Background: an optimization exercise with open tools, aiming at small area and a short achievable clock period. Do not read the settings as production practice. RTL that was checked went through simulation tests only; none was proved equivalent to the original. Some runs may be left out. An edit can pass the tests and still lose a function that they never use. Function not checked in runs 2 to 8: the RTL went through the layout flow alone. In runs 10 to 20 the design's own scripts or RTL, not TritonCTS, make the clock network. No driver is modelled on the clock port, so clock power and skew are understated where the tree is cut down; a real chip needs a root buffer or a tree. Power is estimated from default activity; no workload was simulated.

**Run 1: the worst timing path**

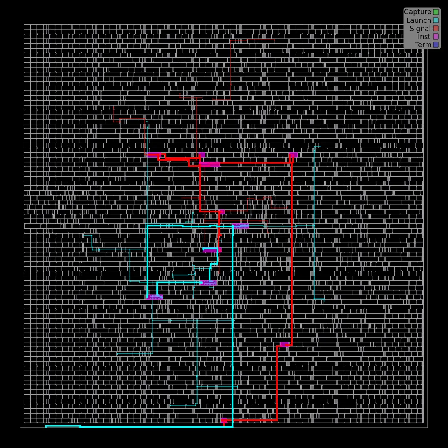
**Run 1: nets reached from selected ports**

Scale: 1.5 px per micron.
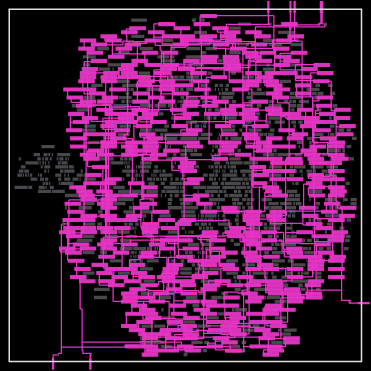
**Run 1: register map, names as in the netlist**

Scale: 2 px per micron.
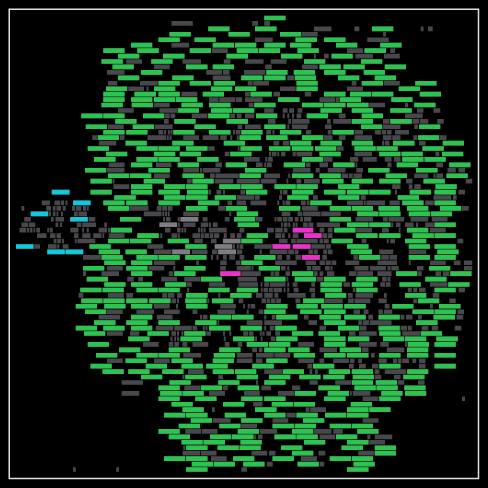
**Run 1: sizing map**

Scale: 2 px per micron.
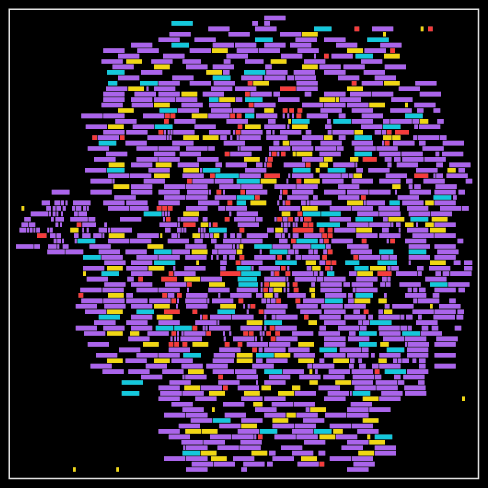
--- flow/run.sh ---
#!/bin/bash
# synth_recipe.tcl (not shown) runs the flow's synth.tcl, then flattens the netlist and writes it again
# the make line also repeats each setting of config.mk as NAME=value (left out here)
make -C /OpenROAD-flow-scripts/flow DESIGN_CONFIG=/design/flow/config.mk WORK_HOME=/design/flow/orfs CLKGATE_MAP_FILE= SYNTH_SCRIPT=/design/flow/synth_recipe.tcl finish
--- flow/config.mk ---
export PLATFORM = sky130hd
export DESIGN_NAME = fifo_sync
export DESIGN_NICKNAME = fifo_sync
export VERILOG_FILES = /design/flow/design.v
export SDC_FILE = /design/flow/constraint.sdc
export NUM_CORES = 4
export LEC_CHECK = 0
export CAP_MARGIN = 20
export CORE_MARGIN = 2
export CORE_UTILIZATION = 40
export SLEW_MARGIN = 20
--- flow/constraint.sdc ---
create_clock -name core_clock -period 4.0 [get_ports {clk}]
set_input_delay 0.8000 -clock core_clock [delete_from_list [all_inputs] [get_ports {clk}]]
set_output_delay 0.8000 -clock core_clock [all_outputs]
set_load 0.01 [all_outputs]
--- flow/design.v ---
`timescale 1ns/1ps
module fifo_sync #(
     parameter Depth = 64,
     parameter  Width = 8)
    (input clk,
     input  resetn,  
     input [Width-1:0] data_in,
     input wr_en, rd_en,
     output [Width-1:0] data_out,    
     output empty, full);
     reg [Width-1:0] memory [0: Depth-1];
     wire do_write = wr_en && !full;
     wire do_read = rd_en && !empty;
     localparam addr_width = $clog2(Depth);
     reg [addr_width:0] count; 
     reg [addr_width-1:0] rd_ptr,wr_ptr;
     always@(posedge clk)
        begin
            if(do_write) 
                    memory[wr_ptr] <= data_in;
        end            
      assign data_out = memory[rd_ptr];
      always@(posedge clk or negedge resetn)
        begin
            if(!resetn)
                begin
                    count <= 0;
                    rd_ptr <= 0;
                    wr_ptr <= 0;
                end  
            else if(do_read && do_write)
                begin
                    rd_ptr <= rd_ptr +1;
                    wr_ptr <= wr_ptr +1;
                end
             else if (do_write)
                begin
                    wr_ptr <= wr_ptr +1;
                    count <= count +1;
                end        
             else if(do_read)
                begin
                    rd_ptr <= rd_ptr +1;
                    count <= count -1;
                end
          end
       assign empty = (count == 0);
       assign full = (count == Depth);
     endmodule
==> results_dict.tcl, run 1 <==
set metrics [dict create \
    critPathLaunchType "flip-flop" \
    comb_power_mw 5.84 \
    syn-cell-area_sq_um 21100 \
    drt-total-wl_microns 49800 \
    p_total_mw 17.8 \
    crit_fanout 15 \
    ys_warn_count 1 \
    powerDensity_nw_per_um2 709 \
    ioPinCount 22 \
    hold_violations 0 \
    cts_buffers 55 \
    multi_input_area_share 0.203 \
    rows 84 \
    grt_pass1_wl_microns 73700 \
    crit_slowest_cell "mux4_2" \
    final-nonclk-buf-share 0.0544 \
    place.gp.congestion 0.795 \
    p_int_mw 12.4 \
    crit_chain "buf_4, bufbuf_16, mux4_2, mux2i_1, a22oi_2, o2111a_2, dlygate4sd2_1" \
    combPwrFrac 0.327 \
    worst_pin_slew_ns 1.08 \
    grtUsageMet3 0.0364 \
    cts_sinks 531 \
    status "finished clean" \
    ys.flop_type "edfxtp_1" \
    use_met2 0.297 \
    placed_area_sq_um 22600 \
    maxPowerGroup "registers" \
    p_clk_frac 0.303 \
    seq_area_frac 0.631 \
    arrival_ns 3.14 \
    grt_max_degree 65 \
    reg2regPathDepth 11 \
    seq_cells 531 \
    busiest_layer "met2" \
    vias 10678 \
    finalSetupViolCount 0 \
    drv_slew 0 \
    grt_pass1_vias 10986 \
    synth.largest_area_cell "edfxtp_1" \
    insertion_delay_ns 0.59 \
    grt_use_total 0.187 \
    synth_top_area_share 0.728 \
    seq_area_sq_um 15900 \
    critPathLaunch "rd_ptr[0]$_DFFE_PN0P_" \
    leakage_nw 8.37 \
    antenna_cells 1 \
    wl_met1_microns 21700 \
    crit_cells 7 \
    syn_area_per_cell_sq_um 20.0 \
    endpoint "data_out[1]" \
    top_layer_used "met4" \
    crit_family "multiplexers" \
    die_w_microns 234 \
    clock_skew_ns 0.0147 \
]
Notes on 'the worst timing path' above:
fin util: 0.480
setup TNS: 0 ns
Post-Layout Cell Count: 1936
slack of the critical path: 0.0587 ns

Notes on 'nets reached from selected ports' above:
Key: magenta = `data_in` [bits 8, direction input, edge 5 north, 2 south, 1 east, end cells 512, buffers 13, wire 8210 microns]

Notes on 'register map, names as in the netlist' above:
Key: magenta = `rd_ptr` [flops 6]; green = `memory` [flops 512]; cyan = `count` [flops 7, where west]

Notes on 'sizing map' above:
Key: yellow = drive 2 [cells 151, share 12%]; red = drive 3 to 4 [cells 126, share 10%]; cyan = drive 6 and up [cells 87, share 7.0%]; purple = drive 1 or less [cells 883, share 71%]

run 1: cells by family (layout without fill, tap and decap cells):
kind of cell | after synthesis | in the layout | share of synthesized area
compound gates | 113 | 113 | 0.0380
xor+xnor | 15 | 15 | 0.00622
fa+ha+maj | 10 | 10 | 0.00628
buf+inv | 68 | 256 | 0.0205
flops | 531 | 531 | 0.750
mux | 188 | 188 | 0.149
other cells | 0 | 1 | 0
simple gates | 134 | 134 | 0.0303
run 1: synth_stat cells (all sizes together) (3+ instances only):
master / n
a211oi: 32
a21oi: 7
a22oi: 14
and3: 3
buf: 38
clkbuf: 21
dfrtp: 19
edfxtp: 512
ha: 9
inv: 9
mux2i: 89
mux4: 98
nand2: 17
nand2b: 5
nand3: 5
nand3b: 7
nor2: 79
nor2b: 5
o2111a: 6
o21ai: 15
o22ai: 29
or3b: 3
xnor2: 10
xor2: 5
run 1: metrics by stage:
stage	util	hold WS [ns]
6_report	0.480	0.166
2_1_floorplan	-	0.459
4_1_cts	0.479	0.510
3_3_place_gp	0.433	0.475
5_1_grt	0.480	0.185
3_5_place_dp	0.433	0.502
run 1: state kept, by name, summed over array words and instances (netlist names):
name / flops
wr_ptr: 6
rd_ptr: 6
memory: 512
count: 7
==> run 2, diff against run 1 <==
==> flow/design.v (replaced) <==
`timescale 1ns/1ps
module fifo_sync #(
     parameter Depth = 64,
     parameter Width = 8)
    (input clk,
     input  resetn,
     input [Width-1:0] data_in,
     input wr_en, rd_en,
     output [Width-1:0] data_out,
     output empty, full);
     localparam AW = $clog2(Depth);
     reg [AW:0] count;        
     reg        empty_r;      
     wire do_read  = rd_en & ~empty_r;
     wire do_write = wr_en & ~count[AW];
     always @(posedge clk or negedge resetn)
        if (!resetn) begin
           count   <= 0;
           empty_r <= 1'b1;
        end else if (do_write != do_read) begin
           count   <= do_write ? count + 1'b1 : count - 1'b1;
           empty_r <= do_read & (count == 1);
        end
     assign empty = empty_r;
     assign full  = count[AW];
     wire [Depth:0] valid;
     genvar i;
     generate
        for (i = 0; i < Depth; i = i + 1) begin : dec
           assign valid[i] = (count > i);
        end
     endgenerate
     assign valid[Depth] = 1'b0;
     reg  [Width-1:0] mem [0:Depth-1];
     generate
        for (i = 0; i < Depth; i = i + 1) begin : ent
           wire hold  = ~do_read & valid[i];
           wire shift =  do_read & valid[i+1];
           wire [Width-1:0] next = (i + 1 < Depth) ? mem[(i + 1) % Depth] : {Width{1'b0}};
           wire load  = ~(hold | shift);
           always @(posedge clk)
              mem[i] <= ({Width{hold}}  & mem[i])
                      | ({Width{shift}} & next)
                      | ({Width{load}}  & data_in);
        end
     endgenerate
     assign data_out = mem[0];
endmodule
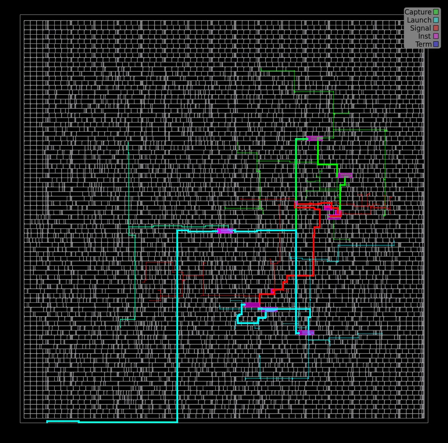
**Above:** run 2 (the worst timing path).
fin util: 0.453
Post-Layout Cell Count: 2857
slack of the critical path: 0.639 ns
crit path time final: 3.36 ns

==> run 2 against run 1 <==
Worst setup slack improved by 0.58 ns. Design area decreased by 0.67%. Clock skew increased by 0.0046 ns. Sequential cell count decreased by 11. Sequential share of layout area decreased by 21 points. Synthesized area increased by 5.5%. Core utilization decreased by 2.7 points.
==> results_dict.tcl, run 2 <==
set metrics [dict create \
    crit_slowest_cell "dfrtp_1" \
    powerDensity_nw_per_um2 1030 \
    leakage_nw 10.2 \
    power_frac_seq 0.379 \
    drv_slew 0 \
    firstDrtPassIters 5 \
    synthMuxAreaShare 0.000449 \
    insertion_delay_ns 0.62 \
    comb_power_mw 10.6 \
    grt_max_degree 61 \
    critPathLaunch "count[3]$_DFFE_PN0P_" \
    synth-compound-area-share 0.304 \
    p_clk_frac 0.211 \
    finalSetupViolCount 0 \
    arrival_ns 3.86 \
    syn-cell-area_sq_um 22300 \
    syn_area_per_cell_sq_um 10.6 \
    cts_sinks 520 \
    drt-total-wl_microns 67300 \
    ys_warn_count 2 \
    p_total_mw 25.7 \
    die_w_microns 240 \
    grt_use_total 0.231 \
    worst_pin_slew_ns 1.11 \
    combPwrFrac 0.411 \
    crit_chain "nand2_1, o21ai_1, a211oi_2, a221o_1" \
    synth_top_area_share 0.453 \
    synthAdderAreaFrac 0.00281 \
    layout_commonest_cell "dfxtp_1" \
    hold_violations 0 \
    r2r-end "mem[26][4]$_DFF_P_" \
    yosys.area_share.simple 0.173 \
    ioPinCount 22 \
    synth_top_family_by_area "compound AO/OA/AOI/OAI gates" \
    synth-xor-area-share 0.00196 \
    placed_area_sq_um 23000 \
    clock_skew_ns 0.0194 \
    vias 18211 \
    max-vdd-ir-drop_uv 371 \
    ys.flop_type "dfxtp_1" \
    synth_most_common_cell "dfxtp_1" \
    reg.largest.list "mem (504), count (7), empty_r (1)" \
    place.gp.congestion 0.843 \
    p_int_mw 15.9 \
    maxPowerGroup "combinational logic" \
    synth.largest_area_cell "dfxtp_1" \
    status "finished clean" \
    holdWs_ns 0.471 \
    reg2regPathDepth 4 \
    synth_common_cells "dfxtp_1 (504), a221o_1 (424), and3_1 (295), clkbuf_1 (99), nor2_1 (61)" \
    rows 86 \
    endpoint "mem[26][4]$_DFF_P_" \
    cts_buffers 55 \
    start_util 0.405 \
    tns_ns 0 \
    antenna_found_initial 1 \
]
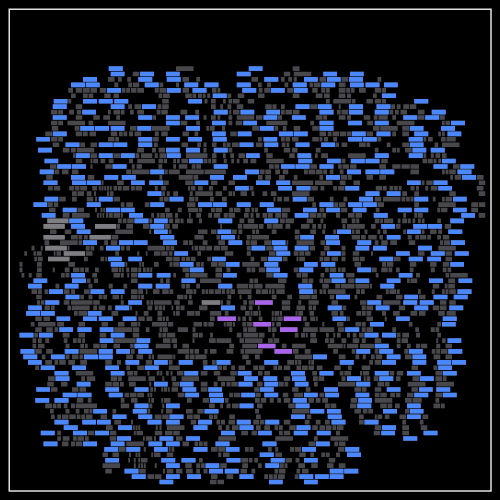
**Above:** run 2 (register map, names as in the netlist).
Scale: 2 px per micron.
Key: purple = `count` [flops 7]; blue = `mem` [flops 504, where all over the die]

-- run 2: cell types whose count changed in the layout (fill, tap and decap cells not counted), sizes merged, moves of 40 or more --
cell,previous run,this run
mux2i,89,1
nor3,2,43
buf,129,77
and2,2,59
nor3b,0,41
a21oi,7,62
dfxtp,0,504
mux4,98,0
and3,3,295
o31ai,1,41
edfxtp,512,8
a221o,0,424
-- run 2: layout make-up --
type / count / area [sq um] / area share
timing repair buffer: 90 / 701 / 0.0281
tap: 748 / 936 / 0.0375
antenna: 1 / 2.50 / 0.000100
sequential: 520 / 10500 / 0.422
inverter: 31 / 116 / 0.00466
multi-input combinational: 1363 / 10700 / 0.430
clock buffer: 68 / 1530 / 0.0612
clock inverter: 36 / 407 / 0.0163
-- run 2: metal layers --
| layer | track usage | share of wire |
|---|---|---|
| met1 | 0.337 | 0.48 |
| met2 | 0.335 | 0.42 |
| met3 | 0.0472 | 0.078 |
| met4 | 0.0809 | 0.029 |
| met5 | 0 | 0.00019 |
-- run 2: worst max-delay path, delay by kind of cell (launching register included) --
family           cells  cell delay (ns)
AO/OA/AOI/OAI        3             1.63
flip-flops           1             1.02
AND/OR/NAND/NOR      1             0.60
==> run 3, diff against run 2 <==
==> flow/design.v (replaced) <==
`timescale 1ns/1ps
module fifo_sync #(
     parameter Depth = 64,
     parameter Width = 8)
    (input clk,
     input  resetn,
     input [Width-1:0] data_in,
     input wr_en, rd_en,
     output [Width-1:0] data_out,
     output empty, full);
     reg  [Depth-1:0] vld;
     wire [Depth:0]   valid = {1'b0, vld};
     wire do_read  = rd_en & vld[0];
     wire do_write = wr_en & ~vld[Depth-1];
     always @(posedge clk or negedge resetn)
        if (!resetn)
           vld <= 0;
        else if (do_write & ~do_read)
           vld <= {vld[Depth-2:0], 1'b1};
        else if (do_read & ~do_write)
           vld <= {1'b0, vld[Depth-1:1]};
     assign empty = ~vld[0];
     assign full  = vld[Depth-1];
     genvar i;
     reg  [Width-1:0] mem [0:Depth-1];
     generate
        for (i = 0; i < Depth; i = i + 1) begin : ent
           wire hold  = ~do_read & valid[i];
           wire shift =  do_read & valid[i+1];
           wire [Width-1:0] next = (i + 1 < Depth) ? mem[(i + 1) % Depth] : {Width{1'b0}};
           wire load  = ~(hold | shift);
           always @(posedge clk)
              mem[i] <= ({Width{hold}}  & mem[i])
                      | ({Width{shift}} & next)
                      | ({Width{load}}  & data_in);
        end
     endgenerate
     assign data_out = mem[0];
endmodule
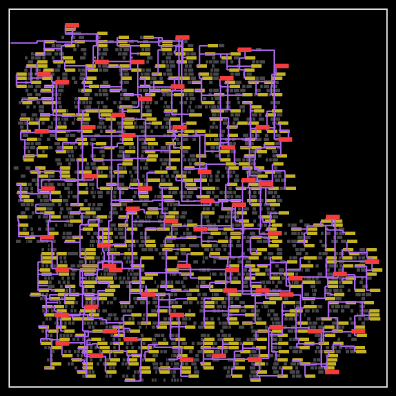
**Above:** run 3 (clock distribution).
Scale: 1.5 px per micron.
Key: yellow = flip-flops [count 576]; purple = clock wires [length 7240 microns]; red = cells driving clock nets [count 60]
There are 61 routed clock nets. Position of the flops: all over the die.

==> run 3 against run 2 <==
Still clean on timing, DRC and antenna. Combinational power decreased by 34%. Final cell count increased by 1.4%. Sequential power increased by 0.8%. Critical path depth decreased by 2. Synthesized cell count increased by 1.3%. Via count decreased by 8.5%.
==> results_dict.tcl, run 3 <==
set metrics [dict create \
    grt_pass1_wl_microns 94100 \
    grt_pass1_vias 16812 \
    vias 16661 \
    cts_buffers 60 \
    reg2regPathDepth 4 \
    ioPinCount 22 \
    endpoint "empty" \
    maxPowerGroup "registers" \
    synth_top_family_by_area "compound AO/OA/AOI/OAI gates" \
    synth_common_cells "dfxtp_1 (504), o221a_2 (423), nand2b_1 (243), or2b_1 (227), a31oi_1 (124)" \
    clock_skew_ns 0.0392 \
    synth-xor-area-share 0.00108 \
    r2r-end "mem[46][3]$_DFF_P_" \
    arrival_ns 1.93 \
    critPathLaunchType "flip-flop" \
    synth-compound-area-share 0.279 \
    combPwrFrac 0.314 \
    max-vdd-ir-drop_uv 424 \
    antenna_found_initial 0 \
    p_int_mw 15.1 \
    antenna_cells 0 \
    status "finished clean" \
    leakage_nw 9.68 \
    synthMuxAreaShare 0.0214 \
    insertion_delay_ns 0.63 \
]
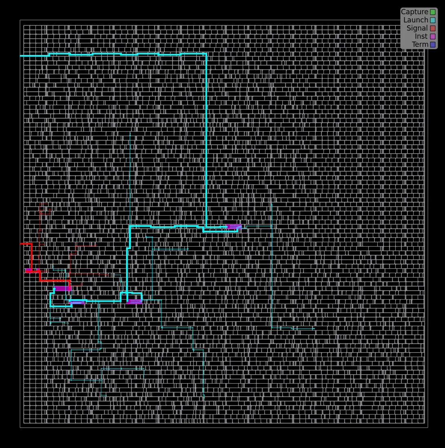
**Above:** run 3 (the worst timing path).
Post-Layout Cell Count: 2896
crit path time final: 2.73 ns
slack of the critical path: 1.27 ns
fin util: 0.441

run 3: cell families (layout without fill, tap and decap cells):
kind of cell    count (synthesis)  count (layout)
xor+xnor                        3               3
mux                            52              52
simple gates                  547             547
buf+inv                       237             214
flops                         576             576
compound gates                722             722
run 3: area by class of cell:
type	instances	area, sq um	area share
Timing Repair Buffer	43	372	0.0140
Clock buffer	94	1790	0.0673
Multi-Input combinational cell	1324	11200	0.419
Clock inverter	15	160	0.00601
Inverter	62	233	0.00874
Sequential cell	576	11900	0.448
Tap cell	782	978	0.0367
run 3: metrics by stage:
step	utilization	cell area [sq um]	worst slack (ns)	instances	power, mW
global placement	0.409	24700	1.25	2787	16.7
floorplan	-	24400	2.02	2137	15.5
detailed placement	0.409	24700	1.19	2787	16.9
global route	0.441	26600	1.20	2896	23.8
finish	0.441	26600	1.27	2896	22.4
CTS	0.441	26600	1.23	2896	22.5
run 3: per-layer routing:
metal	vias to the layer above	routed length, microns	global-route usage
li1	8118	-	-
met3	75	2130	0.0250
met2	276	25300	0.285
met1	8192	28200	0.255
met4	0	1180	0.0514
met5	-	0	0
run 3: critical path, cell delays in order, from the launching register on:
cell and delay [ns]:
dfrtp_4 0.58, inv_1 0.15, clkdlybuf4s50_1 0.56
**Run 3: sizing map**

Scale: 2 px per micron.
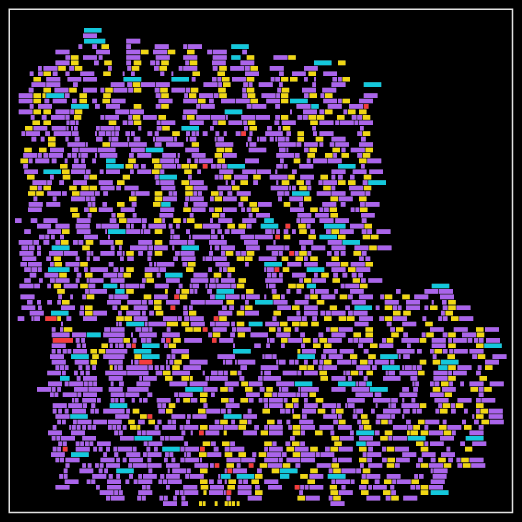

==> run 4, diff against run 3 <==
==> flow/design.v (replaced) <==
`timescale 1ns/1ps
module fifo_sync #(
     parameter Depth = 64,
     parameter Width = 8)
    (input clk,
     input  resetn,
     input [Width-1:0] data_in,
     input wr_en, rd_en,
     output [Width-1:0] data_out,
     output empty, full);
     reg  [7:0] ta;
     reg  [6:0] tb;
     reg        empty_r;
     wire do_read  = rd_en & ~empty_r;
     wire do_write = wr_en & ~ta[7];
     wire up   = do_write & ~do_read;
     wire down = do_read & ~do_write;
     always @(posedge clk or negedge resetn)
        if (!resetn) begin
           ta      <= 8'b0;
           tb      <= 7'b0;
           empty_r <= 1'b1;
        end else if (up) begin
           if (tb[6]) begin                  
              tb <= 7'b0;
              ta <= {ta[6:0], 1'b1};
           end else
              tb <= {tb[5:0], 1'b1};
           empty_r <= 1'b0;
        end else if (down) begin
           if (!tb[0]) begin                 
              tb <= 7'b1111111;
              ta <= {1'b0, ta[7:1]};
           end else
              tb <= {1'b0, tb[6:1]};
           empty_r <= ~ta[0] & ~tb[1];       
        end
     assign empty = empty_r;
     assign full  = ta[7];
     wire [Depth:0] valid;
     genvar i;
     generate
        for (i = 0; i < Depth; i = i + 1) begin : dec
           wire a_gt  = ta[i / 8];
           wire a_ge  = (i / 8 == 0) ? 1'b1 : ta[(i / 8 + 7) % 8];
           wire b_gt  = (i % 8 == 7) ? 1'b0 : tb[i % 8 % 7];
           assign valid[i] = a_gt | (a_ge & b_gt);
        end
     endgenerate
     assign valid[Depth] = 1'b0;
     reg  [Width-1:0] mem [0:Depth-1];
     generate
        for (i = 0; i < Depth; i = i + 1) begin : ent
           wire hold  = ~do_read & valid[i];
           wire shift =  do_read & valid[i+1];
           wire load  = ~(hold | shift);
           wire [Width-1:0] next = (i + 1 < Depth) ? mem[(i + 1) % Depth] : {Width{1'b0}};
           wire [Width-1:0] d;
           fifo_sel #(.Width(Width)) sel (
              .hold(hold), .shift(shift), .load(load),
              .cur(mem[i]), .nxt(next), .din(data_in), .d(d));
           always @(posedge clk)
              mem[i] <= d;
        end
     endgenerate
     assign data_out = mem[0];
endmodule
module fifo_sel #(
     parameter Width = 8)
    (input hold, shift, load,
     input [Width-1:0] cur, nxt, din,
     output [Width-1:0] d);
     assign d = ({Width{hold}}  & cur)
              | ({Width{shift}} & nxt)
              | ({Width{load}}  & din);
endmodule
--- a/flow/config.mk
+++ b/flow/config.mk
@@ -10,2 +10,5 @@
 export CORE_UTILIZATION = 40
+export SETUP_SLACK_MARGIN = 1.8
 export SLEW_MARGIN = 20
+export SYNTH_HIERARCHICAL = 1
+export SYNTH_MINIMUM_KEEP_SIZE = 0
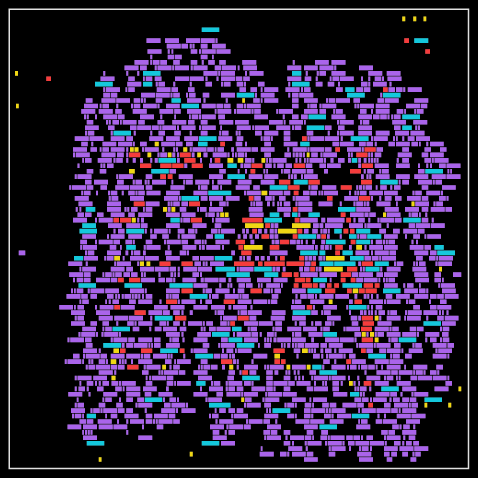
**Above:** run 4 (sizing map).
Scale: 2 px per micron.
Key: purple = drive 1 or less [cells 1790, share 86%]; yellow = drive 2 [cells 59, share 2.8%]; red = drive 3 to 4 [cells 119, share 5.7%]; cyan = drive 6 and up [cells 107, share 5.2%]

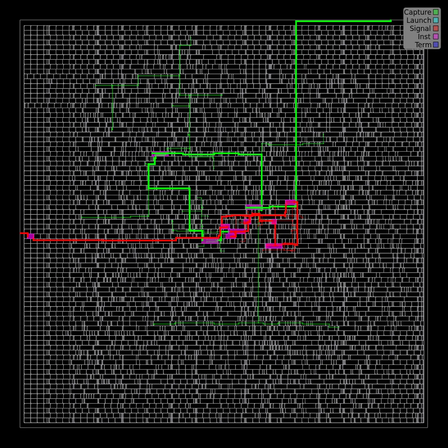
**Above:** run 4 (the worst timing path).
fin util: 0.475
crit path time final: 2.18 ns

==> run 4 against run 3 <==
Still clean. Final cell count down 5.1%. Maximum frequency up 25%. Core utilization up 3.4 points. Combinational power up 26%. Sequential power about the same. Via count up 3.1%.
==> results_dict.tcl, run 4 <==
set metrics [dict create \
    crit_path_max_incr_delay_ns 0.57 \
    drv_slew 0 \
    synth_common_cells "inv_1 (516), a222oi_1 (512), dfxtp_1 (512), nor2_1 (131), clkbuf_2 (128)" \
    ys.flop_type "dfxtp_1" \
    critPathLaunch "wr_en" \
    endpoint "ta[7]$_DFFE_PN0P_" \
    grt_pass1_vias 16448 \
    crit_chain "clkdlybuf4s50_1, nand2b_4, clkinvlp_4, ha_4, clkinv_8, and3_4, mux2_4" \
    tns_ns 0 \
    arrival_ns 2.67 \
    p_total_mw 23.7 \
    place.gp.congestion 0.803 \
    layout_setup_ws_ns 1.82 \
    antenna_cells 0 \
    synth-xor-area-share 0 \
    place_ws_ns 0.527 \
    ioPinCount 22 \
    syn_area_per_cell_sq_um 9.78 \
    regMostFlops "mem" \
    firstDrtPassIters 13 \
    max-vdd-ir-drop_uv 369 \
    ys_warn_count 9 \
    synthMuxAreaShare 0.00408 \
    synth.largest_area_cell "dfxtp_1" \
    drt-total-wl_microns 59200 \
    vias 17183 \
    critPathLaunchType "primary input" \
    synth-compound-area-share 0.290 \
    synth_top_area_share 0.507 \
    grt_use_total 0.218 \
    largest_reg_flops 512 \
    cts_sinks 528 \
    crit_fanout 13 \
    clock_skew_ns 0.0195 \
    hold_violations 0 \
    worst-path-buf-inv 3 \
    die_w_microns 229 \
    worst_pin_slew_ns 0.999 \
    yosys.area_share.simple 0.0367 \
    reg2regPathDepth 9 \
    synth_top_family_by_area "compound AO/OA/AOI/OAI gates" \
    status "finished clean" \
    crit_slowest_cell "clkdlybuf4s50_1" \
    grt_max_degree 65 \
]
## run 4: cell type report
cell class / instances / area share
clock inverters: 9 / 0.00321
well taps: 672 / 0.0354
clock buffers: 89 / 0.0726
multi-input cells: 840 / 0.313
inverters: 517 / 0.0834
repair buffers: 90 / 0.0432
flip-flops and latches: 528 / 0.449
repair inverters: 2 / 0.000737
## run 4: through the flow
step           utilization  instances  hold slack, ns
3_3_place_gp         0.412       2606           0.444
6_report             0.475       2747           0.467
5_1_grt              0.475       2747           0.490
4_1_cts              0.465       2730           0.469
3_5_place_dp         0.412       2606           0.455
2_1_floorplan            -       2076           0.435
## run 4: routing by layer
layer | global-route usage | vias to the layer above | wire length [microns]
li1 | - | 7790 | -
met1 | 0.293 | 8493 | 25100
met2 | 0.358 | 793 | 27600
met3 | 0.0373 | 107 | 5130
met4 | 0.0694 | 0 | 1390
met5 | 0 | - | 0
## run 4: repair_timing
action / CTS / global route
setup endpoints to repair: 537 / 464
setup buffers: 21 / 15
gates cloned: 5 / 2
resized for setup: 143 / 63
endpoints found under the hold margin: 0 / 0
pin swaps: 5 / 20
## run 4: where the power goes
part	internal, mW	switching, mW
sequential	7.96	1.90
clock	2.99	2.06
combinational	3.81	5.01
**Run 4: nets reached from selected ports**

Scale: 1.5 px per micron.
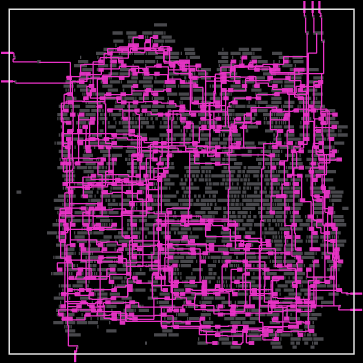

==> run 5, diff against run 4 <==
--- a/flow/config.mk
+++ b/flow/config.mk
@@ -10,3 +10,3 @@
 export CORE_UTILIZATION = 40
-export SETUP_SLACK_MARGIN = 1.8
+export SETUP_SLACK_MARGIN = 2.2
 export SLEW_MARGIN = 20
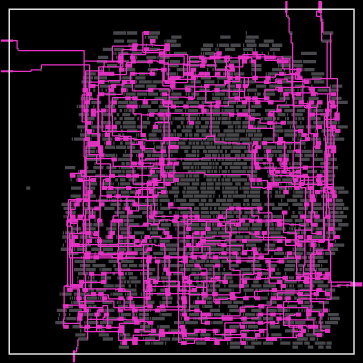
**Above:** run 5 (nets reached from selected ports).
Scale: 1.5 px per micron.
Key: magenta = `data_in` [bits 8, direction input, edge 3 north, 2 west, 2 east, 1 south, end cells 512, buffers 18, wire 9700 microns]

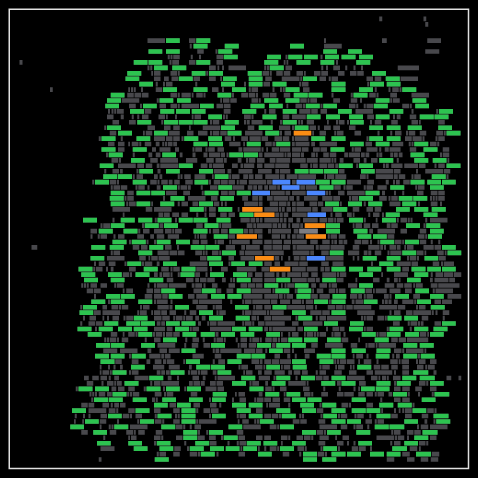
**Above:** run 5 (register map, names as in the netlist).
Scale: 2 px per micron.
Key: blue = `tb` [flops 7]; green = `mem` [flops 512, where all over the die]; orange = `ta` [flops 8, where center]

==> run 5 against run 4 <==
Combinational power is 13% higher. Hold slack lost 0.0025 ns. First-iteration DRC count rose by 11%. Critical path type is now reg -> reg. Still clean on timing, DRC and antenna. Core utilization up 3.8 points. Sequential cell count unchanged. Count of clock-buffer cells in the layout down 9. Design area rose by 8.0%. Non-clock buffer count increased by 58. Worst setup slack worse by 0.028 ns. Synthesized cell count unchanged. Largest power group unchanged. Clock power grew 4%. Register-to-register slack lost 0.07 ns.
==> results_dict.tcl, run 5 <==
set metrics [dict create \
    layout_setup_ws_ns 1.79 \
    top_layer_used "met4" \
    synth-compound-area-share 0.290 \
    drt-total-wl_microns 65000 \
    layout_commonest_cell "inv_1" \
    multi_input_area_sq_um 8230 \
    seq_area_frac 0.416 \
    powerDensity_nw_per_um2 986 \
    seq_area_sq_um 10700 \
    reg.largest.list "mem (512), ta (8), tb (7)" \
    combPwrFrac 0.396 \
    nMultiInputCombCells 844 \
    antenna_cells 0 \
    largest_class "flip-flops and latches" \
    synth_top_family_by_area "compound AO/OA/AOI/OAI gates" \
    vias 17969 \
    tns_ns 0 \
    power_frac_seq 0.398 \
    maxPowerGroup "registers" \
    switching_share 0.386 \
    final_util 0.513 \
    p_switching_mw 9.77 \
    status "finished clean" \
    finalSetupViolCount 0 \
    synthAdderAreaFrac 0.000619 \
    grt_max_degree 65 \
    seq-power_mw 10.1 \
    regMostFlops "mem" \
    crit_family "buffers and inverters" \
]
run 5: cell count changes in the layout (fill, tap and decap cells not counted), moves of 13 or more:
cell | before | now
nor2_1 | 104 | 21
nor2_2 | 25 | 69
buf_6 | 2 | 44
nor2_4 | 2 | 41
buf_12 | 15 | 33
a21oi_1 | 54 | 40
a21oi_4 | 43 | 56
a31oi_1 | 18 | 5
run 5: path summary, 6_finish.rpt:
| path | start | endpoint | slack (ns) | depth (start not counted) |
|---|---|---|---|---|
| setup / recovery | empty_r$_DFFE_PN1P_ | mem[32][4]$_DFF_P_ | 1.79 | 9 |
| hold / removal | mem[42][6]$_DFF_P_ | mem[41][6]$_DFF_P_ | 0.46 | 2 |
| setup reg to reg | empty_r$_DFFE_PN1P_ | mem[32][4]$_DFF_P_ | 1.79 | 9 |
| hold reg to reg | mem[42][6]$_DFF_P_ | mem[41][6]$_DFF_P_ | 0.46 | 2 |
| max in group asynchronous | resetn | ta[4]$_DFFE_PN0P_ | 2.70 | 1 |
| min in group asynchronous | resetn | ta[0]$_DFFE_PN0P_ | 0.67 | 1 |
run 5: layer usage:
layer,vias up,GRT usage
met5,-,0
met4,0,0.0864
met3,165,0.0362
met2,987,0.374
met1,8858,0.304
li1,7959,-
==> run 6, diff against run 5 <==
--- a/flow/design.v
+++ b/flow/design.v
@@ -12,4 +12,6 @@
      reg  [6:0] tb;
-     reg        empty_r;
-     wire do_read  = rd_en & ~empty_r;
+     reg        nempty;       
+     reg        empty_r;      
+     reg        full_r;       
+     wire do_read  = rd_en & nempty;
      wire do_write = wr_en & ~ta[7];
@@ -21,3 +23,5 @@
            tb      <= 7'b0;
+           nempty  <= 1'b0;
            empty_r <= 1'b1;
+           full_r  <= 1'b0;
         end else if (up) begin
@@ -28,3 +32,5 @@
               tb <= {tb[5:0], 1'b1};
+           nempty  <= 1'b1;
            empty_r <= 1'b0;
+           full_r  <= ta[6] & tb[6];         
         end else if (down) begin
@@ -35,6 +41,8 @@
               tb <= {1'b0, tb[6:1]};
-           empty_r <= ~ta[0] & ~tb[1];       
+           nempty  <= ta[0] | tb[1];         
+           empty_r <= ~(ta[0] | tb[1]);
+           full_r  <= 1'b0;
         end
      assign empty = empty_r;
-     assign full  = ta[7];
+     assign full  = full_r;
      wire [Depth:0] valid;
--- a/flow/config.mk
+++ b/flow/config.mk
@@ -10,2 +10,4 @@
 export CORE_UTILIZATION = 40
+export CTS_CLUSTER_DIAMETER = 100
+export CTS_CLUSTER_SIZE = 30
 export SETUP_SLACK_MARGIN = 2.2
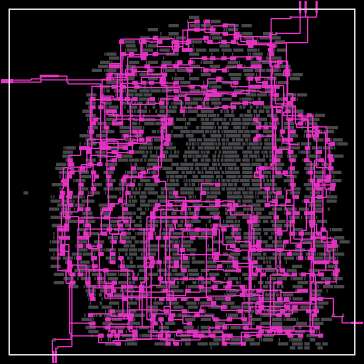
**Above:** run 6 (nets reached from selected ports).
Scale: 1.5 px per micron.
Key: magenta = `data_in` [bits 8, direction input, edge 3 north, 2 south, 2 west, 1 east, end cells 512, buffers 19, wire 8700 microns]

==> run 6 against run 5 <==
Clock power down 49%. First-iteration DRC count decreased by 14%. Design area decreased by 6.8%. Still clean on timing, DRC and antenna. Critical endpoint is now empty.
==> results_dict.tcl, run 6 <==
set metrics [dict create \
    status "finished clean" \
    start_util 0.405 \
    synth-xor-area-share 0 \
    drt-total-wl_microns 58900 \
    endpoint "empty" \
    grt_pass1_wl_microns 89200 \
    final_util 0.477 \
    finalInstanceArea_sq_um 23900 \
    synth.largest_area_cell "dfxtp_1" \
    final_cells 2741 \
    cts_sinks 530 \
    dr_wl_met3_microns 4520 \
    layout_setup_ws_ns 1.91 \
    use_met2 0.344 \
    holdWs_ns 0.454 \
    arrival_ns 1.29 \
    grtUsageMet3 0.0300 \
    insertion_delay_ns 0.59 \
    place.gp.congestion 0.780 \
    ys.flop_type "dfxtp_1" \
    reg2regPathDepth 7 \
    antenna_found_initial 1 \
    grt_use_total 0.205 \
    synth-compound-area-share 0.291 \
    ys_warn_count 9 \
    regMostFlops "mem" \
    powerDensity_nw_per_um2 926 \
    rows 82 \
    place_ws_ns 0.593 \
    cts_buffers 21 \
    ioPinCount 22 \
    firstDrtPassIters 11 \
]
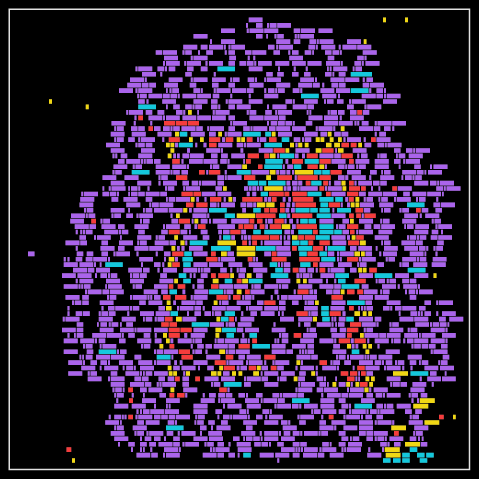
**Above:** run 6 (sizing map).
Scale: 2 px per micron.
Key: purple = drive 1 or less [cells 1652, share 80%]; yellow = drive 2 [cells 134, share 6.5%]; red = drive 3 to 4 [cells 175, share 8.5%]; cyan = drive 6 and up [cells 108, share 5.2%]

-- run 6: changes by cell type after synthesis, sizes merged --
cell,before,now
a2111oi,0,1
dfrtp,15,17
clkbuf,168,170
a31oi,18,17
mux2,7,6
nand3,6,8
and2,16,8
nor2,131,133
mux2i,0,1
a21o,0,1
inv,517,519
nor2b,2,1
buf,23,18
and3,2,9
-- run 6: cells by family (layout without fill, tap and decap cells) --
family | Yosys count | count (layout)
buf+inv | 707 | 695
compound gates | 654 | 654
flops | 530 | 530
simple gates | 172 | 173
mux | 7 | 7
fa+ha+maj | 1 | 1
other cells | 1 | 9
-- run 6: what timing repair did --
action	CTS	global route
resized for setup	321	137
setup endpoints to repair	540	506
pin swaps	78	281
gates cloned	3	9
setup buffers	37	49
-- run 6: layout make-up --
type | instances | area [sq um] | area share
flip-flops and latches | 530 | 10700 | 0.449
multi-input cells | 844 | 8090 | 0.338
inverters | 519 | 1970 | 0.0821
repair buffers | 147 | 1720 | 0.0718
well taps | 672 | 841 | 0.0351
clock buffers | 26 | 544 | 0.0227
clock inverters | 3 | 46.3 | 0.00193
-- run 6: where the power goes --
part / switching [mW] / internal, mW
logic: 5.53 / 4.25
clock network: 1.61 / 1.05
registers: 1.76 / 7.97
**Run 6: clock distribution**

Scale: 1.5 px per micron.
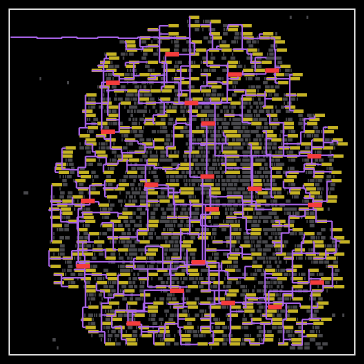

==> run 7, diff against run 6 <==
--- a/flow/config.mk
+++ b/flow/config.mk
@@ -9,3 +9,3 @@
 export CORE_MARGIN = 2
-export CORE_UTILIZATION = 40
+export CORE_UTILIZATION = 55
 export CTS_CLUSTER_DIAMETER = 100
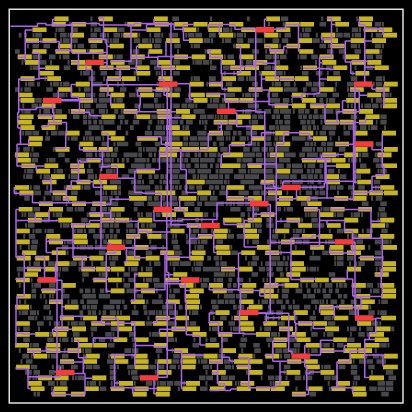
**Above:** run 7 (clock distribution).
Scale: 2 px per micron.
Key: yellow = flip-flops [count 530]; red = cells driving clock nets [count 21]; purple = clock wires [length 5320 microns]
Position of the flops: all over the die.

==> run 7 against run 6 <==
Still clean. Final cell count fell by 8.8%. Critical path depth did not move. Synthesized area did not move. Sequential cell count did not move. Count of clock-buffer cells in the layout fell by 2. Clock skew fell by 0.018 ns. First-iteration DRC count fell by 9.7%. Critical endpoint unchanged.
==> results_dict.tcl, run 7 <==
set metrics [dict create \
    status "finished clean" \
    seq_area_frac 0.467 \
    wl_met2_microns 26700 \
    hold_violations 0 \
    synth_most_common_cell "inv_1" \
    tns_ns 0 \
    signal_buffers 110 \
    clock_skew_ns 0.0268 \
    grt_pass1_wl_microns 88500 \
    clock_power_mw 2.56 \
    multi_input_area_sq_um 7890 \
    taps 468 \
    start_util 0.556 \
    maxPowerGroup "registers" \
    placed_area_sq_um 20500 \
    crit_slowest_cell "dfstp_2" \
    powerDensity_nw_per_um2 938 \
    clkCellAreaFrac 0.0238 \
    dr_wl_met3_microns 4170 \
    largest_reg_flops 512 \
    antenna_cells 0 \
    seq_area_sq_um 10700 \
    whs_endpoint "mem[42][6]$_DFF_P_" \
    wl_met1_microns 24200 \
    grt_use_total 0.281 \
    met1_usage 0.389 \
    rows 70 \
    dp_cells 2410 \
    die_w_microns 196 \
    holdCritStartpoint "mem[43][6]$_DFF_P_" \
    holdWs_ns 0.467 \
    crit_fanout 2 \
    grt_pass1_vias 15782 \
    top_layer_used "met4" \
    cts-resized-gates 252 \
    p_int_mw 12.9 \
    antenna_found_initial 0 \
    combPwrFrac 0.436 \
    worst-path-buf-inv 1 \
    firstDrtPassIters 13 \
    p_total_mw 21.6 \
    r2r_slack_ns 2.10 \
    ys.flop_type "dfxtp_1" \
    leakage_nw 10.9 \
    ioPinCount 22 \
    multi_input_area_share 0.343 \
    postCtsSetupBuffers 29 \
    synth.largest_area_cell "dfxtp_1" \
    cts_sinks 530 \
    worst_pin_slew_ns 1.09 \
    r2r-end "mem[57][6]$_DFF_P_" \
    crit_path_max_incr_delay_ns 0.61 \
    grtUsageMet3 0.0296 \
    insertion_delay_ns 0.57 \
    p_clk_frac 0.119 \
    seq_cells 530 \
]
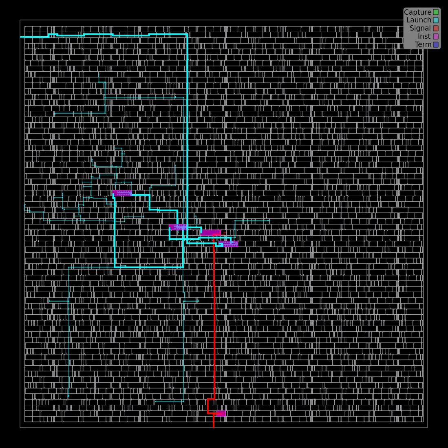
**Above:** run 7 (the worst timing path).
crit path time final: 2.09 ns
Post-Layout Cell Count: 2500
slack of the critical path: 1.91 ns
fin util: 0.630

## run 7: cells by family (layout without fill, tap and decap cells)
| kind of cell | count (synthesis) | after routing | synth area share |
|---|---|---|---|
| buffers and inverters | 707 | 656 | 0.140 |
| AO/OA/AOI/OAI | 654 | 654 | 0.291 |
| flip-flops | 530 | 530 | 0.527 |
| AND/OR/NAND/NOR | 172 | 175 | 0.0362 |
| multiplexers | 7 | 7 | 0.00456 |
| adder cells (fa/ha/maj) | 1 | 1 | 0.000616 |
| other | 1 | 9 | 0.000185 |
## run 7: worst max-delay path by stage
| stage | startpoint | to | slack [ns] | cells after the start |
|---|---|---|---|---|
| 3_5_place_dp | rd_en | mem[62][6]$_DFF_P_ | 0.38 | 7 |
| 5_1_grt | empty_r$_DFFE_PN1P_ | empty | 1.89 | 1 |
| 3_3_place_gp | rd_en | mem[40][6]$_DFF_P_ | 0.28 | 6 |
| 4_1_cts | empty_r$_DFFE_PN1P_ | empty | 1.89 | 1 |
| 6_report | empty_r$_DFFE_PN1P_ | empty | 1.91 | 1 |
| 2_1_floorplan | rd_en | ta[7]$_DFFE_PN0P_ | 1.45 | 12 |
==> run 8, diff against run 7 <==
--- a/flow/design.v
+++ b/flow/design.v
@@ -13,3 +13,2 @@
      reg        nempty;       
-     reg        empty_r;      
      reg        full_r;       
@@ -24,3 +23,2 @@
            nempty  <= 1'b0;
-           empty_r <= 1'b1;
            full_r  <= 1'b0;
@@ -33,3 +31,2 @@
            nempty  <= 1'b1;
-           empty_r <= 1'b0;
            full_r  <= ta[6] & tb[6];         
@@ -42,6 +39,5 @@
            nempty  <= ta[0] | tb[1];         
-           empty_r <= ~(ta[0] | tb[1]);
            full_r  <= 1'b0;
         end
-     assign empty = empty_r;
+     assign empty = ~nempty;
      assign full  = full_r;
@@ -61,5 +57,5 @@
         for (i = 0; i < Depth; i = i + 1) begin : ent
-           wire hold  = ~do_read & valid[i];
-           wire shift =  do_read & valid[i+1];
-           wire load  = ~(hold | shift);
+           wire hold  = ~rd_en & valid[i];
+           wire shift =  rd_en & valid[i+1];
+           wire load  =  rd_en ? ~valid[i+1] : ~valid[i];
            wire [Width-1:0] next = (i + 1 < Depth) ? mem[(i + 1) % Depth] : {Width{1'b0}};
--- a/flow/config.mk
+++ b/flow/config.mk
@@ -9,3 +9,3 @@
 export CORE_MARGIN = 2
-export CORE_UTILIZATION = 55
+export CORE_UTILIZATION = 40
 export CTS_CLUSTER_DIAMETER = 100
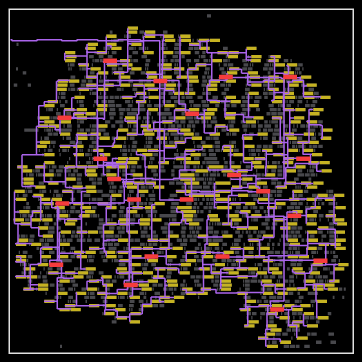
**Above:** run 8 (clock distribution).
Scale: 1.5 px per micron.
Key: red = cells driving clock nets [count 21]; purple = clock wires [length 5440 microns]; yellow = flip-flops [count 529]
Position of the flops: all over the die. There are 22 routed clock nets.

==> run 8 against run 7 <==
Core utilization down 16 points. Maximum frequency grew 7.1%. Synthesized area shrank 0.93%. Final cell count up 7.0%. Global-route usage fell by 9.3 points. Critical endpoint unchanged. Largest cell class unchanged. Largest power group unchanged.
==> results_dict.tcl, run 8 <==
set metrics [dict create \
    status "finished clean" \
    syn_area_per_cell_sq_um 9.92 \
    crit_fanout 2 \
    crit_chain "inv_2, buf_6" \
    comb_power_mw 7.20 \
    synth_top_family_by_area "compound AO/OA/AOI/OAI gates" \
    ys_warn_count 9 \
    r2r_slack_ns 2.19 \
    synthAdderAreaFrac 0.00124 \
    clock_skew_ns 0.0284 \
    synth-xor-area-share 0 \
    rows 82 \
    firstDrtPassIters 14 \
    max-vdd-ir-drop_uv 344 \
    critPathLaunch "nempty$_DFFE_PN0P_" \
    crit_slowest_cell "dfrtp_1" \
    seq_area_frac 0.461 \
    synth-compound-area-share 0.273 \
    die_w_microns 228 \
    vias 16237 \
    grt_use_total 0.188 \
    reg2reg_from "ta[2]$_DFFE_PN0P_" \
    worst_pin_slew_ns 1.04 \
    grt_pass1_wl_microns 82400 \
    grt_pass1_vias 15228 \
    start_util 0.404 \
    switching_share 0.386 \
    grt_max_degree 65 \
    insertion_delay_ns 0.58 \
    largest_reg_flops 512 \
    syn-cell-area_sq_um 20100 \
    critPathLaunchType "flip-flop" \
    hold_violations 0 \
    arrival_ns 1.15 \
    p_clk_frac 0.138 \
    placed_area_sq_um 21000 \
    seq_area_sq_um 10700 \
    crit_path_max_incr_delay_ns 0.41 \
    reg.largest.list "mem (512), ta (8), tb (7)" \
    combPwrFrac 0.366 \
    p_total_mw 19.7 \
    ys.flop_type "dfxtp_1" \
    p_int_mw 12.1 \
    postCtsSetupBuffers 13 \
    synthMuxAreaShare 0.00665 \
    signal_buffers 104 \
    p_switching_mw 7.60 \
    inverters 516 \
    nMultiInputCombCells 827 \
    layout_commonest_cell "inv_1" \
    final-nonclk-buf-share 0.0428 \
    antenna_found_initial 0 \
    synth_top_area_share 0.509 \
    taps 672 \
    synth.largest_area_cell "dfxtp_1" \
    cts-resized-gates 226 \
    whs_endpoint "mem[14][6]$_DFF_P_" \
    clkCellAreaFrac 0.0262 \
]
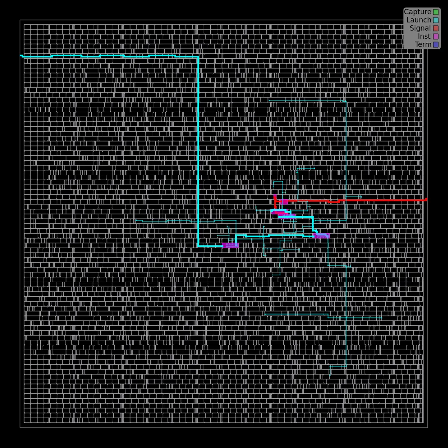
**Above:** run 8 (the worst timing path).
crit path time final: 1.95 ns
slack of the critical path: 2.05 ns
fin util: 0.468

run 8: cell count changes after synthesis, moves of 9 or more:
cell,change
nor2b_1,+68
a31oi_1,-17
clkbuf_1,-18
and3_1,-9
mux2_2,+9
a21oi_1,-50
run 8: worst max path at each step:
| stage | slack (ns) | cells after the start | end |
|---|---|---|---|
| finish | 2.05 | 2 | empty |
| detailed placement | 0.94 | 5 | ta[3]$_DFFE_PN0P_ |
| global placement | 0.98 | 5 | ta[2]$_DFFE_PN0P_ |
| global route | 2.00 | 2 | empty |
| floorplan | 1.81 | 7 | ta[1]$_DFFE_PN0P_ |
| CTS | 2.02 | 2 | empty |
run 8: worst min-delay path: stages (launching register included):
cell and delay, ns:
dfxtp_1 0.35, a222oi_1 0.07, inv_1 0.05
run 8: through the flow:
| stage | hold slack (ns) | setup slack (ns) |
|---|---|---|
| finish | 0.476 | 2.05 |
| global route | 0.503 | 2.00 |
| CTS | 0.483 | 2.02 |
| detailed placement | 0.455 | 0.935 |
| global placement | 0.447 | 0.982 |
| floorplan | 0.435 | 1.81 |
run 8: routing by layer:
layer	part of all wire	global-route usage
met1	0.45	0.261
met2	0.47	0.314
met3	0.061	0.0216
met4	0.015	0.0419
met5	0	0
**Run 8: nets reached from selected ports**

Scale: 1.5 px per micron.
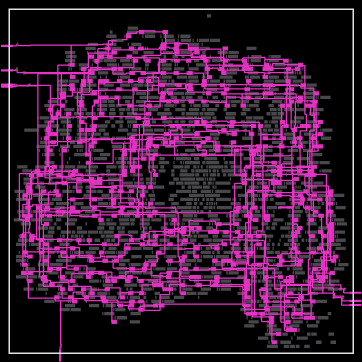

==> run 9, diff against run 8 <==
--- a/flow/design.v
+++ b/flow/design.v
@@ -43,3 +43,3 @@
      assign full  = full_r;
-     wire [Depth:0] valid;
+     wire [Depth:0] vn;
      genvar i;
@@ -50,6 +50,7 @@
            wire b_gt  = (i % 8 == 7) ? 1'b0 : tb[i % 8 % 7];
-           assign valid[i] = a_gt | (a_ge & b_gt);
+           assign vn[i] = ~(a_gt | (a_ge & b_gt));
         end
      endgenerate
-     assign valid[Depth] = 1'b0;
+     assign vn[Depth] = 1'b1;
+     wire rd_n = ~rd_en;
      reg  [Width-1:0] mem [0:Depth-1];
@@ -57,6 +58,14 @@
         for (i = 0; i < Depth; i = i + 1) begin : ent
-           wire hold  = ~rd_en & valid[i];
-           wire shift =  rd_en & valid[i+1];
-           wire load  =  rd_en ? ~valid[i+1] : ~valid[i];
-           wire [Width-1:0] next = (i + 1 < Depth) ? mem[(i + 1) % Depth] : {Width{1'b0}};
+           wire hold, shift, load;
+           wire [Width-1:0] next;
+           fifo_nor2 h (.a(rd_en), .b(vn[i]), .y(hold));
+           if (i + 1 < Depth) begin : mid
+              fifo_nor2 s (.a(rd_n), .b(vn[i+1]), .y(shift));
+              fifo_mux  l (.s(rd_en), .a(vn[i]), .b(vn[i+1]), .y(load));
+              assign next = mem[(i + 1) % Depth];
+           end else begin : last
+              assign shift = 1'b0;
+              assign load  = rd_en | vn[i];
+              assign next  = {Width{1'b0}};
+           end
            wire [Width-1:0] d;
@@ -80 +89,7 @@
 endmodule
+module fifo_nor2 (input a, b, output y);
+     assign y = ~(a | b);
+endmodule
+module fifo_mux (input s, a, b, output y);
+     assign y = s ? b : a;
+endmodule
--- a/flow/config.mk
+++ b/flow/config.mk
@@ -9,6 +9,6 @@
 export CORE_MARGIN = 2
-export CORE_UTILIZATION = 40
+export CORE_UTILIZATION = 55
 export CTS_CLUSTER_DIAMETER = 100
-export CTS_CLUSTER_SIZE = 30
-export SETUP_SLACK_MARGIN = 2.2
+export CTS_CLUSTER_SIZE = 25
+export SETUP_SLACK_MARGIN = 2.3
 export SLEW_MARGIN = 20
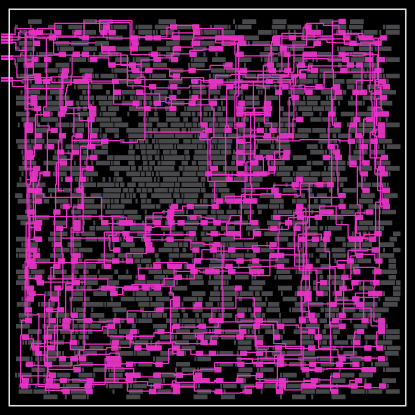
**Above:** run 9 (nets reached from selected ports).
Scale: 2 px per micron.
Key: magenta = `data_in` [bits 8, direction input, edge west, end cells 512, buffers 20, wire 9380 microns]

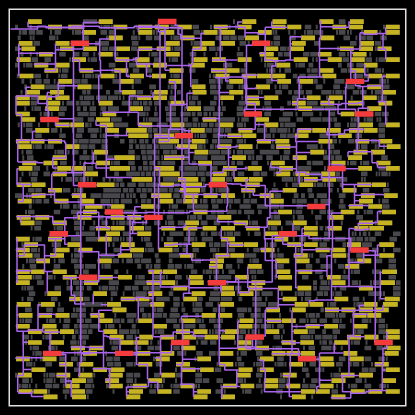
**Above:** run 9 (clock distribution).
Scale: 2 px per micron.
Key: yellow = flip-flops [count 529]; purple = clock wires [length 5420 microns]; red = cells driving clock nets [count 25]
There are 26 routed clock nets. Position of the flops: all over the die.

==> run 9 against run 8 <==
Sequential cell count is the same. Total power grew 9.5%. Clock skew shrank 0.0013 ns.
==> results_dict.tcl, run 9 <==
set metrics [dict create \
    status "finished clean" \
    final-nonclk-buf-share 0.0579 \
    p_total_mw 21.5 \
    taps 468 \
    synth_most_common_cell "inv_1" \
    cts_sinks 529 \
    syn-cell-area_sq_um 20600 \
    seq_area_frac 0.457 \
    seq_area_sq_um 10700 \
    regMostFlops "mem" \
    syn_area_per_cell_sq_um 10.2 \
    multi_input_area_share 0.347 \
    reg2reg_from "ta[5]$_DFFE_PN0P_" \
    insertion_delay_ns 0.58 \
    hold_violations 0 \
    reg2regPathDepth 5 \
    r2r_slack_ns 2.29 \
    clkCellAreaFrac 0.0284 \
    firstDrtPassIters 14 \
    r2r-end "mem[40][4]$_DFF_P_" \
    place_ws_ns 1.38 \
    layout_commonest_cell "inv_1" \
    holdCritStartpoint "mem[51][6]$_DFF_P_" \
    rows 70 \
    finalSetupViolCount 0 \
    cts_buffers 25 \
    p_int_mw 13.2 \
    antenna_found_initial 0 \
    crit_path_max_incr_delay_ns 0.40 \
    wl_met2_microns 26200 \
    vias 16702 \
    crit_fanout 2 \
    switching_share 0.388 \
]
run 9: per-module statistics from Yosys (local to each module, per instance), a selection:
| module | cells inside | flip-flops and latches |
|---|---|---|
| fifo_mux | 1 | 0 |
| fifo_nor2 | 1 | 0 |
| fifo_sync | 679 | 529 |
run 9: power by group through the flow:
| stage | combinational (mW) | sequential, mW | clock (mW) |
|---|---|---|---|
| finish | 9.12 | 9.63 | 2.79 |
| global route | 10.0 | 9.88 | 3.06 |
| CTS | 7.10 | 10.0 | 2.87 |
| detailed placement | 6.80 | 9.96 | 0 |
| global placement | 6.54 | 9.95 | 0 |
| floorplan | 6.14 | 8.92 | 0 |
run 9: cell families (layout without fill, tap and decap cells):
| logic type | after synthesis | in the layout | synth area share |
|---|---|---|---|
| compound gates | 577 | 577 | 0.266 |
| mux | 77 | 77 | 0.0527 |
| buf+inv | 676 | 673 | 0.131 |
| fa+ha+maj | 2 | 2 | 0.00121 |
| other cells | 1 | 9 | 0.000182 |
| flops | 529 | 529 | 0.518 |
| simple gates | 159 | 159 | 0.0305 |
==> run 10, diff against run 9 <==
==> flow/flow/run.sh (new file) <==
#!/bin/bash
# The standard ORFS flow (standard.sh), except that the clock tree is built by
# flow/cts_hook.tcl: a two-level tree of root buffers (up to 4 on the clock
# port) feeding leaf buffers at the centres of balanced groups of flip-flops.
set -euo pipefail
here=$(pwd)
export PRE_CTS_TCL=$here/flow/cts_hook.tcl
export MYCTS_LEAVES=${MYCTS_LEAVES:-21}
export MYCTS_ROOTS=${MYCTS_ROOTS:-4}
bash standard.sh finish > "$here/orfs_make.log" 2>&1 || { tail -n 50 "$here/orfs_make.log"; exit 1; }
tail -n 5 "$here/orfs_make.log"
==> flow/flow/cts_hook.tcl (new file) <==
# PRE_CTS_TCL hook: build the clock tree by hand (see mycts.tcl) and make
# the clock_tree_synthesis call that cts.tcl makes next do nothing, so the
# rest of cts.tcl (legalisation, timing repair) runs on this tree.
source [file join [file dirname [info script]] mycts.tcl]
mycts_build $::env(MYCTS_LEAVES) $::env(MYCTS_ROOTS) \
  sky130_fd_sc_hd__clkbuf_16 sky130_fd_sc_hd__clkbuf_16
rename clock_tree_synthesis orfs_clock_tree_synthesis
proc clock_tree_synthesis { args } {
  puts "clock tree built by flow/cts_hook.tcl; TritonCTS not run"
  set_propagated_clock [all_clocks]
}
==> flow/flow/mycts.tcl (new file) <==
# Two-level clock tree built by hand: root buffer(s) at the middle of the
# sinks, each driving leaf buffers placed at the centres of balanced groups of
# flip-flops (groups made by recursive bisection, so the leaves carry nearly
# equal loads and the registers' clock arrivals stay balanced).
proc mycts_split {pts k} {
  # pts: list of {x y item}; returns a list of k groups
  if {$k <= 1} { return [list $pts] }
  set xs {}; set ys {}
  foreach p $pts { lappend xs [lindex $p 0]; lappend ys [lindex $p 1] }
  set xs [lsort -integer $xs]; set ys [lsort -integer $ys]
  set w [expr {[lindex $xs end] - [lindex $xs 0]}]
  set h [expr {[lindex $ys end] - [lindex $ys 0]}]
  set axis [expr {$w >= $h ? 0 : 1}]
  set sorted [lsort -integer -index $axis $pts]
  set k1 [expr {$k / 2}]
  set n1 [expr {int(round(double([llength $pts]) * $k1 / $k))}]
  return [concat [mycts_split [lrange $sorted 0 [expr {$n1 - 1}]] $k1] \
                 [mycts_split [lrange $sorted $n1 end] [expr {$k - $k1}]]]
}
proc mycts_centre {pts} {
  set sx 0; set sy 0
  foreach p $pts { set sx [expr {$sx + [lindex $p 0]}]; set sy [expr {$sy + [lindex $p 1]}] }
  set n [llength $pts]
  return [list [expr {$sx / $n}] [expr {$sy / $n}]]
}
proc mycts_build {nleaf nroot leafcell rootcell} {
  set block [ord::get_db_block]
  set db [ord::get_db]
  set clknet [$block findNet clk]
  set leaf_m [$db findMaster $leafcell]
  set root_m [$db findMaster $rootcell]
  set pts {}
  foreach it [$clknet getITerms] {
    set bb [[$it getInst] getBBox]
    lappend pts [list [expr {([$bb xMin] + [$bb xMax]) / 2}] [expr {([$bb yMin] + [$bb yMax]) / 2}] $it]
  }
  puts "mycts: [llength $pts] sinks, $nleaf leaves, $nroot roots"
  set groups [mycts_split $pts $nleaf]
  set leaves {}
  set li 0
  foreach g $groups {
    lassign [mycts_centre $g] cx cy
    set inst [odb::dbInst_create $block $leaf_m "clkbuf_leaf_$li"]
    $inst setLocation [expr {$cx - [$leaf_m getWidth] / 2}] [expr {$cy - [$leaf_m getHeight] / 2}]
    $inst setPlacementStatus PLACED
    set net [odb::dbNet_create $block "clknet_leaf_$li"]
    $net setSigType CLOCK
    [$inst findITerm X] connect $net
    foreach p $g {
      set it [lindex $p 2]
      $it disconnect
      $it connect $net
    }
    lappend leaves [list $cx $cy $inst]
    incr li
  }
  set rgroups [mycts_split $leaves $nroot]
  set ri 0
  foreach g $rgroups {
    lassign [mycts_centre $g] cx cy
    set inst [odb::dbInst_create $block $root_m "clkbuf_root_$ri"]
    $inst setLocation [expr {$cx - [$root_m getWidth] / 2}] [expr {$cy - [$root_m getHeight] / 2}]
    $inst setPlacementStatus PLACED
    [$inst findITerm A] connect $clknet
    set net [odb::dbNet_create $block "clknet_root_$ri"]
    $net setSigType CLOCK
    [$inst findITerm X] connect $net
    foreach p $g { [[lindex $p 2] findITerm A] connect $net }
    incr ri
  }
  $clknet setSigType CLOCK
}
==> flow/standard.sh (new file) <==
#!/bin/bash
# synth_recipe.tcl (not shown) runs the flow's synth.tcl, then flattens the netlist and writes it again
# the make line also repeats each setting of config.mk as NAME=value (left out here)
make -C /OpenROAD-flow-scripts/flow DESIGN_CONFIG=/design/flow/config.mk WORK_HOME=/design/flow/orfs CLKGATE_MAP_FILE= SYNTH_SCRIPT=/design/flow/synth_recipe.tcl "${@:-finish}"
--- a/flow/config.mk
+++ b/flow/config.mk
@@ -10,5 +10,3 @@
 export CORE_UTILIZATION = 55
-export CTS_CLUSTER_DIAMETER = 100
-export CTS_CLUSTER_SIZE = 25
-export SETUP_SLACK_MARGIN = 2.3
+export SETUP_SLACK_MARGIN = 2.4
 export SLEW_MARGIN = 20
removed: flow/run.sh
==> run 10 against run 9 <==
Highest routed layer is now met5. Maximum frequency up 11%. Critical path type unchanged. Core utilization is 5.3 points higher. Sequential power is 1% higher. Worst setup slack improved by 0.19 ns. Combinational power is 14% higher. Synthesized cell count stayed put. Die area unchanged. Largest cell class unchanged.
==> results_dict.tcl, run 10 <==
set metrics [dict create \
    insertion_delay_ns 0.37 \
    synth_common_cells "inv_1 (523), a222oi_1 (512), dfxtp_1 (512), nor2_1 (136), clkbuf_2 (128)" \
    worst_pin_slew_ns 0.879 \
    postCtsSetupBuffers 124 \
    dr_wl_met3_microns 5420 \
    tns_ns 0 \
    grt_pass1_vias 16311 \
    critPathLaunch "nempty$_DFFE_PN0P_" \
    wl_met1_microns 25400 \
    worstHoldPathCells 2 \
    whs_endpoint "mem[35][6]$_DFF_P_" \
    firstDrtPassIters 14 \
    drv_slew 0 \
    layout_setup_ws_ns 2.23 \
    regMostFlops "mem" \
    reg2reg_from "ta[2]$_DFFE_PN0P_" \
    synth_top_area_share 0.498 \
    use_met2 0.495 \
    grt_pass1_wl_microns 93400 \
    layout_commonest_cell "inv_1" \
    start_util 0.560 \
    antenna_found_initial 1 \
    placed_area_sq_um 20800 \
    max-vdd-ir-drop_uv 556 \
    cts-resized-gates 469 \
    hold_violations 0 \
    clock_power_mw 2.71 \
    combPwrFrac 0.454 \
    status "finished clean" \
    synth_most_common_cell "inv_1" \
    place_ws_ns 1.37 \
    switching_share 0.390 \
    reg2regPathDepth 6 \
    place.gp.congestion 0.767 \
    fin_crit_ns 1.77 \
    crit_fanout 2 \
    clock_skew_ns 0.0309 \
    die_w_microns 198 \
    largest_reg_flops 512 \
    reg.largest.list "mem (512), ta (8), tb (7)" \
    r2r-end "mem[27][4]$_DFF_P_" \
]
-- run 10: cell types whose count changed in the layout (fill, tap and decap cells not counted), sizes merged, moves of 2 or more --
cell / change
buf: +90
clkbuf: -4
clkinvlp: +2
inv: -2
-- run 10: cells by family after synthesis --
logic type               after synthesis  share of synthesized area
AND/OR/NAND/NOR                      159                     0.0305
adder cells (fa/ha/maj)                2                    0.00121
multiplexers                          77                     0.0527
flip-flops                           529                      0.518
buffers and inverters                676                      0.131
AO/OA/AOI/OAI                        577                      0.266
other                                  1                   0.000182
-- run 10: critical path: stages, from the launching register on --
cell	delay (ns)
dfrtp_1	0.41
inv_2	0.09
buf_6	0.11
-- run 10: final cells by class --
class | instances | area [sq um]
Inverter | 523 | 1990
Multi-Input combinational cell | 824 | 8790
Fill cell | 2741 | 11300
Tap cell | 468 | 586
Timing Repair Buffer | 210 | 2720
Sequential cell | 529 | 10700
Buffer | 25 | 626
-- run 10: per-stage QoR --
step | instances | utilization
global route | 2579 | 0.692
floorplan | 2029 | -
finish | 2579 | 0.692
detailed placement | 2380 | 0.567
global placement | 2379 | 0.566
CTS | 2544 | 0.669
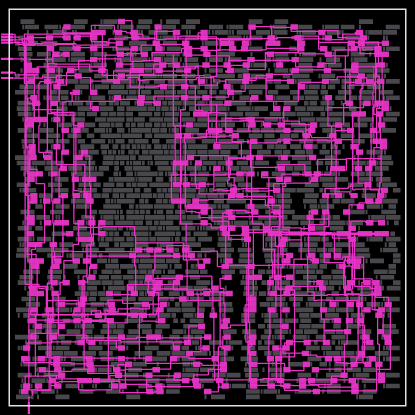
**Above:** run 10 (nets reached from selected ports).
Scale: 2 px per micron.
Key: magenta = `data_in` [bits 8, direction input, edge 7 west, 1 south, end cells 512, buffers 19, wire 9840 microns]

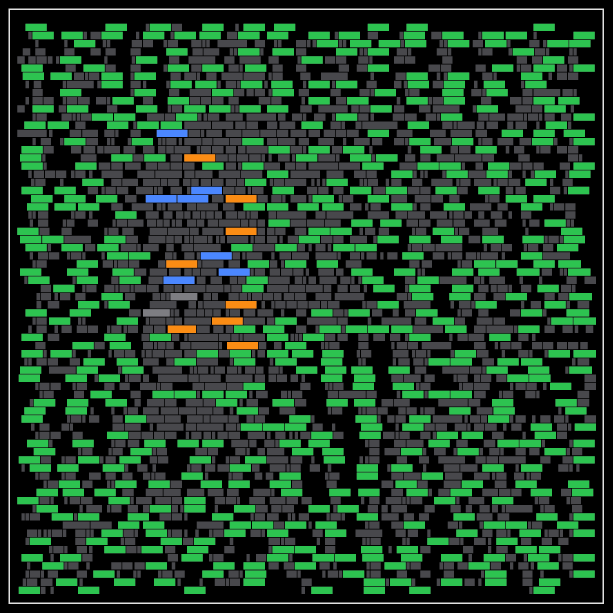
**Above:** run 10 (register map, names as in the netlist).
Scale: 3 px per micron.
Key: green = `mem` [flops 512, where all over the die]; blue = `tb` [flops 7]; orange = `ta` [flops 8]

==> run 11, diff against run 10 <==
--- a/flow/config.mk
+++ b/flow/config.mk
@@ -10,3 +10,3 @@
 export CORE_UTILIZATION = 55
-export SETUP_SLACK_MARGIN = 2.4
+export SETUP_SLACK_MARGIN = 2.25
 export SLEW_MARGIN = 20
@@ -14 +14,2 @@
 export SYNTH_MINIMUM_KEEP_SIZE = 0
+export TNS_END_PERCENT = 10
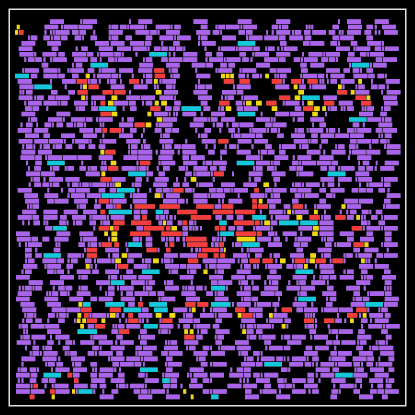
**Above:** run 11 (sizing map).
Scale: 2 px per micron.
Key: yellow = drive 2 [cells 91, share 4.6%]; purple = drive 1 or less [cells 1712, share 87%]; red = drive 3 to 4 [cells 117, share 5.9%]; cyan = drive 6 and up [cells 49, share 2.5%]

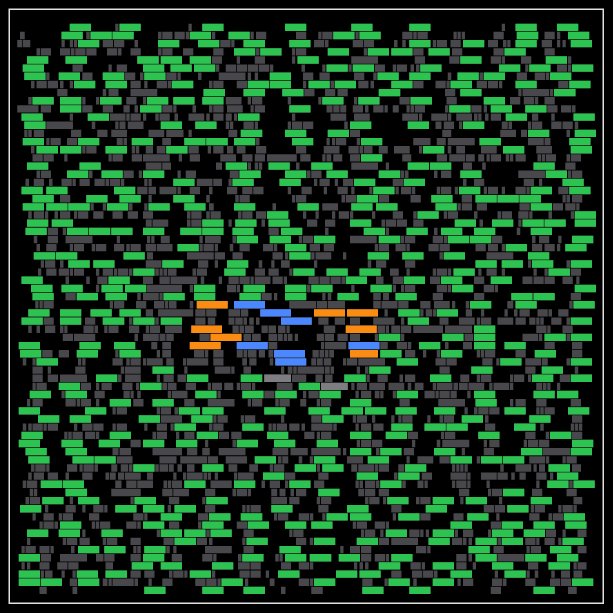
**Above:** run 11 (register map, names as in the netlist).
Scale: 3 px per micron.
Key: blue = `tb` [flops 7, where center]; orange = `ta` [flops 8, where center]; green = `mem` [flops 512, where all over the die]

==> run 11 against run 10 <==
Still clean on timing, DRC and antenna. Maximum frequency is 2.2% lower. Sequential cell count stayed put. Clock power hardly changed. Sequential share of layout area is 5.8 points higher. Final cell count is 5.5% lower. Clock skew is 0.0022 ns higher. Worst setup slack worse by 0.041 ns. Design area is 12% lower. Core utilization is 8.4 points lower. Sequential power is 2.3% higher. Die area stayed put.
==> results_dict.tcl, run 11 <==
set metrics [dict create \
    met1_usage 0.388 \
    leakage_nw 11.1 \
    dr_wl_met3_microns 4010 \
    final_cells 2437 \
    max-vdd-ir-drop_uv 474 \
    r2r_slack_ns 2.18 \
    hold_violations 0 \
    status "finished clean" \
    ys_warn_count 9 \
    synth_most_common_cell "inv_1" \
    seq_area_sq_um 10700 \
    endpoint "mem[50][2]$_DFF_P_" \
    crit_path_max_incr_delay_ns 0.54 \
    critPathLaunchType "flip-flop" \
    grt_pass1_wl_microns 84200 \
    r2r-end "mem[50][2]$_DFF_P_" \
    worst-path-buf-inv 2 \
    synth_top_area_share 0.498 \
    grtUsageMet3 0.0208 \
    dp_cells 2377 \
    worst_pin_slew_ns 0.972 \
    busiest_layer "met2" \
    grt_use_total 0.266 \
    crit_slowest_cell "dfrtp_4" \
    largest_reg_flops 512 \
    grt_pass1_vias 14996 \
    antenna_found_initial 0 \
    wl_met2_microns 25100 \
    reg2regPathDepth 5 \
    cts-resized-gates 95 \
    vias 16249 \
    synth_common_cells "inv_1 (523), a222oi_1 (512), dfxtp_1 (512), nor2_1 (136), clkbuf_2 (128)" \
    crit_chain "buf_2, a21oi_1, nor2_1, a222oi_1, inv_1" \
    syn_area_per_cell_sq_um 10.2 \
    use_met2 0.433 \
    insertion_delay_ns 0.36 \
    die_w_microns 198 \
    crit_fanout 8 \
    top_layer_used "met4" \
    fin_crit_ns 1.82 \
    clock_skew_ns 0.0331 \
    grt_max_degree 65 \
    start_util 0.560 \
    tns_ns 0 \
    ioPinCount 22 \
    arrival_ns 2.07 \
    reg2reg_from "ta[6]$_DFFE_PN0P_" \
    holdCritStartpoint "mem[28][6]$_DFF_P_" \
    syn-cell-area_sq_um 20600 \
    postCtsSetupBuffers 9 \
]
[run 11: cell counts after synthesis]
No cell type changed its count.
[run 11: through the flow]
step	cell area, sq um	power (mW)	utilization	setup slack (ns)	hold WS, ns
5_1_grt	22300	21.5	0.608	2.11	0.496
6_report	22300	20.1	0.608	2.18	0.472
3_3_place_gp	20800	16.5	0.565	1.10	0.448
3_5_place_dp	20800	16.8	0.565	1.05	0.455
2_1_floorplan	20600	15.0	-	2.00	0.435
4_1_cts	21800	19.6	0.593	2.14	0.474
[run 11: final cells by class]
class                   count  area share
multi-input cells         824       0.340
flip-flops and latches    529       0.480
repair buffers             68      0.0373
well taps                 468      0.0262
inverters                 523      0.0880
plain buffers              25      0.0280
[run 11: cell families (layout without fill, tap and decap cells)]
logic type      Yosys count  in the layout  share of synthesized area
simple gates            159            159                     0.0305
compound gates          577            577                      0.266
mux                      77             77                     0.0527
flops                   529            529                      0.518
fa+ha+maj                 2              2                    0.00121
other cells               1              9                   0.000182
buf+inv                 676            616                      0.131
[run 11: power breakdown]
part | internal (mW) | switching (mW)
clock | 1.13 | 1.54
combinational | 3.34 | 4.13
sequential | 7.92 | 2.03
total | 12.4 | 7.70
==> run 12, diff against run 11 <==
--- a/flow/design.v
+++ b/flow/design.v
@@ -63,3 +63,3 @@
               fifo_nor2 s (.a(rd_n), .b(vn[i+1]), .y(shift));
-              fifo_mux  l (.s(rd_en), .a(vn[i]), .b(vn[i+1]), .y(load));
+              fifo_ao21 l (.a(rd_en), .b(vn[i+1]), .c(vn[i]), .y(load));
               assign next = mem[(i + 1) % Depth];
@@ -92,4 +92,4 @@
 endmodule
-module fifo_mux (input s, a, b, output y);
-     assign y = s ? b : a;
+module fifo_ao21 (input a, b, c, output y);
+     assign y = (a & b) | c;
 endmodule
--- a/flow/config.mk
+++ b/flow/config.mk
@@ -10,3 +10,3 @@
 export CORE_UTILIZATION = 55
-export SETUP_SLACK_MARGIN = 2.25
+export SETUP_SLACK_MARGIN = 2.2
 export SLEW_MARGIN = 20
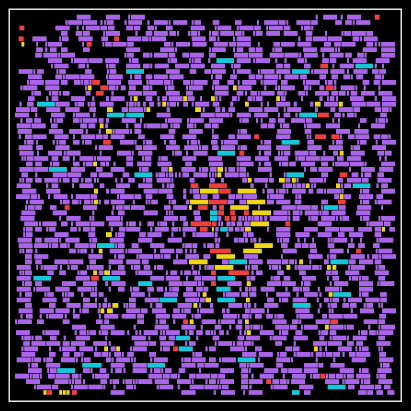
**Above:** run 12 (sizing map).
Scale: 2 px per micron.
Key: yellow = drive 2 [cells 73, share 3.7%]; red = drive 3 to 4 [cells 47, share 2.4%]; cyan = drive 6 and up [cells 38, share 1.9%]; purple = drive 1 or less [cells 1796, share 92%]

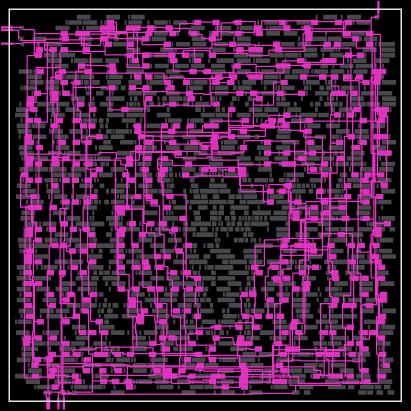
**Above:** run 12 (nets reached from selected ports).
Scale: 2 px per micron.
Key: magenta = `data_in` [bits 8, direction input, edge 4 south, 3 west, 1 north, end cells 512, buffers 19, wire 9110 microns]

==> run 12 against run 11 <==
First-iteration DRC count decreased by 3.7%. Hold slack worse by 0.0015 ns. Final cell count shrank 0.62%. Worst setup slack worse by 0.21 ns. Wire length down 6.7%. Largest power group unchanged. Highest routed layer unchanged. Critical path type is now reg -> out. Sequential share of layout area rose by 1.7 points.
==> results_dict.tcl, run 12 <==
set metrics [dict create \
    status "finished clean" \
    worst-path-buf-inv 1 \
    clock_skew_ns 0.0303 \
    syn-cell-area_sq_um 20100 \
    synth.largest_area_cell "dfxtp_1" \
    power_frac_seq 0.517 \
    grt_pass1_vias 15108 \
    dr_wl_met3_microns 3350 \
    fin_crit_ns 2.02 \
    wl_met2_microns 24200 \
    crit_fanout 2 \
    inverters 523 \
    p_total_mw 18.6 \
    grt_max_degree 65 \
    synth_most_common_cell "inv_1" \
    combPwrFrac 0.340 \
    leakage_nw 10.6 \
    reg2reg_from "tb[5]$_DFFE_PN0P_" \
    grtUsageMet3 0.0159 \
    multi_input_area_sq_um 7080 \
    met1_usage 0.352 \
    hold_violations 0 \
    use_met2 0.438 \
    antenna_found_initial 0 \
    tns_ns 0 \
    worst_pin_slew_ns 0.903 \
    layout_setup_ws_ns 1.98 \
    crit_slowest_cell "clkdlybuf4s50_1" \
    drt-total-wl_microns 50700 \
    crit_path_max_incr_delay_ns 0.55 \
    arrival_ns 1.22 \
    final_util 0.592 \
    start_util 0.554 \
    fillers 3172 \
    firstDrtPassIters 13 \
    drv_slew 0 \
    ioPinCount 22 \
    place_ws_ns 1.20 \
    dp_cells 2380 \
    rows 70 \
    reg.largest.list "mem (512), ta (8), tb (7)" \
]
==> run 12: logic make-up after synthesis <==
logic type,Yosys count,synth area share
AND/OR/NAND/NOR,159,0.0313
buffers and inverters,676,0.134
AO/OA/AOI/OAI,640,0.296
other,1,0.000186
adder cells (fa/ha/maj),2,0.00124
multiplexers,14,0.00696
flip-flops,529,0.530
==> run 12: power by group through the flow <==
stage               clock network [mW]  registers [mW]  logic (mW)
floorplan                            0            8.69        5.43
global placement                     0            9.60        5.75
detailed placement                   0            9.64        6.00
CTS                               2.73            9.54        6.18
global route                      2.92            9.87        7.16
finish                            2.65            9.61        6.31
==> run 12: final timing paths <==
check | cells past startpoint | slack [ns] | end
max | 1 | 1.98 | data_out[5]
min | 2 | 0.47 | mem[10][6]$_DFF_P_
max reg2reg | 4 | 2.16 | mem[37][6]$_DFF_P_
min reg2reg | 2 | 0.47 | mem[10][6]$_DFF_P_
max in group asynchronous | 1 | 2.50 | ta[6]$_DFFE_PN0P_
min in group asynchronous | 1 | 0.92 | tb[1]$_DFFE_PN0P_
==> run 12: tightest hold or removal path, stage by stage, from the launching register on <==
cell and delay (ns):
dfxtp_1 0.34, a222oi_1 0.06, inv_1 0.05
==> run 13, diff against run 12 <==
--- a/flow/config.mk
+++ b/flow/config.mk
@@ -10,3 +10,3 @@
 export CORE_UTILIZATION = 55
-export SETUP_SLACK_MARGIN = 2.2
+export SETUP_SLACK_MARGIN = 2.3
 export SLEW_MARGIN = 20
@@ -14,2 +14,2 @@
 export SYNTH_MINIMUM_KEEP_SIZE = 0
-export TNS_END_PERCENT = 10
+export TNS_END_PERCENT = 5
==> run 13 against run 12 <==
Sequential share of layout area decreased by 1.1 points. Highest routed layer unchanged. Maximum frequency increased by 12%. Clock power about the same. Critical path type is now in -> reg. Largest power group unchanged. Wire length increased by 2.4%. Design area increased by 2.6%. Still clean. Sequential cell count unchanged.
==> results_dict.tcl, run 13 <==
set metrics [dict create \
    status "finished clean" \
    reg2regPathDepth 4 \
    firstDrtPassIters 11 \
    final_cells 2440 \
    synth.largest_area_cell "dfxtp_1" \
    wl_met1_microns 23100 \
    whs_endpoint "mem[40][6]$_DFF_P_" \
    powerDensity_nw_per_um2 872 \
    layout_setup_ws_ns 2.19 \
    crit_cells 7 \
    rows 70 \
    die_w_microns 195 \
    multi_input_area_sq_um 7410 \
    fin_crit_ns 1.81 \
    leakage_nw 10.7 \
    insertion_delay_ns 0.36 \
    place.gp.congestion 0.795 \
    grt_use_total 0.252 \
    critPathLaunch "rd_en" \
    placed_area_sq_um 20300 \
    ioPinCount 22 \
    synth_top_area_share 0.509 \
    fillers 3084 \
    grt_pass1_wl_microns 80700 \
    finalSetupViolCount 0 \
    seq_area_sq_um 10700 \
    start_util 0.554 \
    largest_reg_flops 512 \
    top_layer_used "met4" \
    worstHoldPathCells 2 \
    crit_chain "buf_16, nand2_4, ha_4, or2_4, a21oi_4, buf_12, mux2i_1" \
]
==> run 13: final cells by class <==
class,count,area share
Timing Repair inverter,1,0.000340
Timing Repair Buffer,70,0.0341
Inverter,523,0.0891
Sequential cell,529,0.486
Buffer,25,0.0283
Multi-Input combinational cell,824,0.336
Tap cell,468,0.0265
==> run 13: what timing repair did <==
action | 4_1_cts | 5_1_grt
endpoints found under the setup margin | 539 | 532
setup buffers | 9 | 21
resized for setup | 109 | 147
pin swaps | 2 | 9
gates cloned | 1 | 3
hold buffers | 0 | 0
==> run 13: cells by family after synthesis <==
logic type      count (synthesis)  synth area share
other cells                     1          0.000186
fa+ha+maj                       2           0.00124
simple gates                  159            0.0313
compound gates                640             0.296
buf+inv                       676             0.134
mux                            14           0.00696
flops                         529             0.530
==> run 13: layer usage <==
metal,GRT usage,vias up
li1,-,7586
met2,0.426,583
met5,0,-
met3,0.0187,48
met4,0.0495,0
met1,0.358,7984
==> run 13: worst reg2reg max path: stages, from the launching register on <==
cell and delay, ns:
dfrtp_4 0.65, a21oi_2 0.30, nor2_1 0.19, a222oi_1 0.37
inv_1 0.08
==> run 13: power by group <==
part           switching, mW  internal (mW)
Clock                   1.53           1.13
Combinational           3.99           2.95
Sequential              1.89           7.76
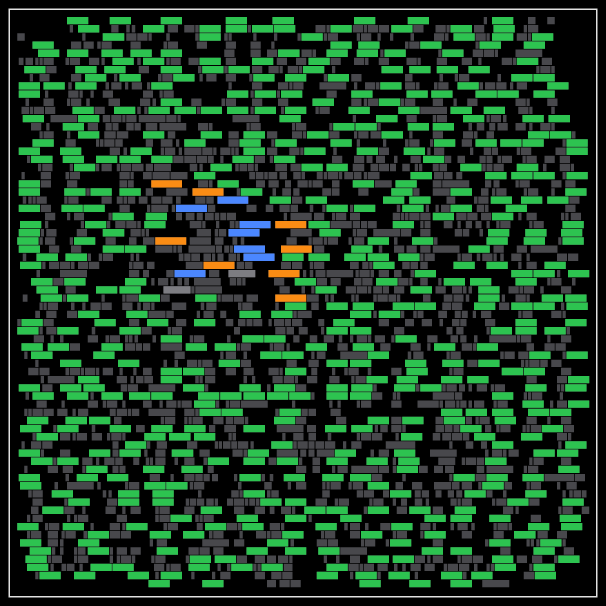
**Above:** run 13 (register map, names as in the netlist).
Scale: 3 px per micron.
Key: blue = `tb` [flops 7]; green = `mem` [flops 512, where all over the die]; orange = `ta` [flops 8, where center]
Another 2 sequential cells are not colored.

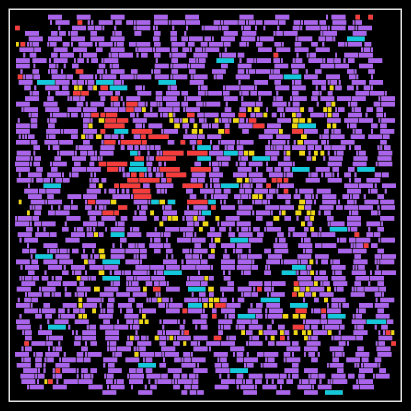
**Above:** run 13 (sizing map).
Scale: 2 px per micron.
Key: purple = drive 1 or less [cells 1717, share 87%]; yellow = drive 2 [cells 125, share 6.3%]; cyan = drive 6 and up [cells 44, share 2.2%]; red = drive 3 to 4 [cells 86, share 4.4%]

==> run 14, diff against run 13 <==
--- a/flow/flow/run.sh
+++ b/flow/flow/run.sh
@@ -9,2 +9,4 @@
 export MYCTS_ROOTS=${MYCTS_ROOTS:-4}
+# port buffers: a plain buffer rather than the delay cell ORFS picks by area
+export BUFFER_PORTS_ARGS="-buffer_cell sky130_fd_sc_hd__buf_4"
 bash standard.sh finish > "$here/orfs_make.log" 2>&1 || { tail -n 50 "$here/orfs_make.log"; exit 1; }
--- a/flow/config.mk
+++ b/flow/config.mk
@@ -10,3 +10,3 @@
 export CORE_UTILIZATION = 55
-export SETUP_SLACK_MARGIN = 2.3
+export SETUP_SLACK_MARGIN = 2.25
 export SLEW_MARGIN = 20
@@ -14,2 +14 @@
 export SYNTH_MINIMUM_KEEP_SIZE = 0
-export TNS_END_PERCENT = 5
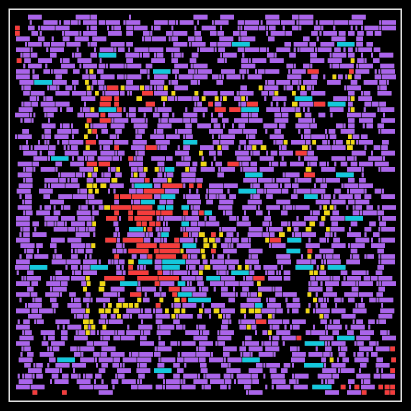
**Above:** run 14 (sizing map).
Scale: 2 px per micron.
Key: cyan = drive 6 and up [cells 51, share 2.6%]; red = drive 3 to 4 [cells 101, share 5.1%]; purple = drive 1 or less [cells 1695, share 86%]; yellow = drive 2 [cells 134, share 6.8%]

==> run 14 against run 13 <==
Sequential share of layout area down 0.40 points. Via count grew 0.64%. Sequential power hardly changed. Critical path depth increased by 1. Largest power group unchanged. Synthesized cell count is the same. Clock power hardly changed. Die area did not move. Final cell count increased by 0.41%. Synthesized area unchanged.
==> results_dict.tcl, run 14 <==
set metrics [dict create \
    synth-xor-area-share 0 \
    crit_chain "buf_16, buf_16, nand2_8, ha_4, or2_4, a21oi_4, buf_6, mux2i_1" \
    multi_input_area_sq_um 7460 \
    grt_use_total 0.256 \
    drv_slew 0 \
    drt-total-wl_microns 52800 \
    synth_top_area_share 0.509 \
    status "finished clean" \
    ys_warn_count 9 \
    ioPinCount 22 \
    vias 16304 \
    ys.flop_type "dfxtp_1" \
    start_util 0.554 \
    maxPowerGroup "registers" \
    crit_family "buffers and inverters" \
    insertion_delay_ns 0.36 \
    holdWs_ns 0.287 \
    tns_ns 0 \
    taps 468 \
    seq_area_sq_um 10700 \
    synth_most_common_cell "inv_1" \
    synth_top_family_by_area "compound AO/OA/AOI/OAI gates" \
    place_ws_ns 1.33 \
    place.gp.congestion 0.758 \
    crit_path_max_incr_delay_ns 0.24 \
    p_int_mw 12.0 \
    syn_area_per_cell_sq_um 9.96 \
    grt_pass1_vias 14759 \
    crit_fanout 7 \
    busiest_layer "met2" \
    layout_commonest_cell "inv_1" \
    largest_reg_flops 512 \
    grt_max_degree 75 \
    grtUsageMet3 0.0171 \
    multi_input_area_share 0.335 \
    arrival_ns 2.03 \
    finalInstanceArea_sq_um 22300 \
    dp_cells 2368 \
]
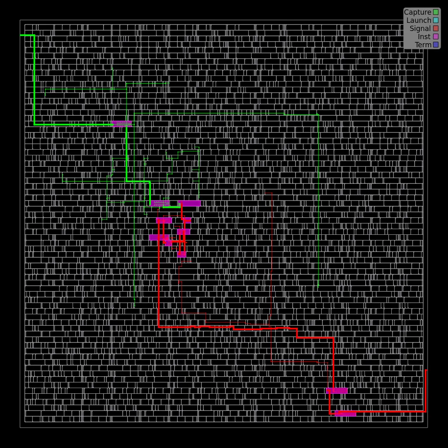
**Above:** run 14 (the worst timing path).
Post-Layout Cell Count: 2450
slack of the critical path: 2.23 ns
crit path time final: 1.77 ns
fin util: 0.612

==> run 14: cell count changes in the layout (fill, tap and decap cells not counted), sizes merged <==
| cell | previous run | this run |
|---|---|---|
| buf | 53 | 74 |
| clkdlybuf4s50 | 1 | 0 |
| diode | 0 | 1 |
| inv | 522 | 521 |
| bufbuf | 0 | 2 |
| clkbuf | 34 | 28 |
| clkinvlp | 2 | 3 |
| clkdlybuf4s15 | 4 | 0 |
| dlygate4sd2 | 3 | 0 |
==> run 14: cell families after synthesis <==
family                   Yosys count
AND/OR/NAND/NOR                  159
multiplexers                      14
other                              1
buffers and inverters            676
flip-flops                       529
AO/OA/AOI/OAI                    640
adder cells (fa/ha/maj)            2
==> run 14: final timing paths <==
kind	from	to	slack (ns)	cells after the start
min in group core_clock	mem[34][6]$_DFF_P_	mem[33][6]$_DFF_P_	0.45	2
min	resetn	full_r$_DFFE_PN0P_	0.29	1
max	rd_en	ta[6]$_DFFE_PN0P_	2.23	8
max in group asynchronous	resetn	ta[6]$_DFFE_PN0P_	3.47	1
min reg2reg	mem[34][6]$_DFF_P_	mem[33][6]$_DFF_P_	0.45	2
max reg2reg	ta[0]$_DFFE_PN0P_	mem[13][6]$_DFF_P_	2.27	5
==> run 15, diff against run 14 <==
--- a/flow/config.mk
+++ b/flow/config.mk
@@ -9,3 +9,3 @@
 export CORE_MARGIN = 2
-export CORE_UTILIZATION = 55
+export CORE_UTILIZATION = 65
 export SETUP_SLACK_MARGIN = 2.25
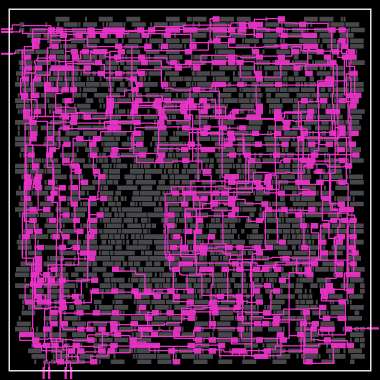
**Above:** run 15 (nets reached from selected ports).
Scale: 2 px per micron.
Key: magenta = `data_in` [bits 8, direction input, edge 4 south, 3 west, 1 east, end cells 512, buffers 8, wire 8350 microns]

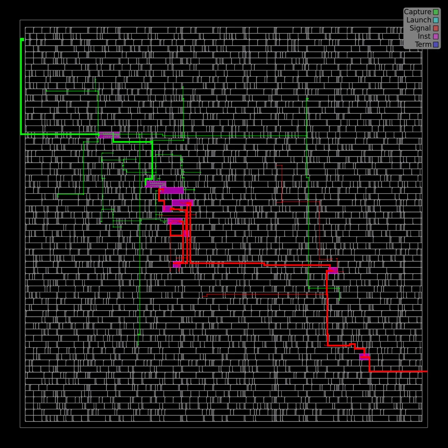
**Above:** run 15 (the worst timing path).
fin util: 0.739
Post-Layout Cell Count: 2386
slack of the critical path: 2.15 ns

==> run 15 against run 14 <==
Still clean on timing, DRC and antenna. Sequential share of layout area fell by 0.64 points. Critical endpoint is now ta[4]$_DFFE_PN0P_. Sequential cell count did not move. Wire length fell by 0.88%. Combinational power rose by 4.7%. Register-to-register slack got worse by 0.07 ns. Clock skew barely moved. Total power rose by 1.8%. Final cell count fell by 2.6%. Design area rose by 1.3%. Core utilization rose by 13 points. Clock power barely moved.
==> results_dict.tcl, run 15 <==
set metrics [dict create \
    insertion_delay_ns 0.36 \
    synth_common_cells "inv_1 (523), a222oi_1 (512), dfxtp_1 (512), nor2_1 (136), clkbuf_2 (128)" \
    drv_slew 0 \
    start_util 0.660 \
    tns_ns 0 \
    reg2regPathDepth 4 \
    placed_area_sq_um 20100 \
    wl_met2_microns 23900 \
    taps 396 \
    inverters 524 \
    grt_use_total 0.286 \
    reg.largest.list "mem (512), ta (8), tb (7)" \
    cts-resized-gates 106 \
    dr_wl_met3_microns 5180 \
    syn_area_per_cell_sq_um 9.96 \
    syn-cell-area_sq_um 20100 \
    crit_path_max_incr_delay_ns 0.24 \
    finalInstanceArea_sq_um 22600 \
    dp_cells 2297 \
    busiest_layer "met2" \
    synth.largest_area_cell "dfxtp_1" \
    grt_pass1_wl_microns 78700 \
    seq_cells 529 \
    p_total_mw 19.9 \
    top_layer_used "met4" \
    status "finished clean" \
    crit_family "buffers and inverters" \
    antenna_found_initial 0 \
    use_met2 0.471 \
    ys_warn_count 9 \
    powerDensity_nw_per_um2 882 \
    grtUsageMet3 0.0255 \
    wl_met1_microns 22200 \
    crit_slowest_cell "or2_4" \
    crit_fanout 7 \
    worst_pin_slew_ns 0.951 \
    nMultiInputCombCells 824 \
    multi_input_area_sq_um 7730 \
    regMostFlops "mem" \
    place_ws_ns 1.49 \
    leakage_nw 11.0 \
    arrival_ns 2.11 \
    endpoint "ta[4]$_DFFE_PN0P_" \
    ctsHoldBuffers 0 \
]
-- run 15: cell count changes in the layout (fill, tap and decap cells not counted), moves of 3 or more --
cell,delta
nor2_2,-54
nor2_4,+51
a21o_1,+10
buf_4,+8
a21o_2,-7
a21oi_2,-7
a21oi_4,+7
clkbuf_16,+4
a21o_4,-3
nor2_1,+3
-- run 15: worst min path at each step --
stage | from | endpoint
6_report | resetn | full_r$_DFFE_PN0P_
4_1_cts | resetn | full_r$_DFFE_PN0P_
5_1_grt | resetn | full_r$_DFFE_PN0P_
2_1_floorplan | mem[1][6]$_DFF_P_ | mem[0][6]$_DFF_P_
3_3_place_gp | mem[61][6]$_DFF_P_ | mem[60][6]$_DFF_P_
3_5_place_dp | mem[51][6]$_DFF_P_ | mem[50][6]$_DFF_P_
-- run 15: kinds of logic after synthesis --
family	Yosys count	share of synthesized area
other	1	0.000186
buffers and inverters	676	0.134
flip-flops	529	0.530
multiplexers	14	0.00696
adder cells (fa/ha/maj)	2	0.00124
AND/OR/NAND/NOR	159	0.0313
AO/OA/AOI/OAI	640	0.296
-- run 15: where the power goes --
part	switching, mW	internal, mW
Sequential	1.91	7.76
Clock	1.52	1.13
Combinational	4.31	3.25
**Run 15: clock distribution**

Scale: 2 px per micron.
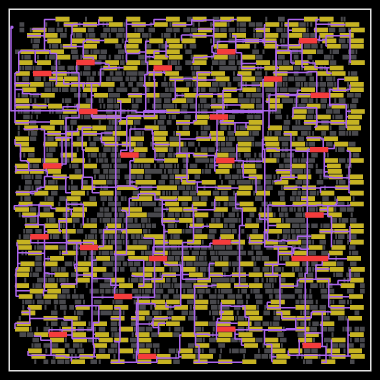

==> run 16, diff against run 15 <==
--- a/flow/config.mk
+++ b/flow/config.mk
@@ -9,3 +9,3 @@
 export CORE_MARGIN = 2
-export CORE_UTILIZATION = 65
+export CORE_UTILIZATION = 45
 export SETUP_SLACK_MARGIN = 2.25
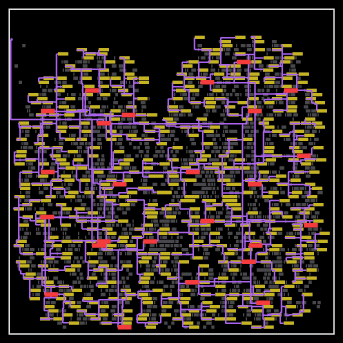
**Above:** run 16 (clock distribution).
Scale: 1.5 px per micron.
Key: red = cells driving clock nets [count 25]; yellow = flip-flops [count 529]; purple = clock wires [length 5330 microns]
Position of the flops: all over the die.

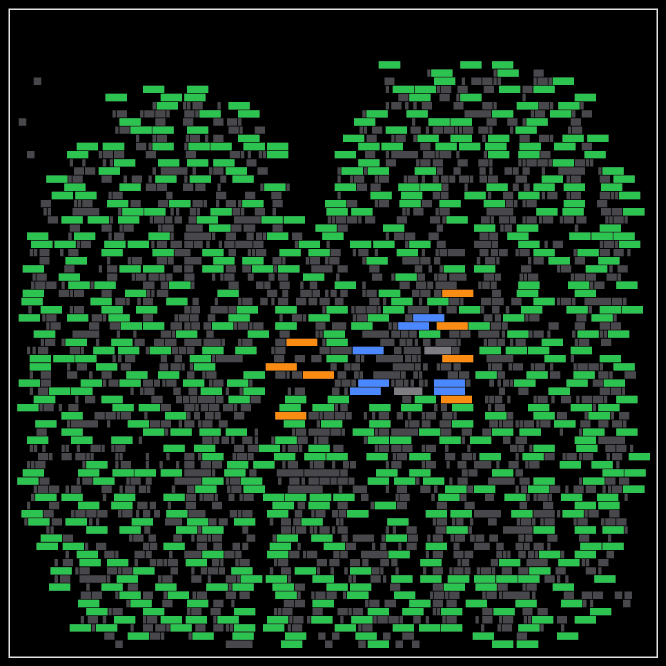
**Above:** run 16 (register map, names as in the netlist).
Scale: 3 px per micron.
Key: green = `mem` [flops 512, where all over the die]; blue = `tb` [flops 7]; orange = `ta` [flops 8, where center]

==> run 16 against run 15 <==
Hold slack lost 0.012 ns. Core utilization decreased by 24 points. Total power decreased by 2.7%. Still clean on timing, DRC and antenna. Via count is 1.9% lower. Clock skew increased by 0.00050 ns. Sequential power grew 0.6%. Worst setup slack better by 0.041 ns. Clock power about the same. Highest routed layer unchanged. Sequential cell count is the same. Largest power group unchanged. Final cell count is 7.1% higher. Wire length up 0.50%.
==> results_dict.tcl, run 16 <==
set metrics [dict create \
    p_switching_mw 7.46 \
    drv_slew 0 \
    status "finished clean" \
    crit_family "compound AO/OA/AOI/OAI gates" \
    use_met2 0.363 \
    combPwrFrac 0.360 \
    multi_input_area_sq_um 7460 \
    antenna_cells 0 \
    synth_top_family_by_area "compound AO/OA/AOI/OAI gates" \
    leakage_nw 10.7 \
    fillers 4036 \
    tns_ns 0 \
    max-vdd-ir-drop_uv 348 \
    worst_pin_slew_ns 0.963 \
    antenna_found_initial 0 \
    largest_class "flip-flops and latches" \
    crit_chain "clkbuf_8, clkinvlp_4, a21o_1, a222oi_1, inv_1" \
    reg2regPathDepth 5 \
    final_util 0.502 \
    die_w_microns 216 \
    powerDensity_nw_per_um2 871 \
    syn_area_per_cell_sq_um 9.96 \
    grt_pass1_vias 15547 \
    p_int_mw 11.9 \
    taps 592 \
    arrival_ns 2.06 \
    firstDrtPassIters 13 \
    place_ws_ns 1.15 \
    p_clk_frac 0.138 \
    met1_usage 0.287 \
    final_cells 2555 \
    seq_area_frac 0.483 \
    clock_skew_ns 0.0324 \
    synthAdderAreaFrac 0.00124 \
    largest_reg_flops 512 \
    grtUsageMet3 0.0221 \
    critPathLaunchType "flip-flop" \
    start_util 0.455 \
    insertion_delay_ns 0.36 \
    dp_cells 2493 \
    fin_crit_ns 1.81 \
    power_frac_seq 0.503 \
    synth-xor-area-share 0 \
    finalSetupViolCount 0 \
    critPathLaunch "ta[6]$_DFFE_PN0P_" \
    p_total_mw 19.4 \
    grt_pass1_wl_microns 82800 \
    grt_max_degree 65 \
    seq_cells 529 \
    holdWs_ns 0.286 \
    crit_path_max_incr_delay_ns 0.55 \
]
[run 16: per-module statistics from Yosys, one instance, submodules excluded, excerpt]
module     times used  flip-flops and latches
fifo_nor2         127                       0
fifo_ao21          63                       0
fifo_sync           1                     529
[run 16: timing repair]
action,CTS,global route
resized for setup,104,136
pin swaps,2,16
cloned,3,0
endpoints found under the setup margin,531,462
setup buffers,9,25
hold buffers,0,0
[run 16: worst max-delay path by stage]
| stage | to | slack, ns | cells after the start |
|---|---|---|---|
| global route | mem[54][6]$_DFF_P_ | 2.13 | 5 |
| CTS | mem[29][7]$_DFF_P_ | 2.19 | 4 |
| detailed placement | mem[30][5]$_DFF_P_ | 1.15 | 6 |
| global placement | mem[27][3]$_DFF_P_ | 1.21 | 6 |
| floorplan | mem[63][6]$_DFF_P_ | 2.00 | 5 |
| finish | mem[55][6]$_DFF_P_ | 2.19 | 5 |
[run 16: power by group through the flow]
stage	Sequential (mW)	Combinational (mW)	Clock (mW)
2_1_floorplan	8.71	5.42	0
3_5_place_dp	9.67	6.00	0
4_1_cts	9.59	6.22	2.76
6_report	9.73	6.96	2.67
5_1_grt	9.97	7.80	2.93
3_3_place_gp	9.64	5.74	0
**Run 16: sizing map**

Scale: 2 px per micron.
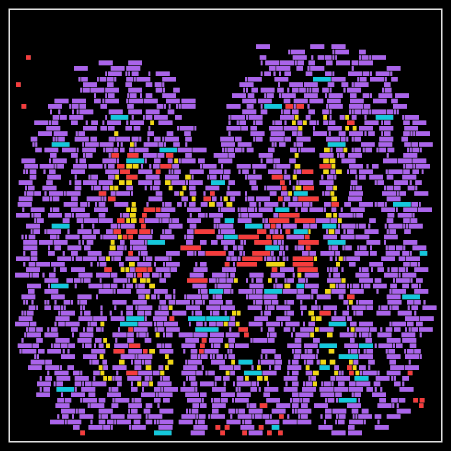

==> run 17, diff against run 16 <==
--- a/flow/config.mk
+++ b/flow/config.mk
@@ -9,3 +9,3 @@
 export CORE_MARGIN = 2
-export CORE_UTILIZATION = 45
+export CORE_UTILIZATION = 50
 export SETUP_SLACK_MARGIN = 2.25
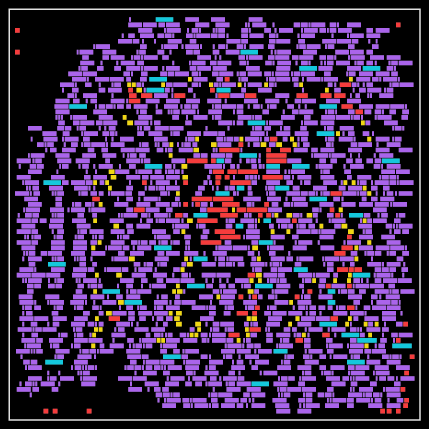
**Above:** run 17 (sizing map).
Scale: 2 px per micron.
Key: cyan = drive 6 and up [cells 47, share 2.4%]; purple = drive 1 or less [cells 1711, share 87%]; yellow = drive 2 [cells 113, share 5.7%]; red = drive 3 to 4 [cells 96, share 4.9%]

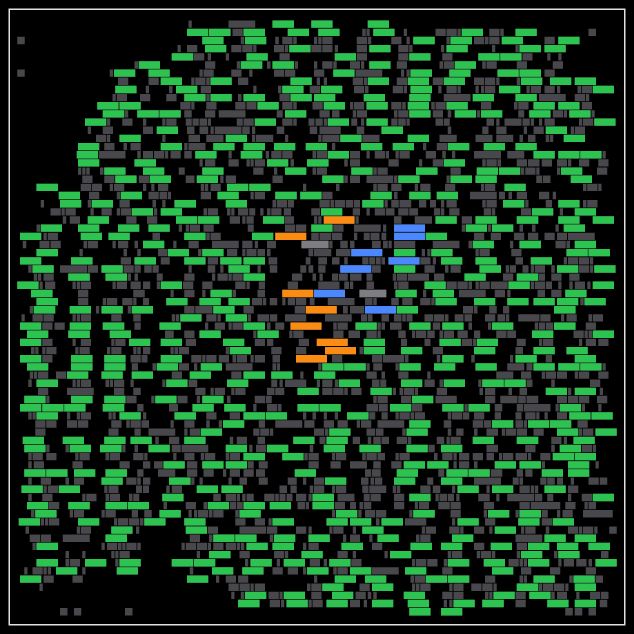
**Above:** run 17 (register map, names as in the netlist).
Scale: 3 px per micron.
Key: orange = `ta` [flops 8, where center]; blue = `tb` [flops 7, where center]; green = `mem` [flops 512, where all over the die]
Another 2 sequential cells are not colored.

==> run 17 against run 16 <==
Still clean. Synthesized cell count is the same. First-iteration DRC count fell by 3.0%. Design area fell by 0.17%. Sequential cell count unchanged. Hold slack improved by 0.0093 ns. Highest routed layer unchanged.
==> results_dict.tcl, run 17 <==
set metrics [dict create \
    synthAdderAreaFrac 0.00124 \
    dp_cells 2426 \
    largest_reg_flops 512 \
    syn_area_per_cell_sq_um 9.96 \
    grt_pass1_vias 15301 \
    antenna_cells 0 \
    wl_met2_microns 25300 \
    ioPinCount 22 \
    firstDrtPassIters 14 \
    crit_family "flip-flops" \
    fillers 3501 \
    max-vdd-ir-drop_uv 433 \
    tns_ns 0 \
    holdWs_ns 0.295 \
    finalInstanceArea_sq_um 22200 \
    leakage_nw 10.8 \
    power_frac_seq 0.501 \
    use_met2 0.407 \
    arrival_ns 1.98 \
    syn-cell-area_sq_um 20100 \
    dr_wl_met3_microns 3860 \
    yosys.area_share.simple 0.0313 \
    insertion_delay_ns 0.36 \
    synth_top_family_by_area "compound AO/OA/AOI/OAI gates" \
    status "finished clean" \
    crit_slowest_cell "dfrtp_4" \
]
==> run 17: changes by cell type in the layout (fill, tap and decap cells not counted), sizes merged <==
cell | previous run | this run
buf | 57 | 61
bufbuf | 2 | 0
clkbuf | 27 | 29
clkinvlp | 3 | 2
inv | 521 | 522
==> run 17: repair_timing <==
item	in CTS	in global routing
buffers inserted	6	30
resized for setup	134	92
gates cloned	1	4
setup endpoints to repair	526	500
pin swaps	1	8
==> run 17: final cells by class <==
| type | instances | area (sq um) | area share |
|---|---|---|---|
| inverters | 523 | 1970 | 0.0887 |
| multi-input cells | 824 | 7440 | 0.336 |
| plain buffers | 25 | 626 | 0.0282 |
| well taps | 525 | 657 | 0.0296 |
| repair buffers | 65 | 743 | 0.0335 |
| flip-flops and latches | 529 | 10700 | 0.484 |
| repair inverters | 1 | 7.51 | 0.000339 |
==> run 17: worst reg2reg max path, stage by stage (launching register included) <==
cell and delay (ns):
dfrtp_4 0.68, inv_1 0.25, a21o_1 0.31, a222oi_1 0.34, inv_1 0.07
==> run 17: Yosys stat by module, one instance, submodules excluded, a selection <==
module,flip-flops and latches,copies in the design,cells
fifo_sync,529,1,679
fifo_ao21,0,63,1
fifo_nor2,0,127,1
==> run 18, diff against run 17 <==
--- a/flow/flow/run.sh
+++ b/flow/flow/run.sh
@@ -8,3 +8,3 @@
 export MYCTS_LEAVES=${MYCTS_LEAVES:-21}
-export MYCTS_ROOTS=${MYCTS_ROOTS:-4}
+export MYCTS_ROOTS=${MYCTS_ROOTS:-3}
 # port buffers: a plain buffer rather than the delay cell ORFS picks by area
==> run 18 against run 17 <==
Clock power down 2%. Maximum frequency down 0.37%. Critical path depth rose by 1. Sequential power grew 0.6%. Critical path type unchanged. Largest power group unchanged.
==> results_dict.tcl, run 18 <==
set metrics [dict create \
    multi_input_area_share 0.347 \
    synth-xor-area-share 0 \
    reg2regPathDepth 5 \
    synth.largest_area_cell "dfxtp_1" \
    synth_top_family_by_area "compound AO/OA/AOI/OAI gates" \
    ys_warn_count 9 \
    drv_slew 0 \
    synthAdderAreaFrac 0.00124 \
    synth_most_common_cell "inv_1" \
    critPathLaunchType "flip-flop" \
    grt_max_degree 65 \
    status "finished clean" \
    worst_pin_slew_ns 0.972 \
    seq_area_sq_um 10700 \
    crit_path_max_incr_delay_ns 0.60 \
    dp_cells 2426 \
    grt_use_total 0.244 \
    powerDensity_nw_per_um2 875 \
    grt_pass1_vias 15505 \
    placed_area_sq_um 20300 \
    worst-path-buf-inv 2 \
    largest_reg_flops 512 \
    seq_area_frac 0.475 \
    arrival_ns 2.02 \
    nMultiInputCombCells 824 \
    inverters 524 \
    drt-total-wl_microns 53900 \
    synth-compound-area-share 0.296 \
    regMostFlops "mem" \
    seq_cells 529 \
    layout_commonest_cell "inv_1" \
    ys.flop_type "dfxtp_1" \
    crit_chain "buf_6, a21oi_4, nor2_2, a222oi_1, inv_1" \
    synthMuxAreaShare 0.00696 \
    rows 73 \
    tns_ns 0 \
    ioPinCount 22 \
    synth_common_cells "inv_1 (523), a222oi_1 (512), dfxtp_1 (512), nor2_1 (136), clkbuf_2 (128)" \
    insertion_delay_ns 0.38 \
    r2r-end "mem[56][4]$_DFF_P_" \
    cts-resized-gates 185 \
    grt_pass1_wl_microns 84700 \
    taps 525 \
    start_util 0.507 \
    syn-cell-area_sq_um 20100 \
    reg.largest.list "mem (512), ta (8), tb (7)" \
    fin_crit_ns 1.77 \
]
## run 18: cell counts after synthesis
Identical to the previous run, type by type.
## run 18: worst max-delay path by stage
stage | startpoint | end | slack (ns)
finish | tb[0]$_DFFE_PN0P_ | mem[56][4]$_DFF_P_ | 2.23
global route | tb[1]$_DFFE_PN0P_ | mem[9][6]$_DFF_P_ | 2.16
CTS | tb[4]$_DFFE_PN0P_ | mem[60][6]$_DFF_P_ | 2.19
detailed placement | rd_en | mem[41][5]$_DFF_P_ | 1.32
global placement | rd_en | mem[41][1]$_DFF_P_ | 1.40
floorplan | rd_en | mem[63][6]$_DFF_P_ | 2.00
## run 18: power by group
group | switching (mW) | internal, mW | total (mW)
Clock | 1.53 | 1.09 | 2.61
Combinational | 4.16 | 3.21 | 7.37
Sequential | 2.03 | 7.76 | 9.79
## run 18: metal layers
layer  global-route usage  vias up  part of all wire
met5                    0        -                 0
met4               0.0484        0             0.014
met3               0.0173       49             0.071
met2                0.411      601              0.48
met1                0.345     8147              0.44
li1                     -     7601                 -
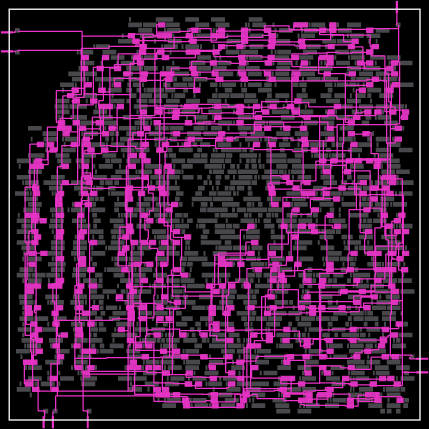
**Above:** run 18 (nets reached from selected ports).
Scale: 2 px per micron.
Key: magenta = `data_in` [bits 8, direction input, edge 3 south, 2 west, 2 east, 1 north, end cells 512, buffers 8, wire 9390 microns]

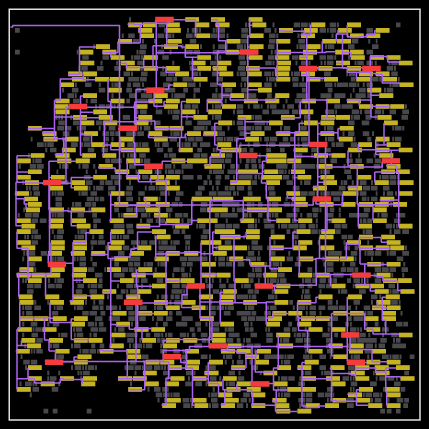
**Above:** run 18 (clock distribution).
Scale: 2 px per micron.
Key: purple = clock wires [length 5200 microns]; red = cells driving clock nets [count 24]; yellow = flip-flops [count 529]
There are 25 routed clock nets. Position of the flops: all over the die.

==> run 19, diff against run 18 <==
--- a/flow/flow/run.sh
+++ b/flow/flow/run.sh
@@ -8,3 +8,3 @@
 export MYCTS_LEAVES=${MYCTS_LEAVES:-21}
-export MYCTS_ROOTS=${MYCTS_ROOTS:-3}
+export MYCTS_ROOTS=${MYCTS_ROOTS:-4}
 # port buffers: a plain buffer rather than the delay cell ORFS picks by area
--- a/flow/config.mk
+++ b/flow/config.mk
@@ -10,3 +10,3 @@
 export CORE_UTILIZATION = 50
-export SETUP_SLACK_MARGIN = 2.25
+export SETUP_SLACK_MARGIN = 2.35
 export SLEW_MARGIN = 20
@@ -14 +14,2 @@
 export SYNTH_MINIMUM_KEEP_SIZE = 0
+export TNS_END_PERCENT = 2
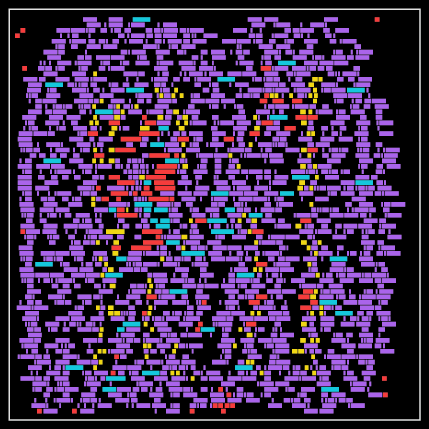
**Above:** run 19 (sizing map).
Scale: 2 px per micron.
Key: red = drive 3 to 4 [cells 81, share 4.1%]; yellow = drive 2 [cells 141, share 7.2%]; cyan = drive 6 and up [cells 47, share 2.4%]; purple = drive 1 or less [cells 1684, share 86%]

==> run 19 against run 18 <==
Still clean. Worst setup slack lost 0.0015 ns. Hold slack gained 0.018 ns. Clock power grew 2%. Total power shrank 2.1%. Clock skew grew 0.0030 ns. Sequential cell count is the same. Design area shrank 2.2%. Die area is the same. Global-route usage shrank 0.78 points. Critical endpoint is now mem[38][6]$_DFF_P_. Largest cell class unchanged.
==> results_dict.tcl, run 19 <==
set metrics [dict create \
    wl_met2_microns 25500 \
    max-vdd-ir-drop_uv 407 \
    crit_path_max_incr_delay_ns 0.68 \
    grt_use_total 0.236 \
    busiest_layer "met2" \
    power_frac_seq 0.501 \
    tns_ns 0 \
    drt-total-wl_microns 52200 \
    crit_slowest_cell "dfrtp_4" \
    nMultiInputCombCells 824 \
    status "finished clean" \
    ctsHoldBuffers 0 \
    p_total_mw 19.4 \
    regMostFlops "mem" \
    worst_pin_slew_ns 0.902 \
    syn_area_per_cell_sq_um 9.96 \
    fin_crit_ns 1.77 \
    clock_power_mw 2.67 \
    rows 73 \
    crit_fanout 17 \
    start_util 0.507 \
    die_w_microns 205 \
    reg.largest.list "mem (512), ta (8), tb (7)" \
    clock_skew_ns 0.0186 \
    place.gp.congestion 0.765 \
    finalSetupViolCount 0 \
]
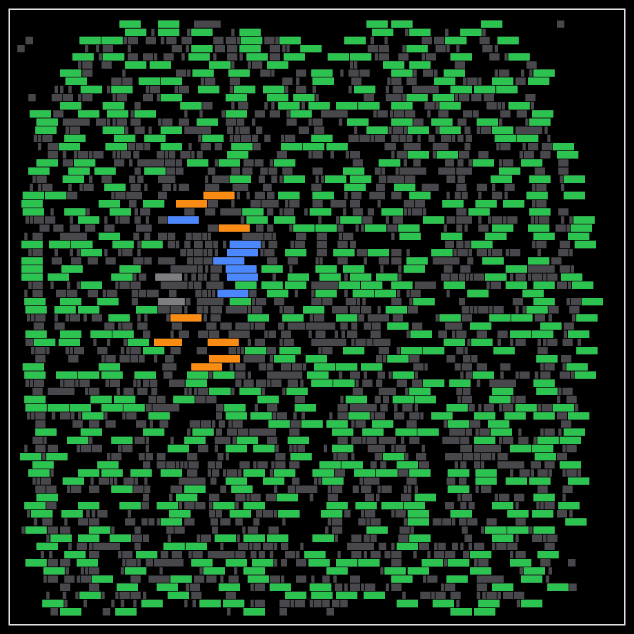
**Above:** run 19 (register map, names as in the netlist).
Scale: 3 px per micron.
Key: orange = `ta` [flops 8]; green = `mem` [flops 512, where all over the die]; blue = `tb` [flops 7]
Another 2 sequential cells are not colored.

==> run 19: worst min-delay path by stage <==
stage,from,to,slack [ns],cells after the start
5_1_grt,resetn,ta[7]$_DFFE_PN0P_,0.29,1
2_1_floorplan,mem[1][6]$_DFF_P_,mem[0][6]$_DFF_P_,0.44,2
6_report,resetn,ta[0]$_DFFE_PN0P_,0.29,1
4_1_cts,resetn,ta[7]$_DFFE_PN0P_,0.29,1
3_5_place_dp,mem[26][6]$_DFF_P_,mem[25][6]$_DFF_P_,0.46,2
3_3_place_gp,mem[35][6]$_DFF_P_,mem[34][6]$_DFF_P_,0.45,2
==> run 19: timing repair <==
| action | 4_1_cts | 5_1_grt |
|---|---|---|
| endpoints found under the setup margin | 532 | 531 |
| hold endpoints to repair | 0 | 0 |
| buffers inserted | 8 | 16 |
| cloned | 4 | 0 |
| gates resized for setup | 134 | 110 |
| pin swaps | 2 | 8 |
==> run 19: logic make-up after synthesis <==
kind of cell	count (synthesis)	share of synthesized area
other	1	0.000186
buffers and inverters	676	0.134
and+or+nand+nor	159	0.0313
AOI/OAI and AO/OA	640	0.296
adders and majority gates	2	0.00124
DFF	529	0.530
muxes	14	0.00696
==> run 20, diff against run 19 <==
--- a/flow/config.mk
+++ b/flow/config.mk
@@ -10,3 +10,3 @@
 export CORE_UTILIZATION = 50
-export SETUP_SLACK_MARGIN = 2.35
+export SETUP_SLACK_MARGIN = 2.3
 export SLEW_MARGIN = 20
@@ -14,2 +14,2 @@
 export SYNTH_MINIMUM_KEEP_SIZE = 0
-export TNS_END_PERCENT = 2
+export TNS_END_PERCENT = 5
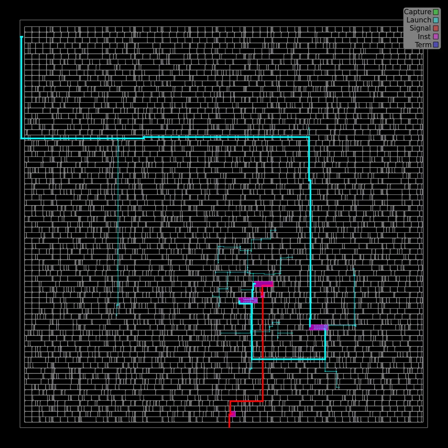
**Above:** run 20 (the worst timing path).
Post-Layout Cell Count: 2476
slack of the critical path: 2.23 ns
fin util: 0.548
crit path time final: 1.77 ns

==> run 20 against run 19 <==
Sequential share of layout area increased by 0.70 points. Total power shrank 2.2%. Synthesized area stayed put. Via count barely moved. Sequential power about the same. Combinational power is 5.6% lower. Design area decreased by 1.5%. Maximum frequency down 0.39%. Synthesized cell count stayed put. Critical path type is now reg -> out. Largest power group unchanged.
==> results_dict.tcl, run 20 <==
set metrics [dict create \
    status "finished clean" \
    grt_pass1_vias 15253 \
    antenna_found_initial 1 \
    wl_met2_microns 24300 \
    crit_path_max_incr_delay_ns 0.40 \
    synth-xor-area-share 0 \
    clock_skew_ns 0.0233 \
    layout_commonest_cell "inv_1" \
    drt-total-wl_microns 50800 \
    r2r-end "mem[62][6]$_DFF_P_" \
    synth-compound-area-share 0.296 \
    synthMuxAreaShare 0.00696 \
    die_w_microns 205 \
    fillers 3495 \
    crit_chain "inv_2, buf_4" \
    top_layer_used "met4" \
    grtUsageMet3 0.0175 \
    multi_input_area_sq_um 7250 \
    powerDensity_nw_per_um2 869 \
    start_util 0.507 \
    met1_usage 0.310 \
    ioPinCount 22 \
    arrival_ns 0.97 \
    synthAdderAreaFrac 0.00124 \
    drv_slew 0 \
    place_ws_ns 1.14 \
    grt_pass1_wl_microns 80100 \
    vias 16161 \
    placed_area_sq_um 20300 \
    rows 73 \
    largest_reg_flops 512 \
    tns_ns 0 \
    r2r_slack_ns 2.24 \
    finalInstanceArea_sq_um 21800 \
    synth_common_cells "inv_1 (523), a222oi_1 (512), dfxtp_1 (512), nor2_1 (136), clkbuf_2 (128)" \
    reg2reg_from "ta[7]$_DFFE_PN0P_" \
    synth.largest_area_cell "dfxtp_1" \
    ys_warn_count 9 \
    crit_fanout 2 \
    yosys.area_share.simple 0.0313 \
    grt_max_degree 72 \
    dp_cells 2426 \
    grt_use_total 0.230 \
    max-vdd-ir-drop_uv 393 \
    critPathLaunch "nempty$_DFFE_PN0P_" \
    wl_met1_microns 22000 \
    dr_wl_met3_microns 3410 \
    worst_pin_slew_ns 0.932 \
    crit_slowest_cell "dfrtp_1" \
    syn_area_per_cell_sq_um 9.96 \
    syn-cell-area_sq_um 20100 \
    finalSetupViolCount 0 \
    use_met2 0.403 \
    firstDrtPassIters 13 \
    critPathLaunchType "flip-flop" \
    leakage_nw 10.6 \
    synth_most_common_cell "inv_1" \
    busiest_layer "met2" \
    hold_violations 0 \
]
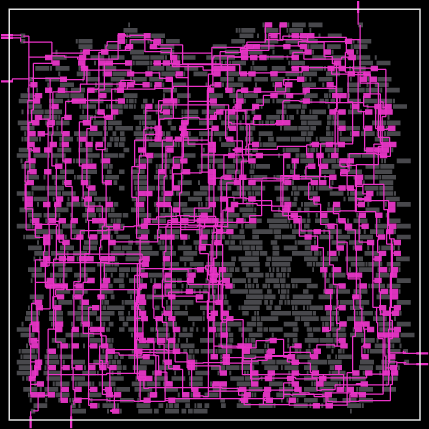
**Above:** run 20 (nets reached from selected ports).
Scale: 2 px per micron.
Key: magenta = `data_in` [bits 8, direction input, edge 3 west, 2 east, 2 south, 1 north, end cells 512, buffers 8, wire 8670 microns]

==> run 20: cell counts after synthesis <==
Identical to the previous run, type by type.
==> run 20: report_power, final <==
part           leakage, nW  switching, mW  internal [mW]
sequential            4.51           1.91           7.75
combinational         5.80           3.79           2.81
clock                0.308           1.53           1.13
==> run 20: per-module statistics from Yosys, one instance, submodules excluded, a selection <==
module | cell area (sq um) | times used | cells
fifo_nor2 | 3.75 | 127 | 1
fifo_ao21 | 7.51 | 63 | 1
fifo_sync | 11500 | 1 | 679
==> run 20: worst max-delay path, delay by kind of cell (launching register included) <==
| family | cells | cell delay, ns |
|---|---|---|
| buf+inv | 2 | 0.23 |
| flops | 1 | 0.40 |
==> run 20: what timing repair did <==
item,in CTS,in global routing
pin swaps,2,5
cloned,3,0
gates resized for setup,88,99
buffers inserted,11,10
hold endpoints to repair,0,0
setup endpoints to repair,531,520
hold buffers,0,0
==> run 20: area by class of cell <==
cell class,instances,area share
Sequential cell,529,0.492
Multi-Input combinational cell,824,0.333
Inverter,523,0.0904
Tap cell,525,0.0301
Buffer,25,0.0287
Timing Repair Buffer,48,0.0251
Timing Repair inverter,1,0.000345
Antenna cell,1,0.000115

==> layout pictures side by side <==
Sizing map.
picture 1
Scale: 2 px per micron.
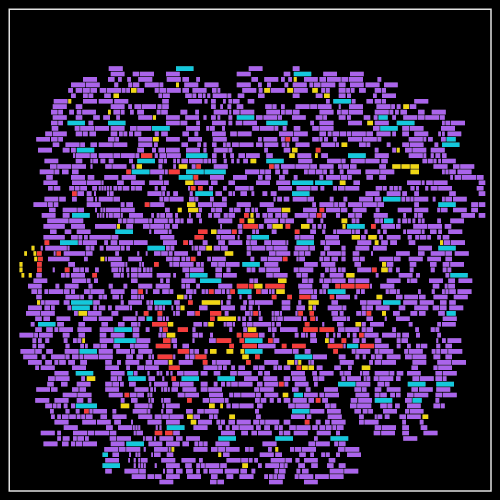
picture 2
Scale: 2 px per micron.
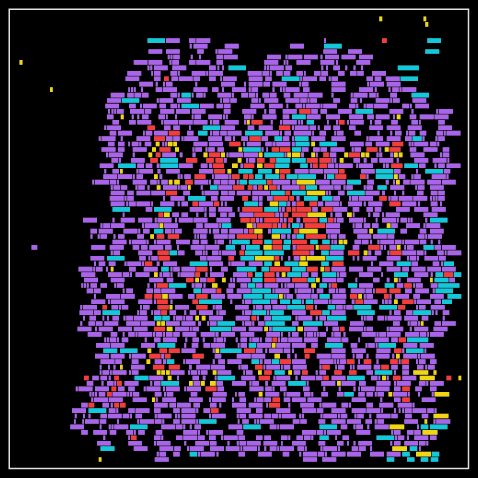
picture 3
Scale: 2 px per micron.
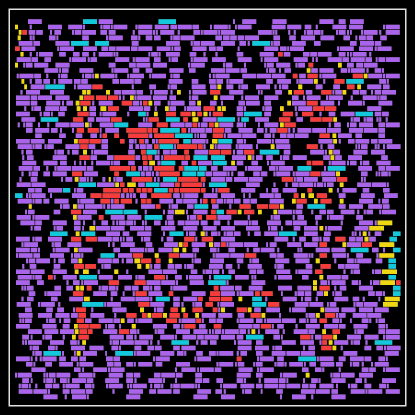
picture 4
Scale: 2 px per micron.
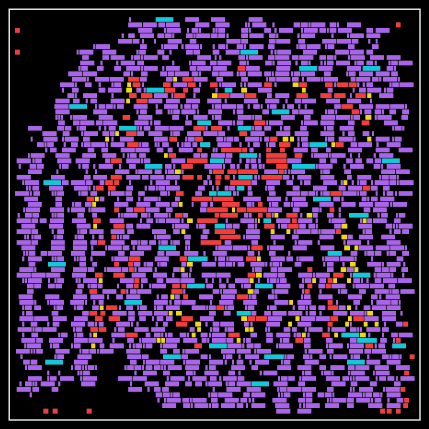
picture 5
Scale: 3 px per micron.
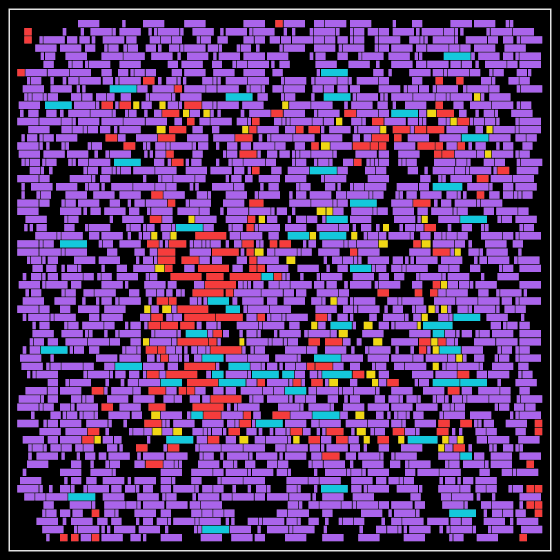
picture 6
Scale: 2 px per micron.
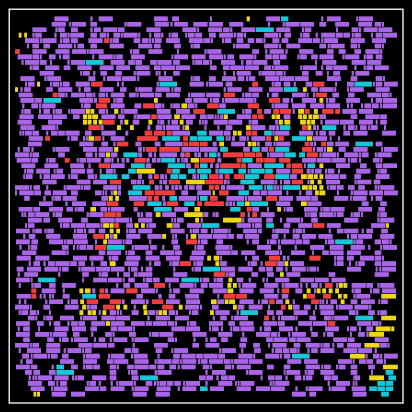
Picture 6 is run 7.
Picture 1 is run 2.
Picture 3 is run 9.
Picture 2 is run 5.
Picture 5 is run 15.
Picture 4 is run 18.
- smallest die: picture 5

## separate check: timing with driven ports
No port has a modelled driver above. Below, the same layouts with a new extraction and two added sets of constraints.
Step 1 assumes that a clkbuf_16 drives the clock port and a buf_2 every other input.
Step 2, shift: input delay + t, output delay - t, t = (earliest + latest rising clock arrival at the registers) / 2. This alone moves slack from input paths to output paths.
Slacks: ideal / step 1 / step 2; pairs: ideal / step 1.
run	t, ns	slack for setup (ns)	worst setup path at the end	clock arrival spread, ns
run 1	0.639	0.059 / 0.007 / 0.645	register to output	0.015 / 0.015
run 2	0.661	0.639 / 0.639 / 0.043	input to register	0.023 / 0.022
run 3	0.681	1.275 / 1.212 / 1.120	input to register	0.044 / 0.044
run 4	0.647	1.817 / 1.819 / 1.201	input to register	0.024 / 0.024
run 5	0.657	1.788 / 1.759 / 1.326	input to register	0.023 / 0.023
run 6	0.631	1.908 / 1.849 / 1.531	input to register	0.050 / 0.050
run 7	0.615	1.908 / 1.852 / 1.581	input to register	0.027 / 0.027
run 8	0.627	2.046 / 1.986 / 1.502	input to register	0.028 / 0.028
run 9	0.622	2.033 / 1.978 / 1.515	input to register	0.028 / 0.028
run 10	0.472	2.225 / 1.980 / 1.509	input to register	0.031 / 0.031
run 11	0.473	2.185 / 2.101 / 1.637	input to register	0.039 / 0.038
run 12	0.461	1.978 / 1.861 / 1.659	input to register	0.035 / 0.035
run 13	0.456	2.194 / 2.107 / 1.660	input to register	0.039 / 0.040
run 14	0.462	2.233 / 2.119 / 1.768	input to register	0.032 / 0.032
run 15	0.464	2.152 / 2.146 / 1.744	input to register	0.034 / 0.034
run 16	0.466	2.192 / 2.139 / 1.765	input to register	0.036 / 0.035
run 17	0.466	2.241 / 2.141 / 1.853	input to register	0.030 / 0.030
run 18	0.463	2.234 / 2.142 / 1.820	input to register	0.017 / 0.016
run 19	0.468	2.232 / 2.124 / 1.830	input to register	0.024 / 0.024
run 20	0.461	2.226 / 2.116 / 1.818	input to register	0.031 / 0.030
After both steps setup and hold are still met in every run listed. For run 10, which loses most, drivers alone change the setup slack by -0.245 ns; drivers and shift together by -0.716 ns.
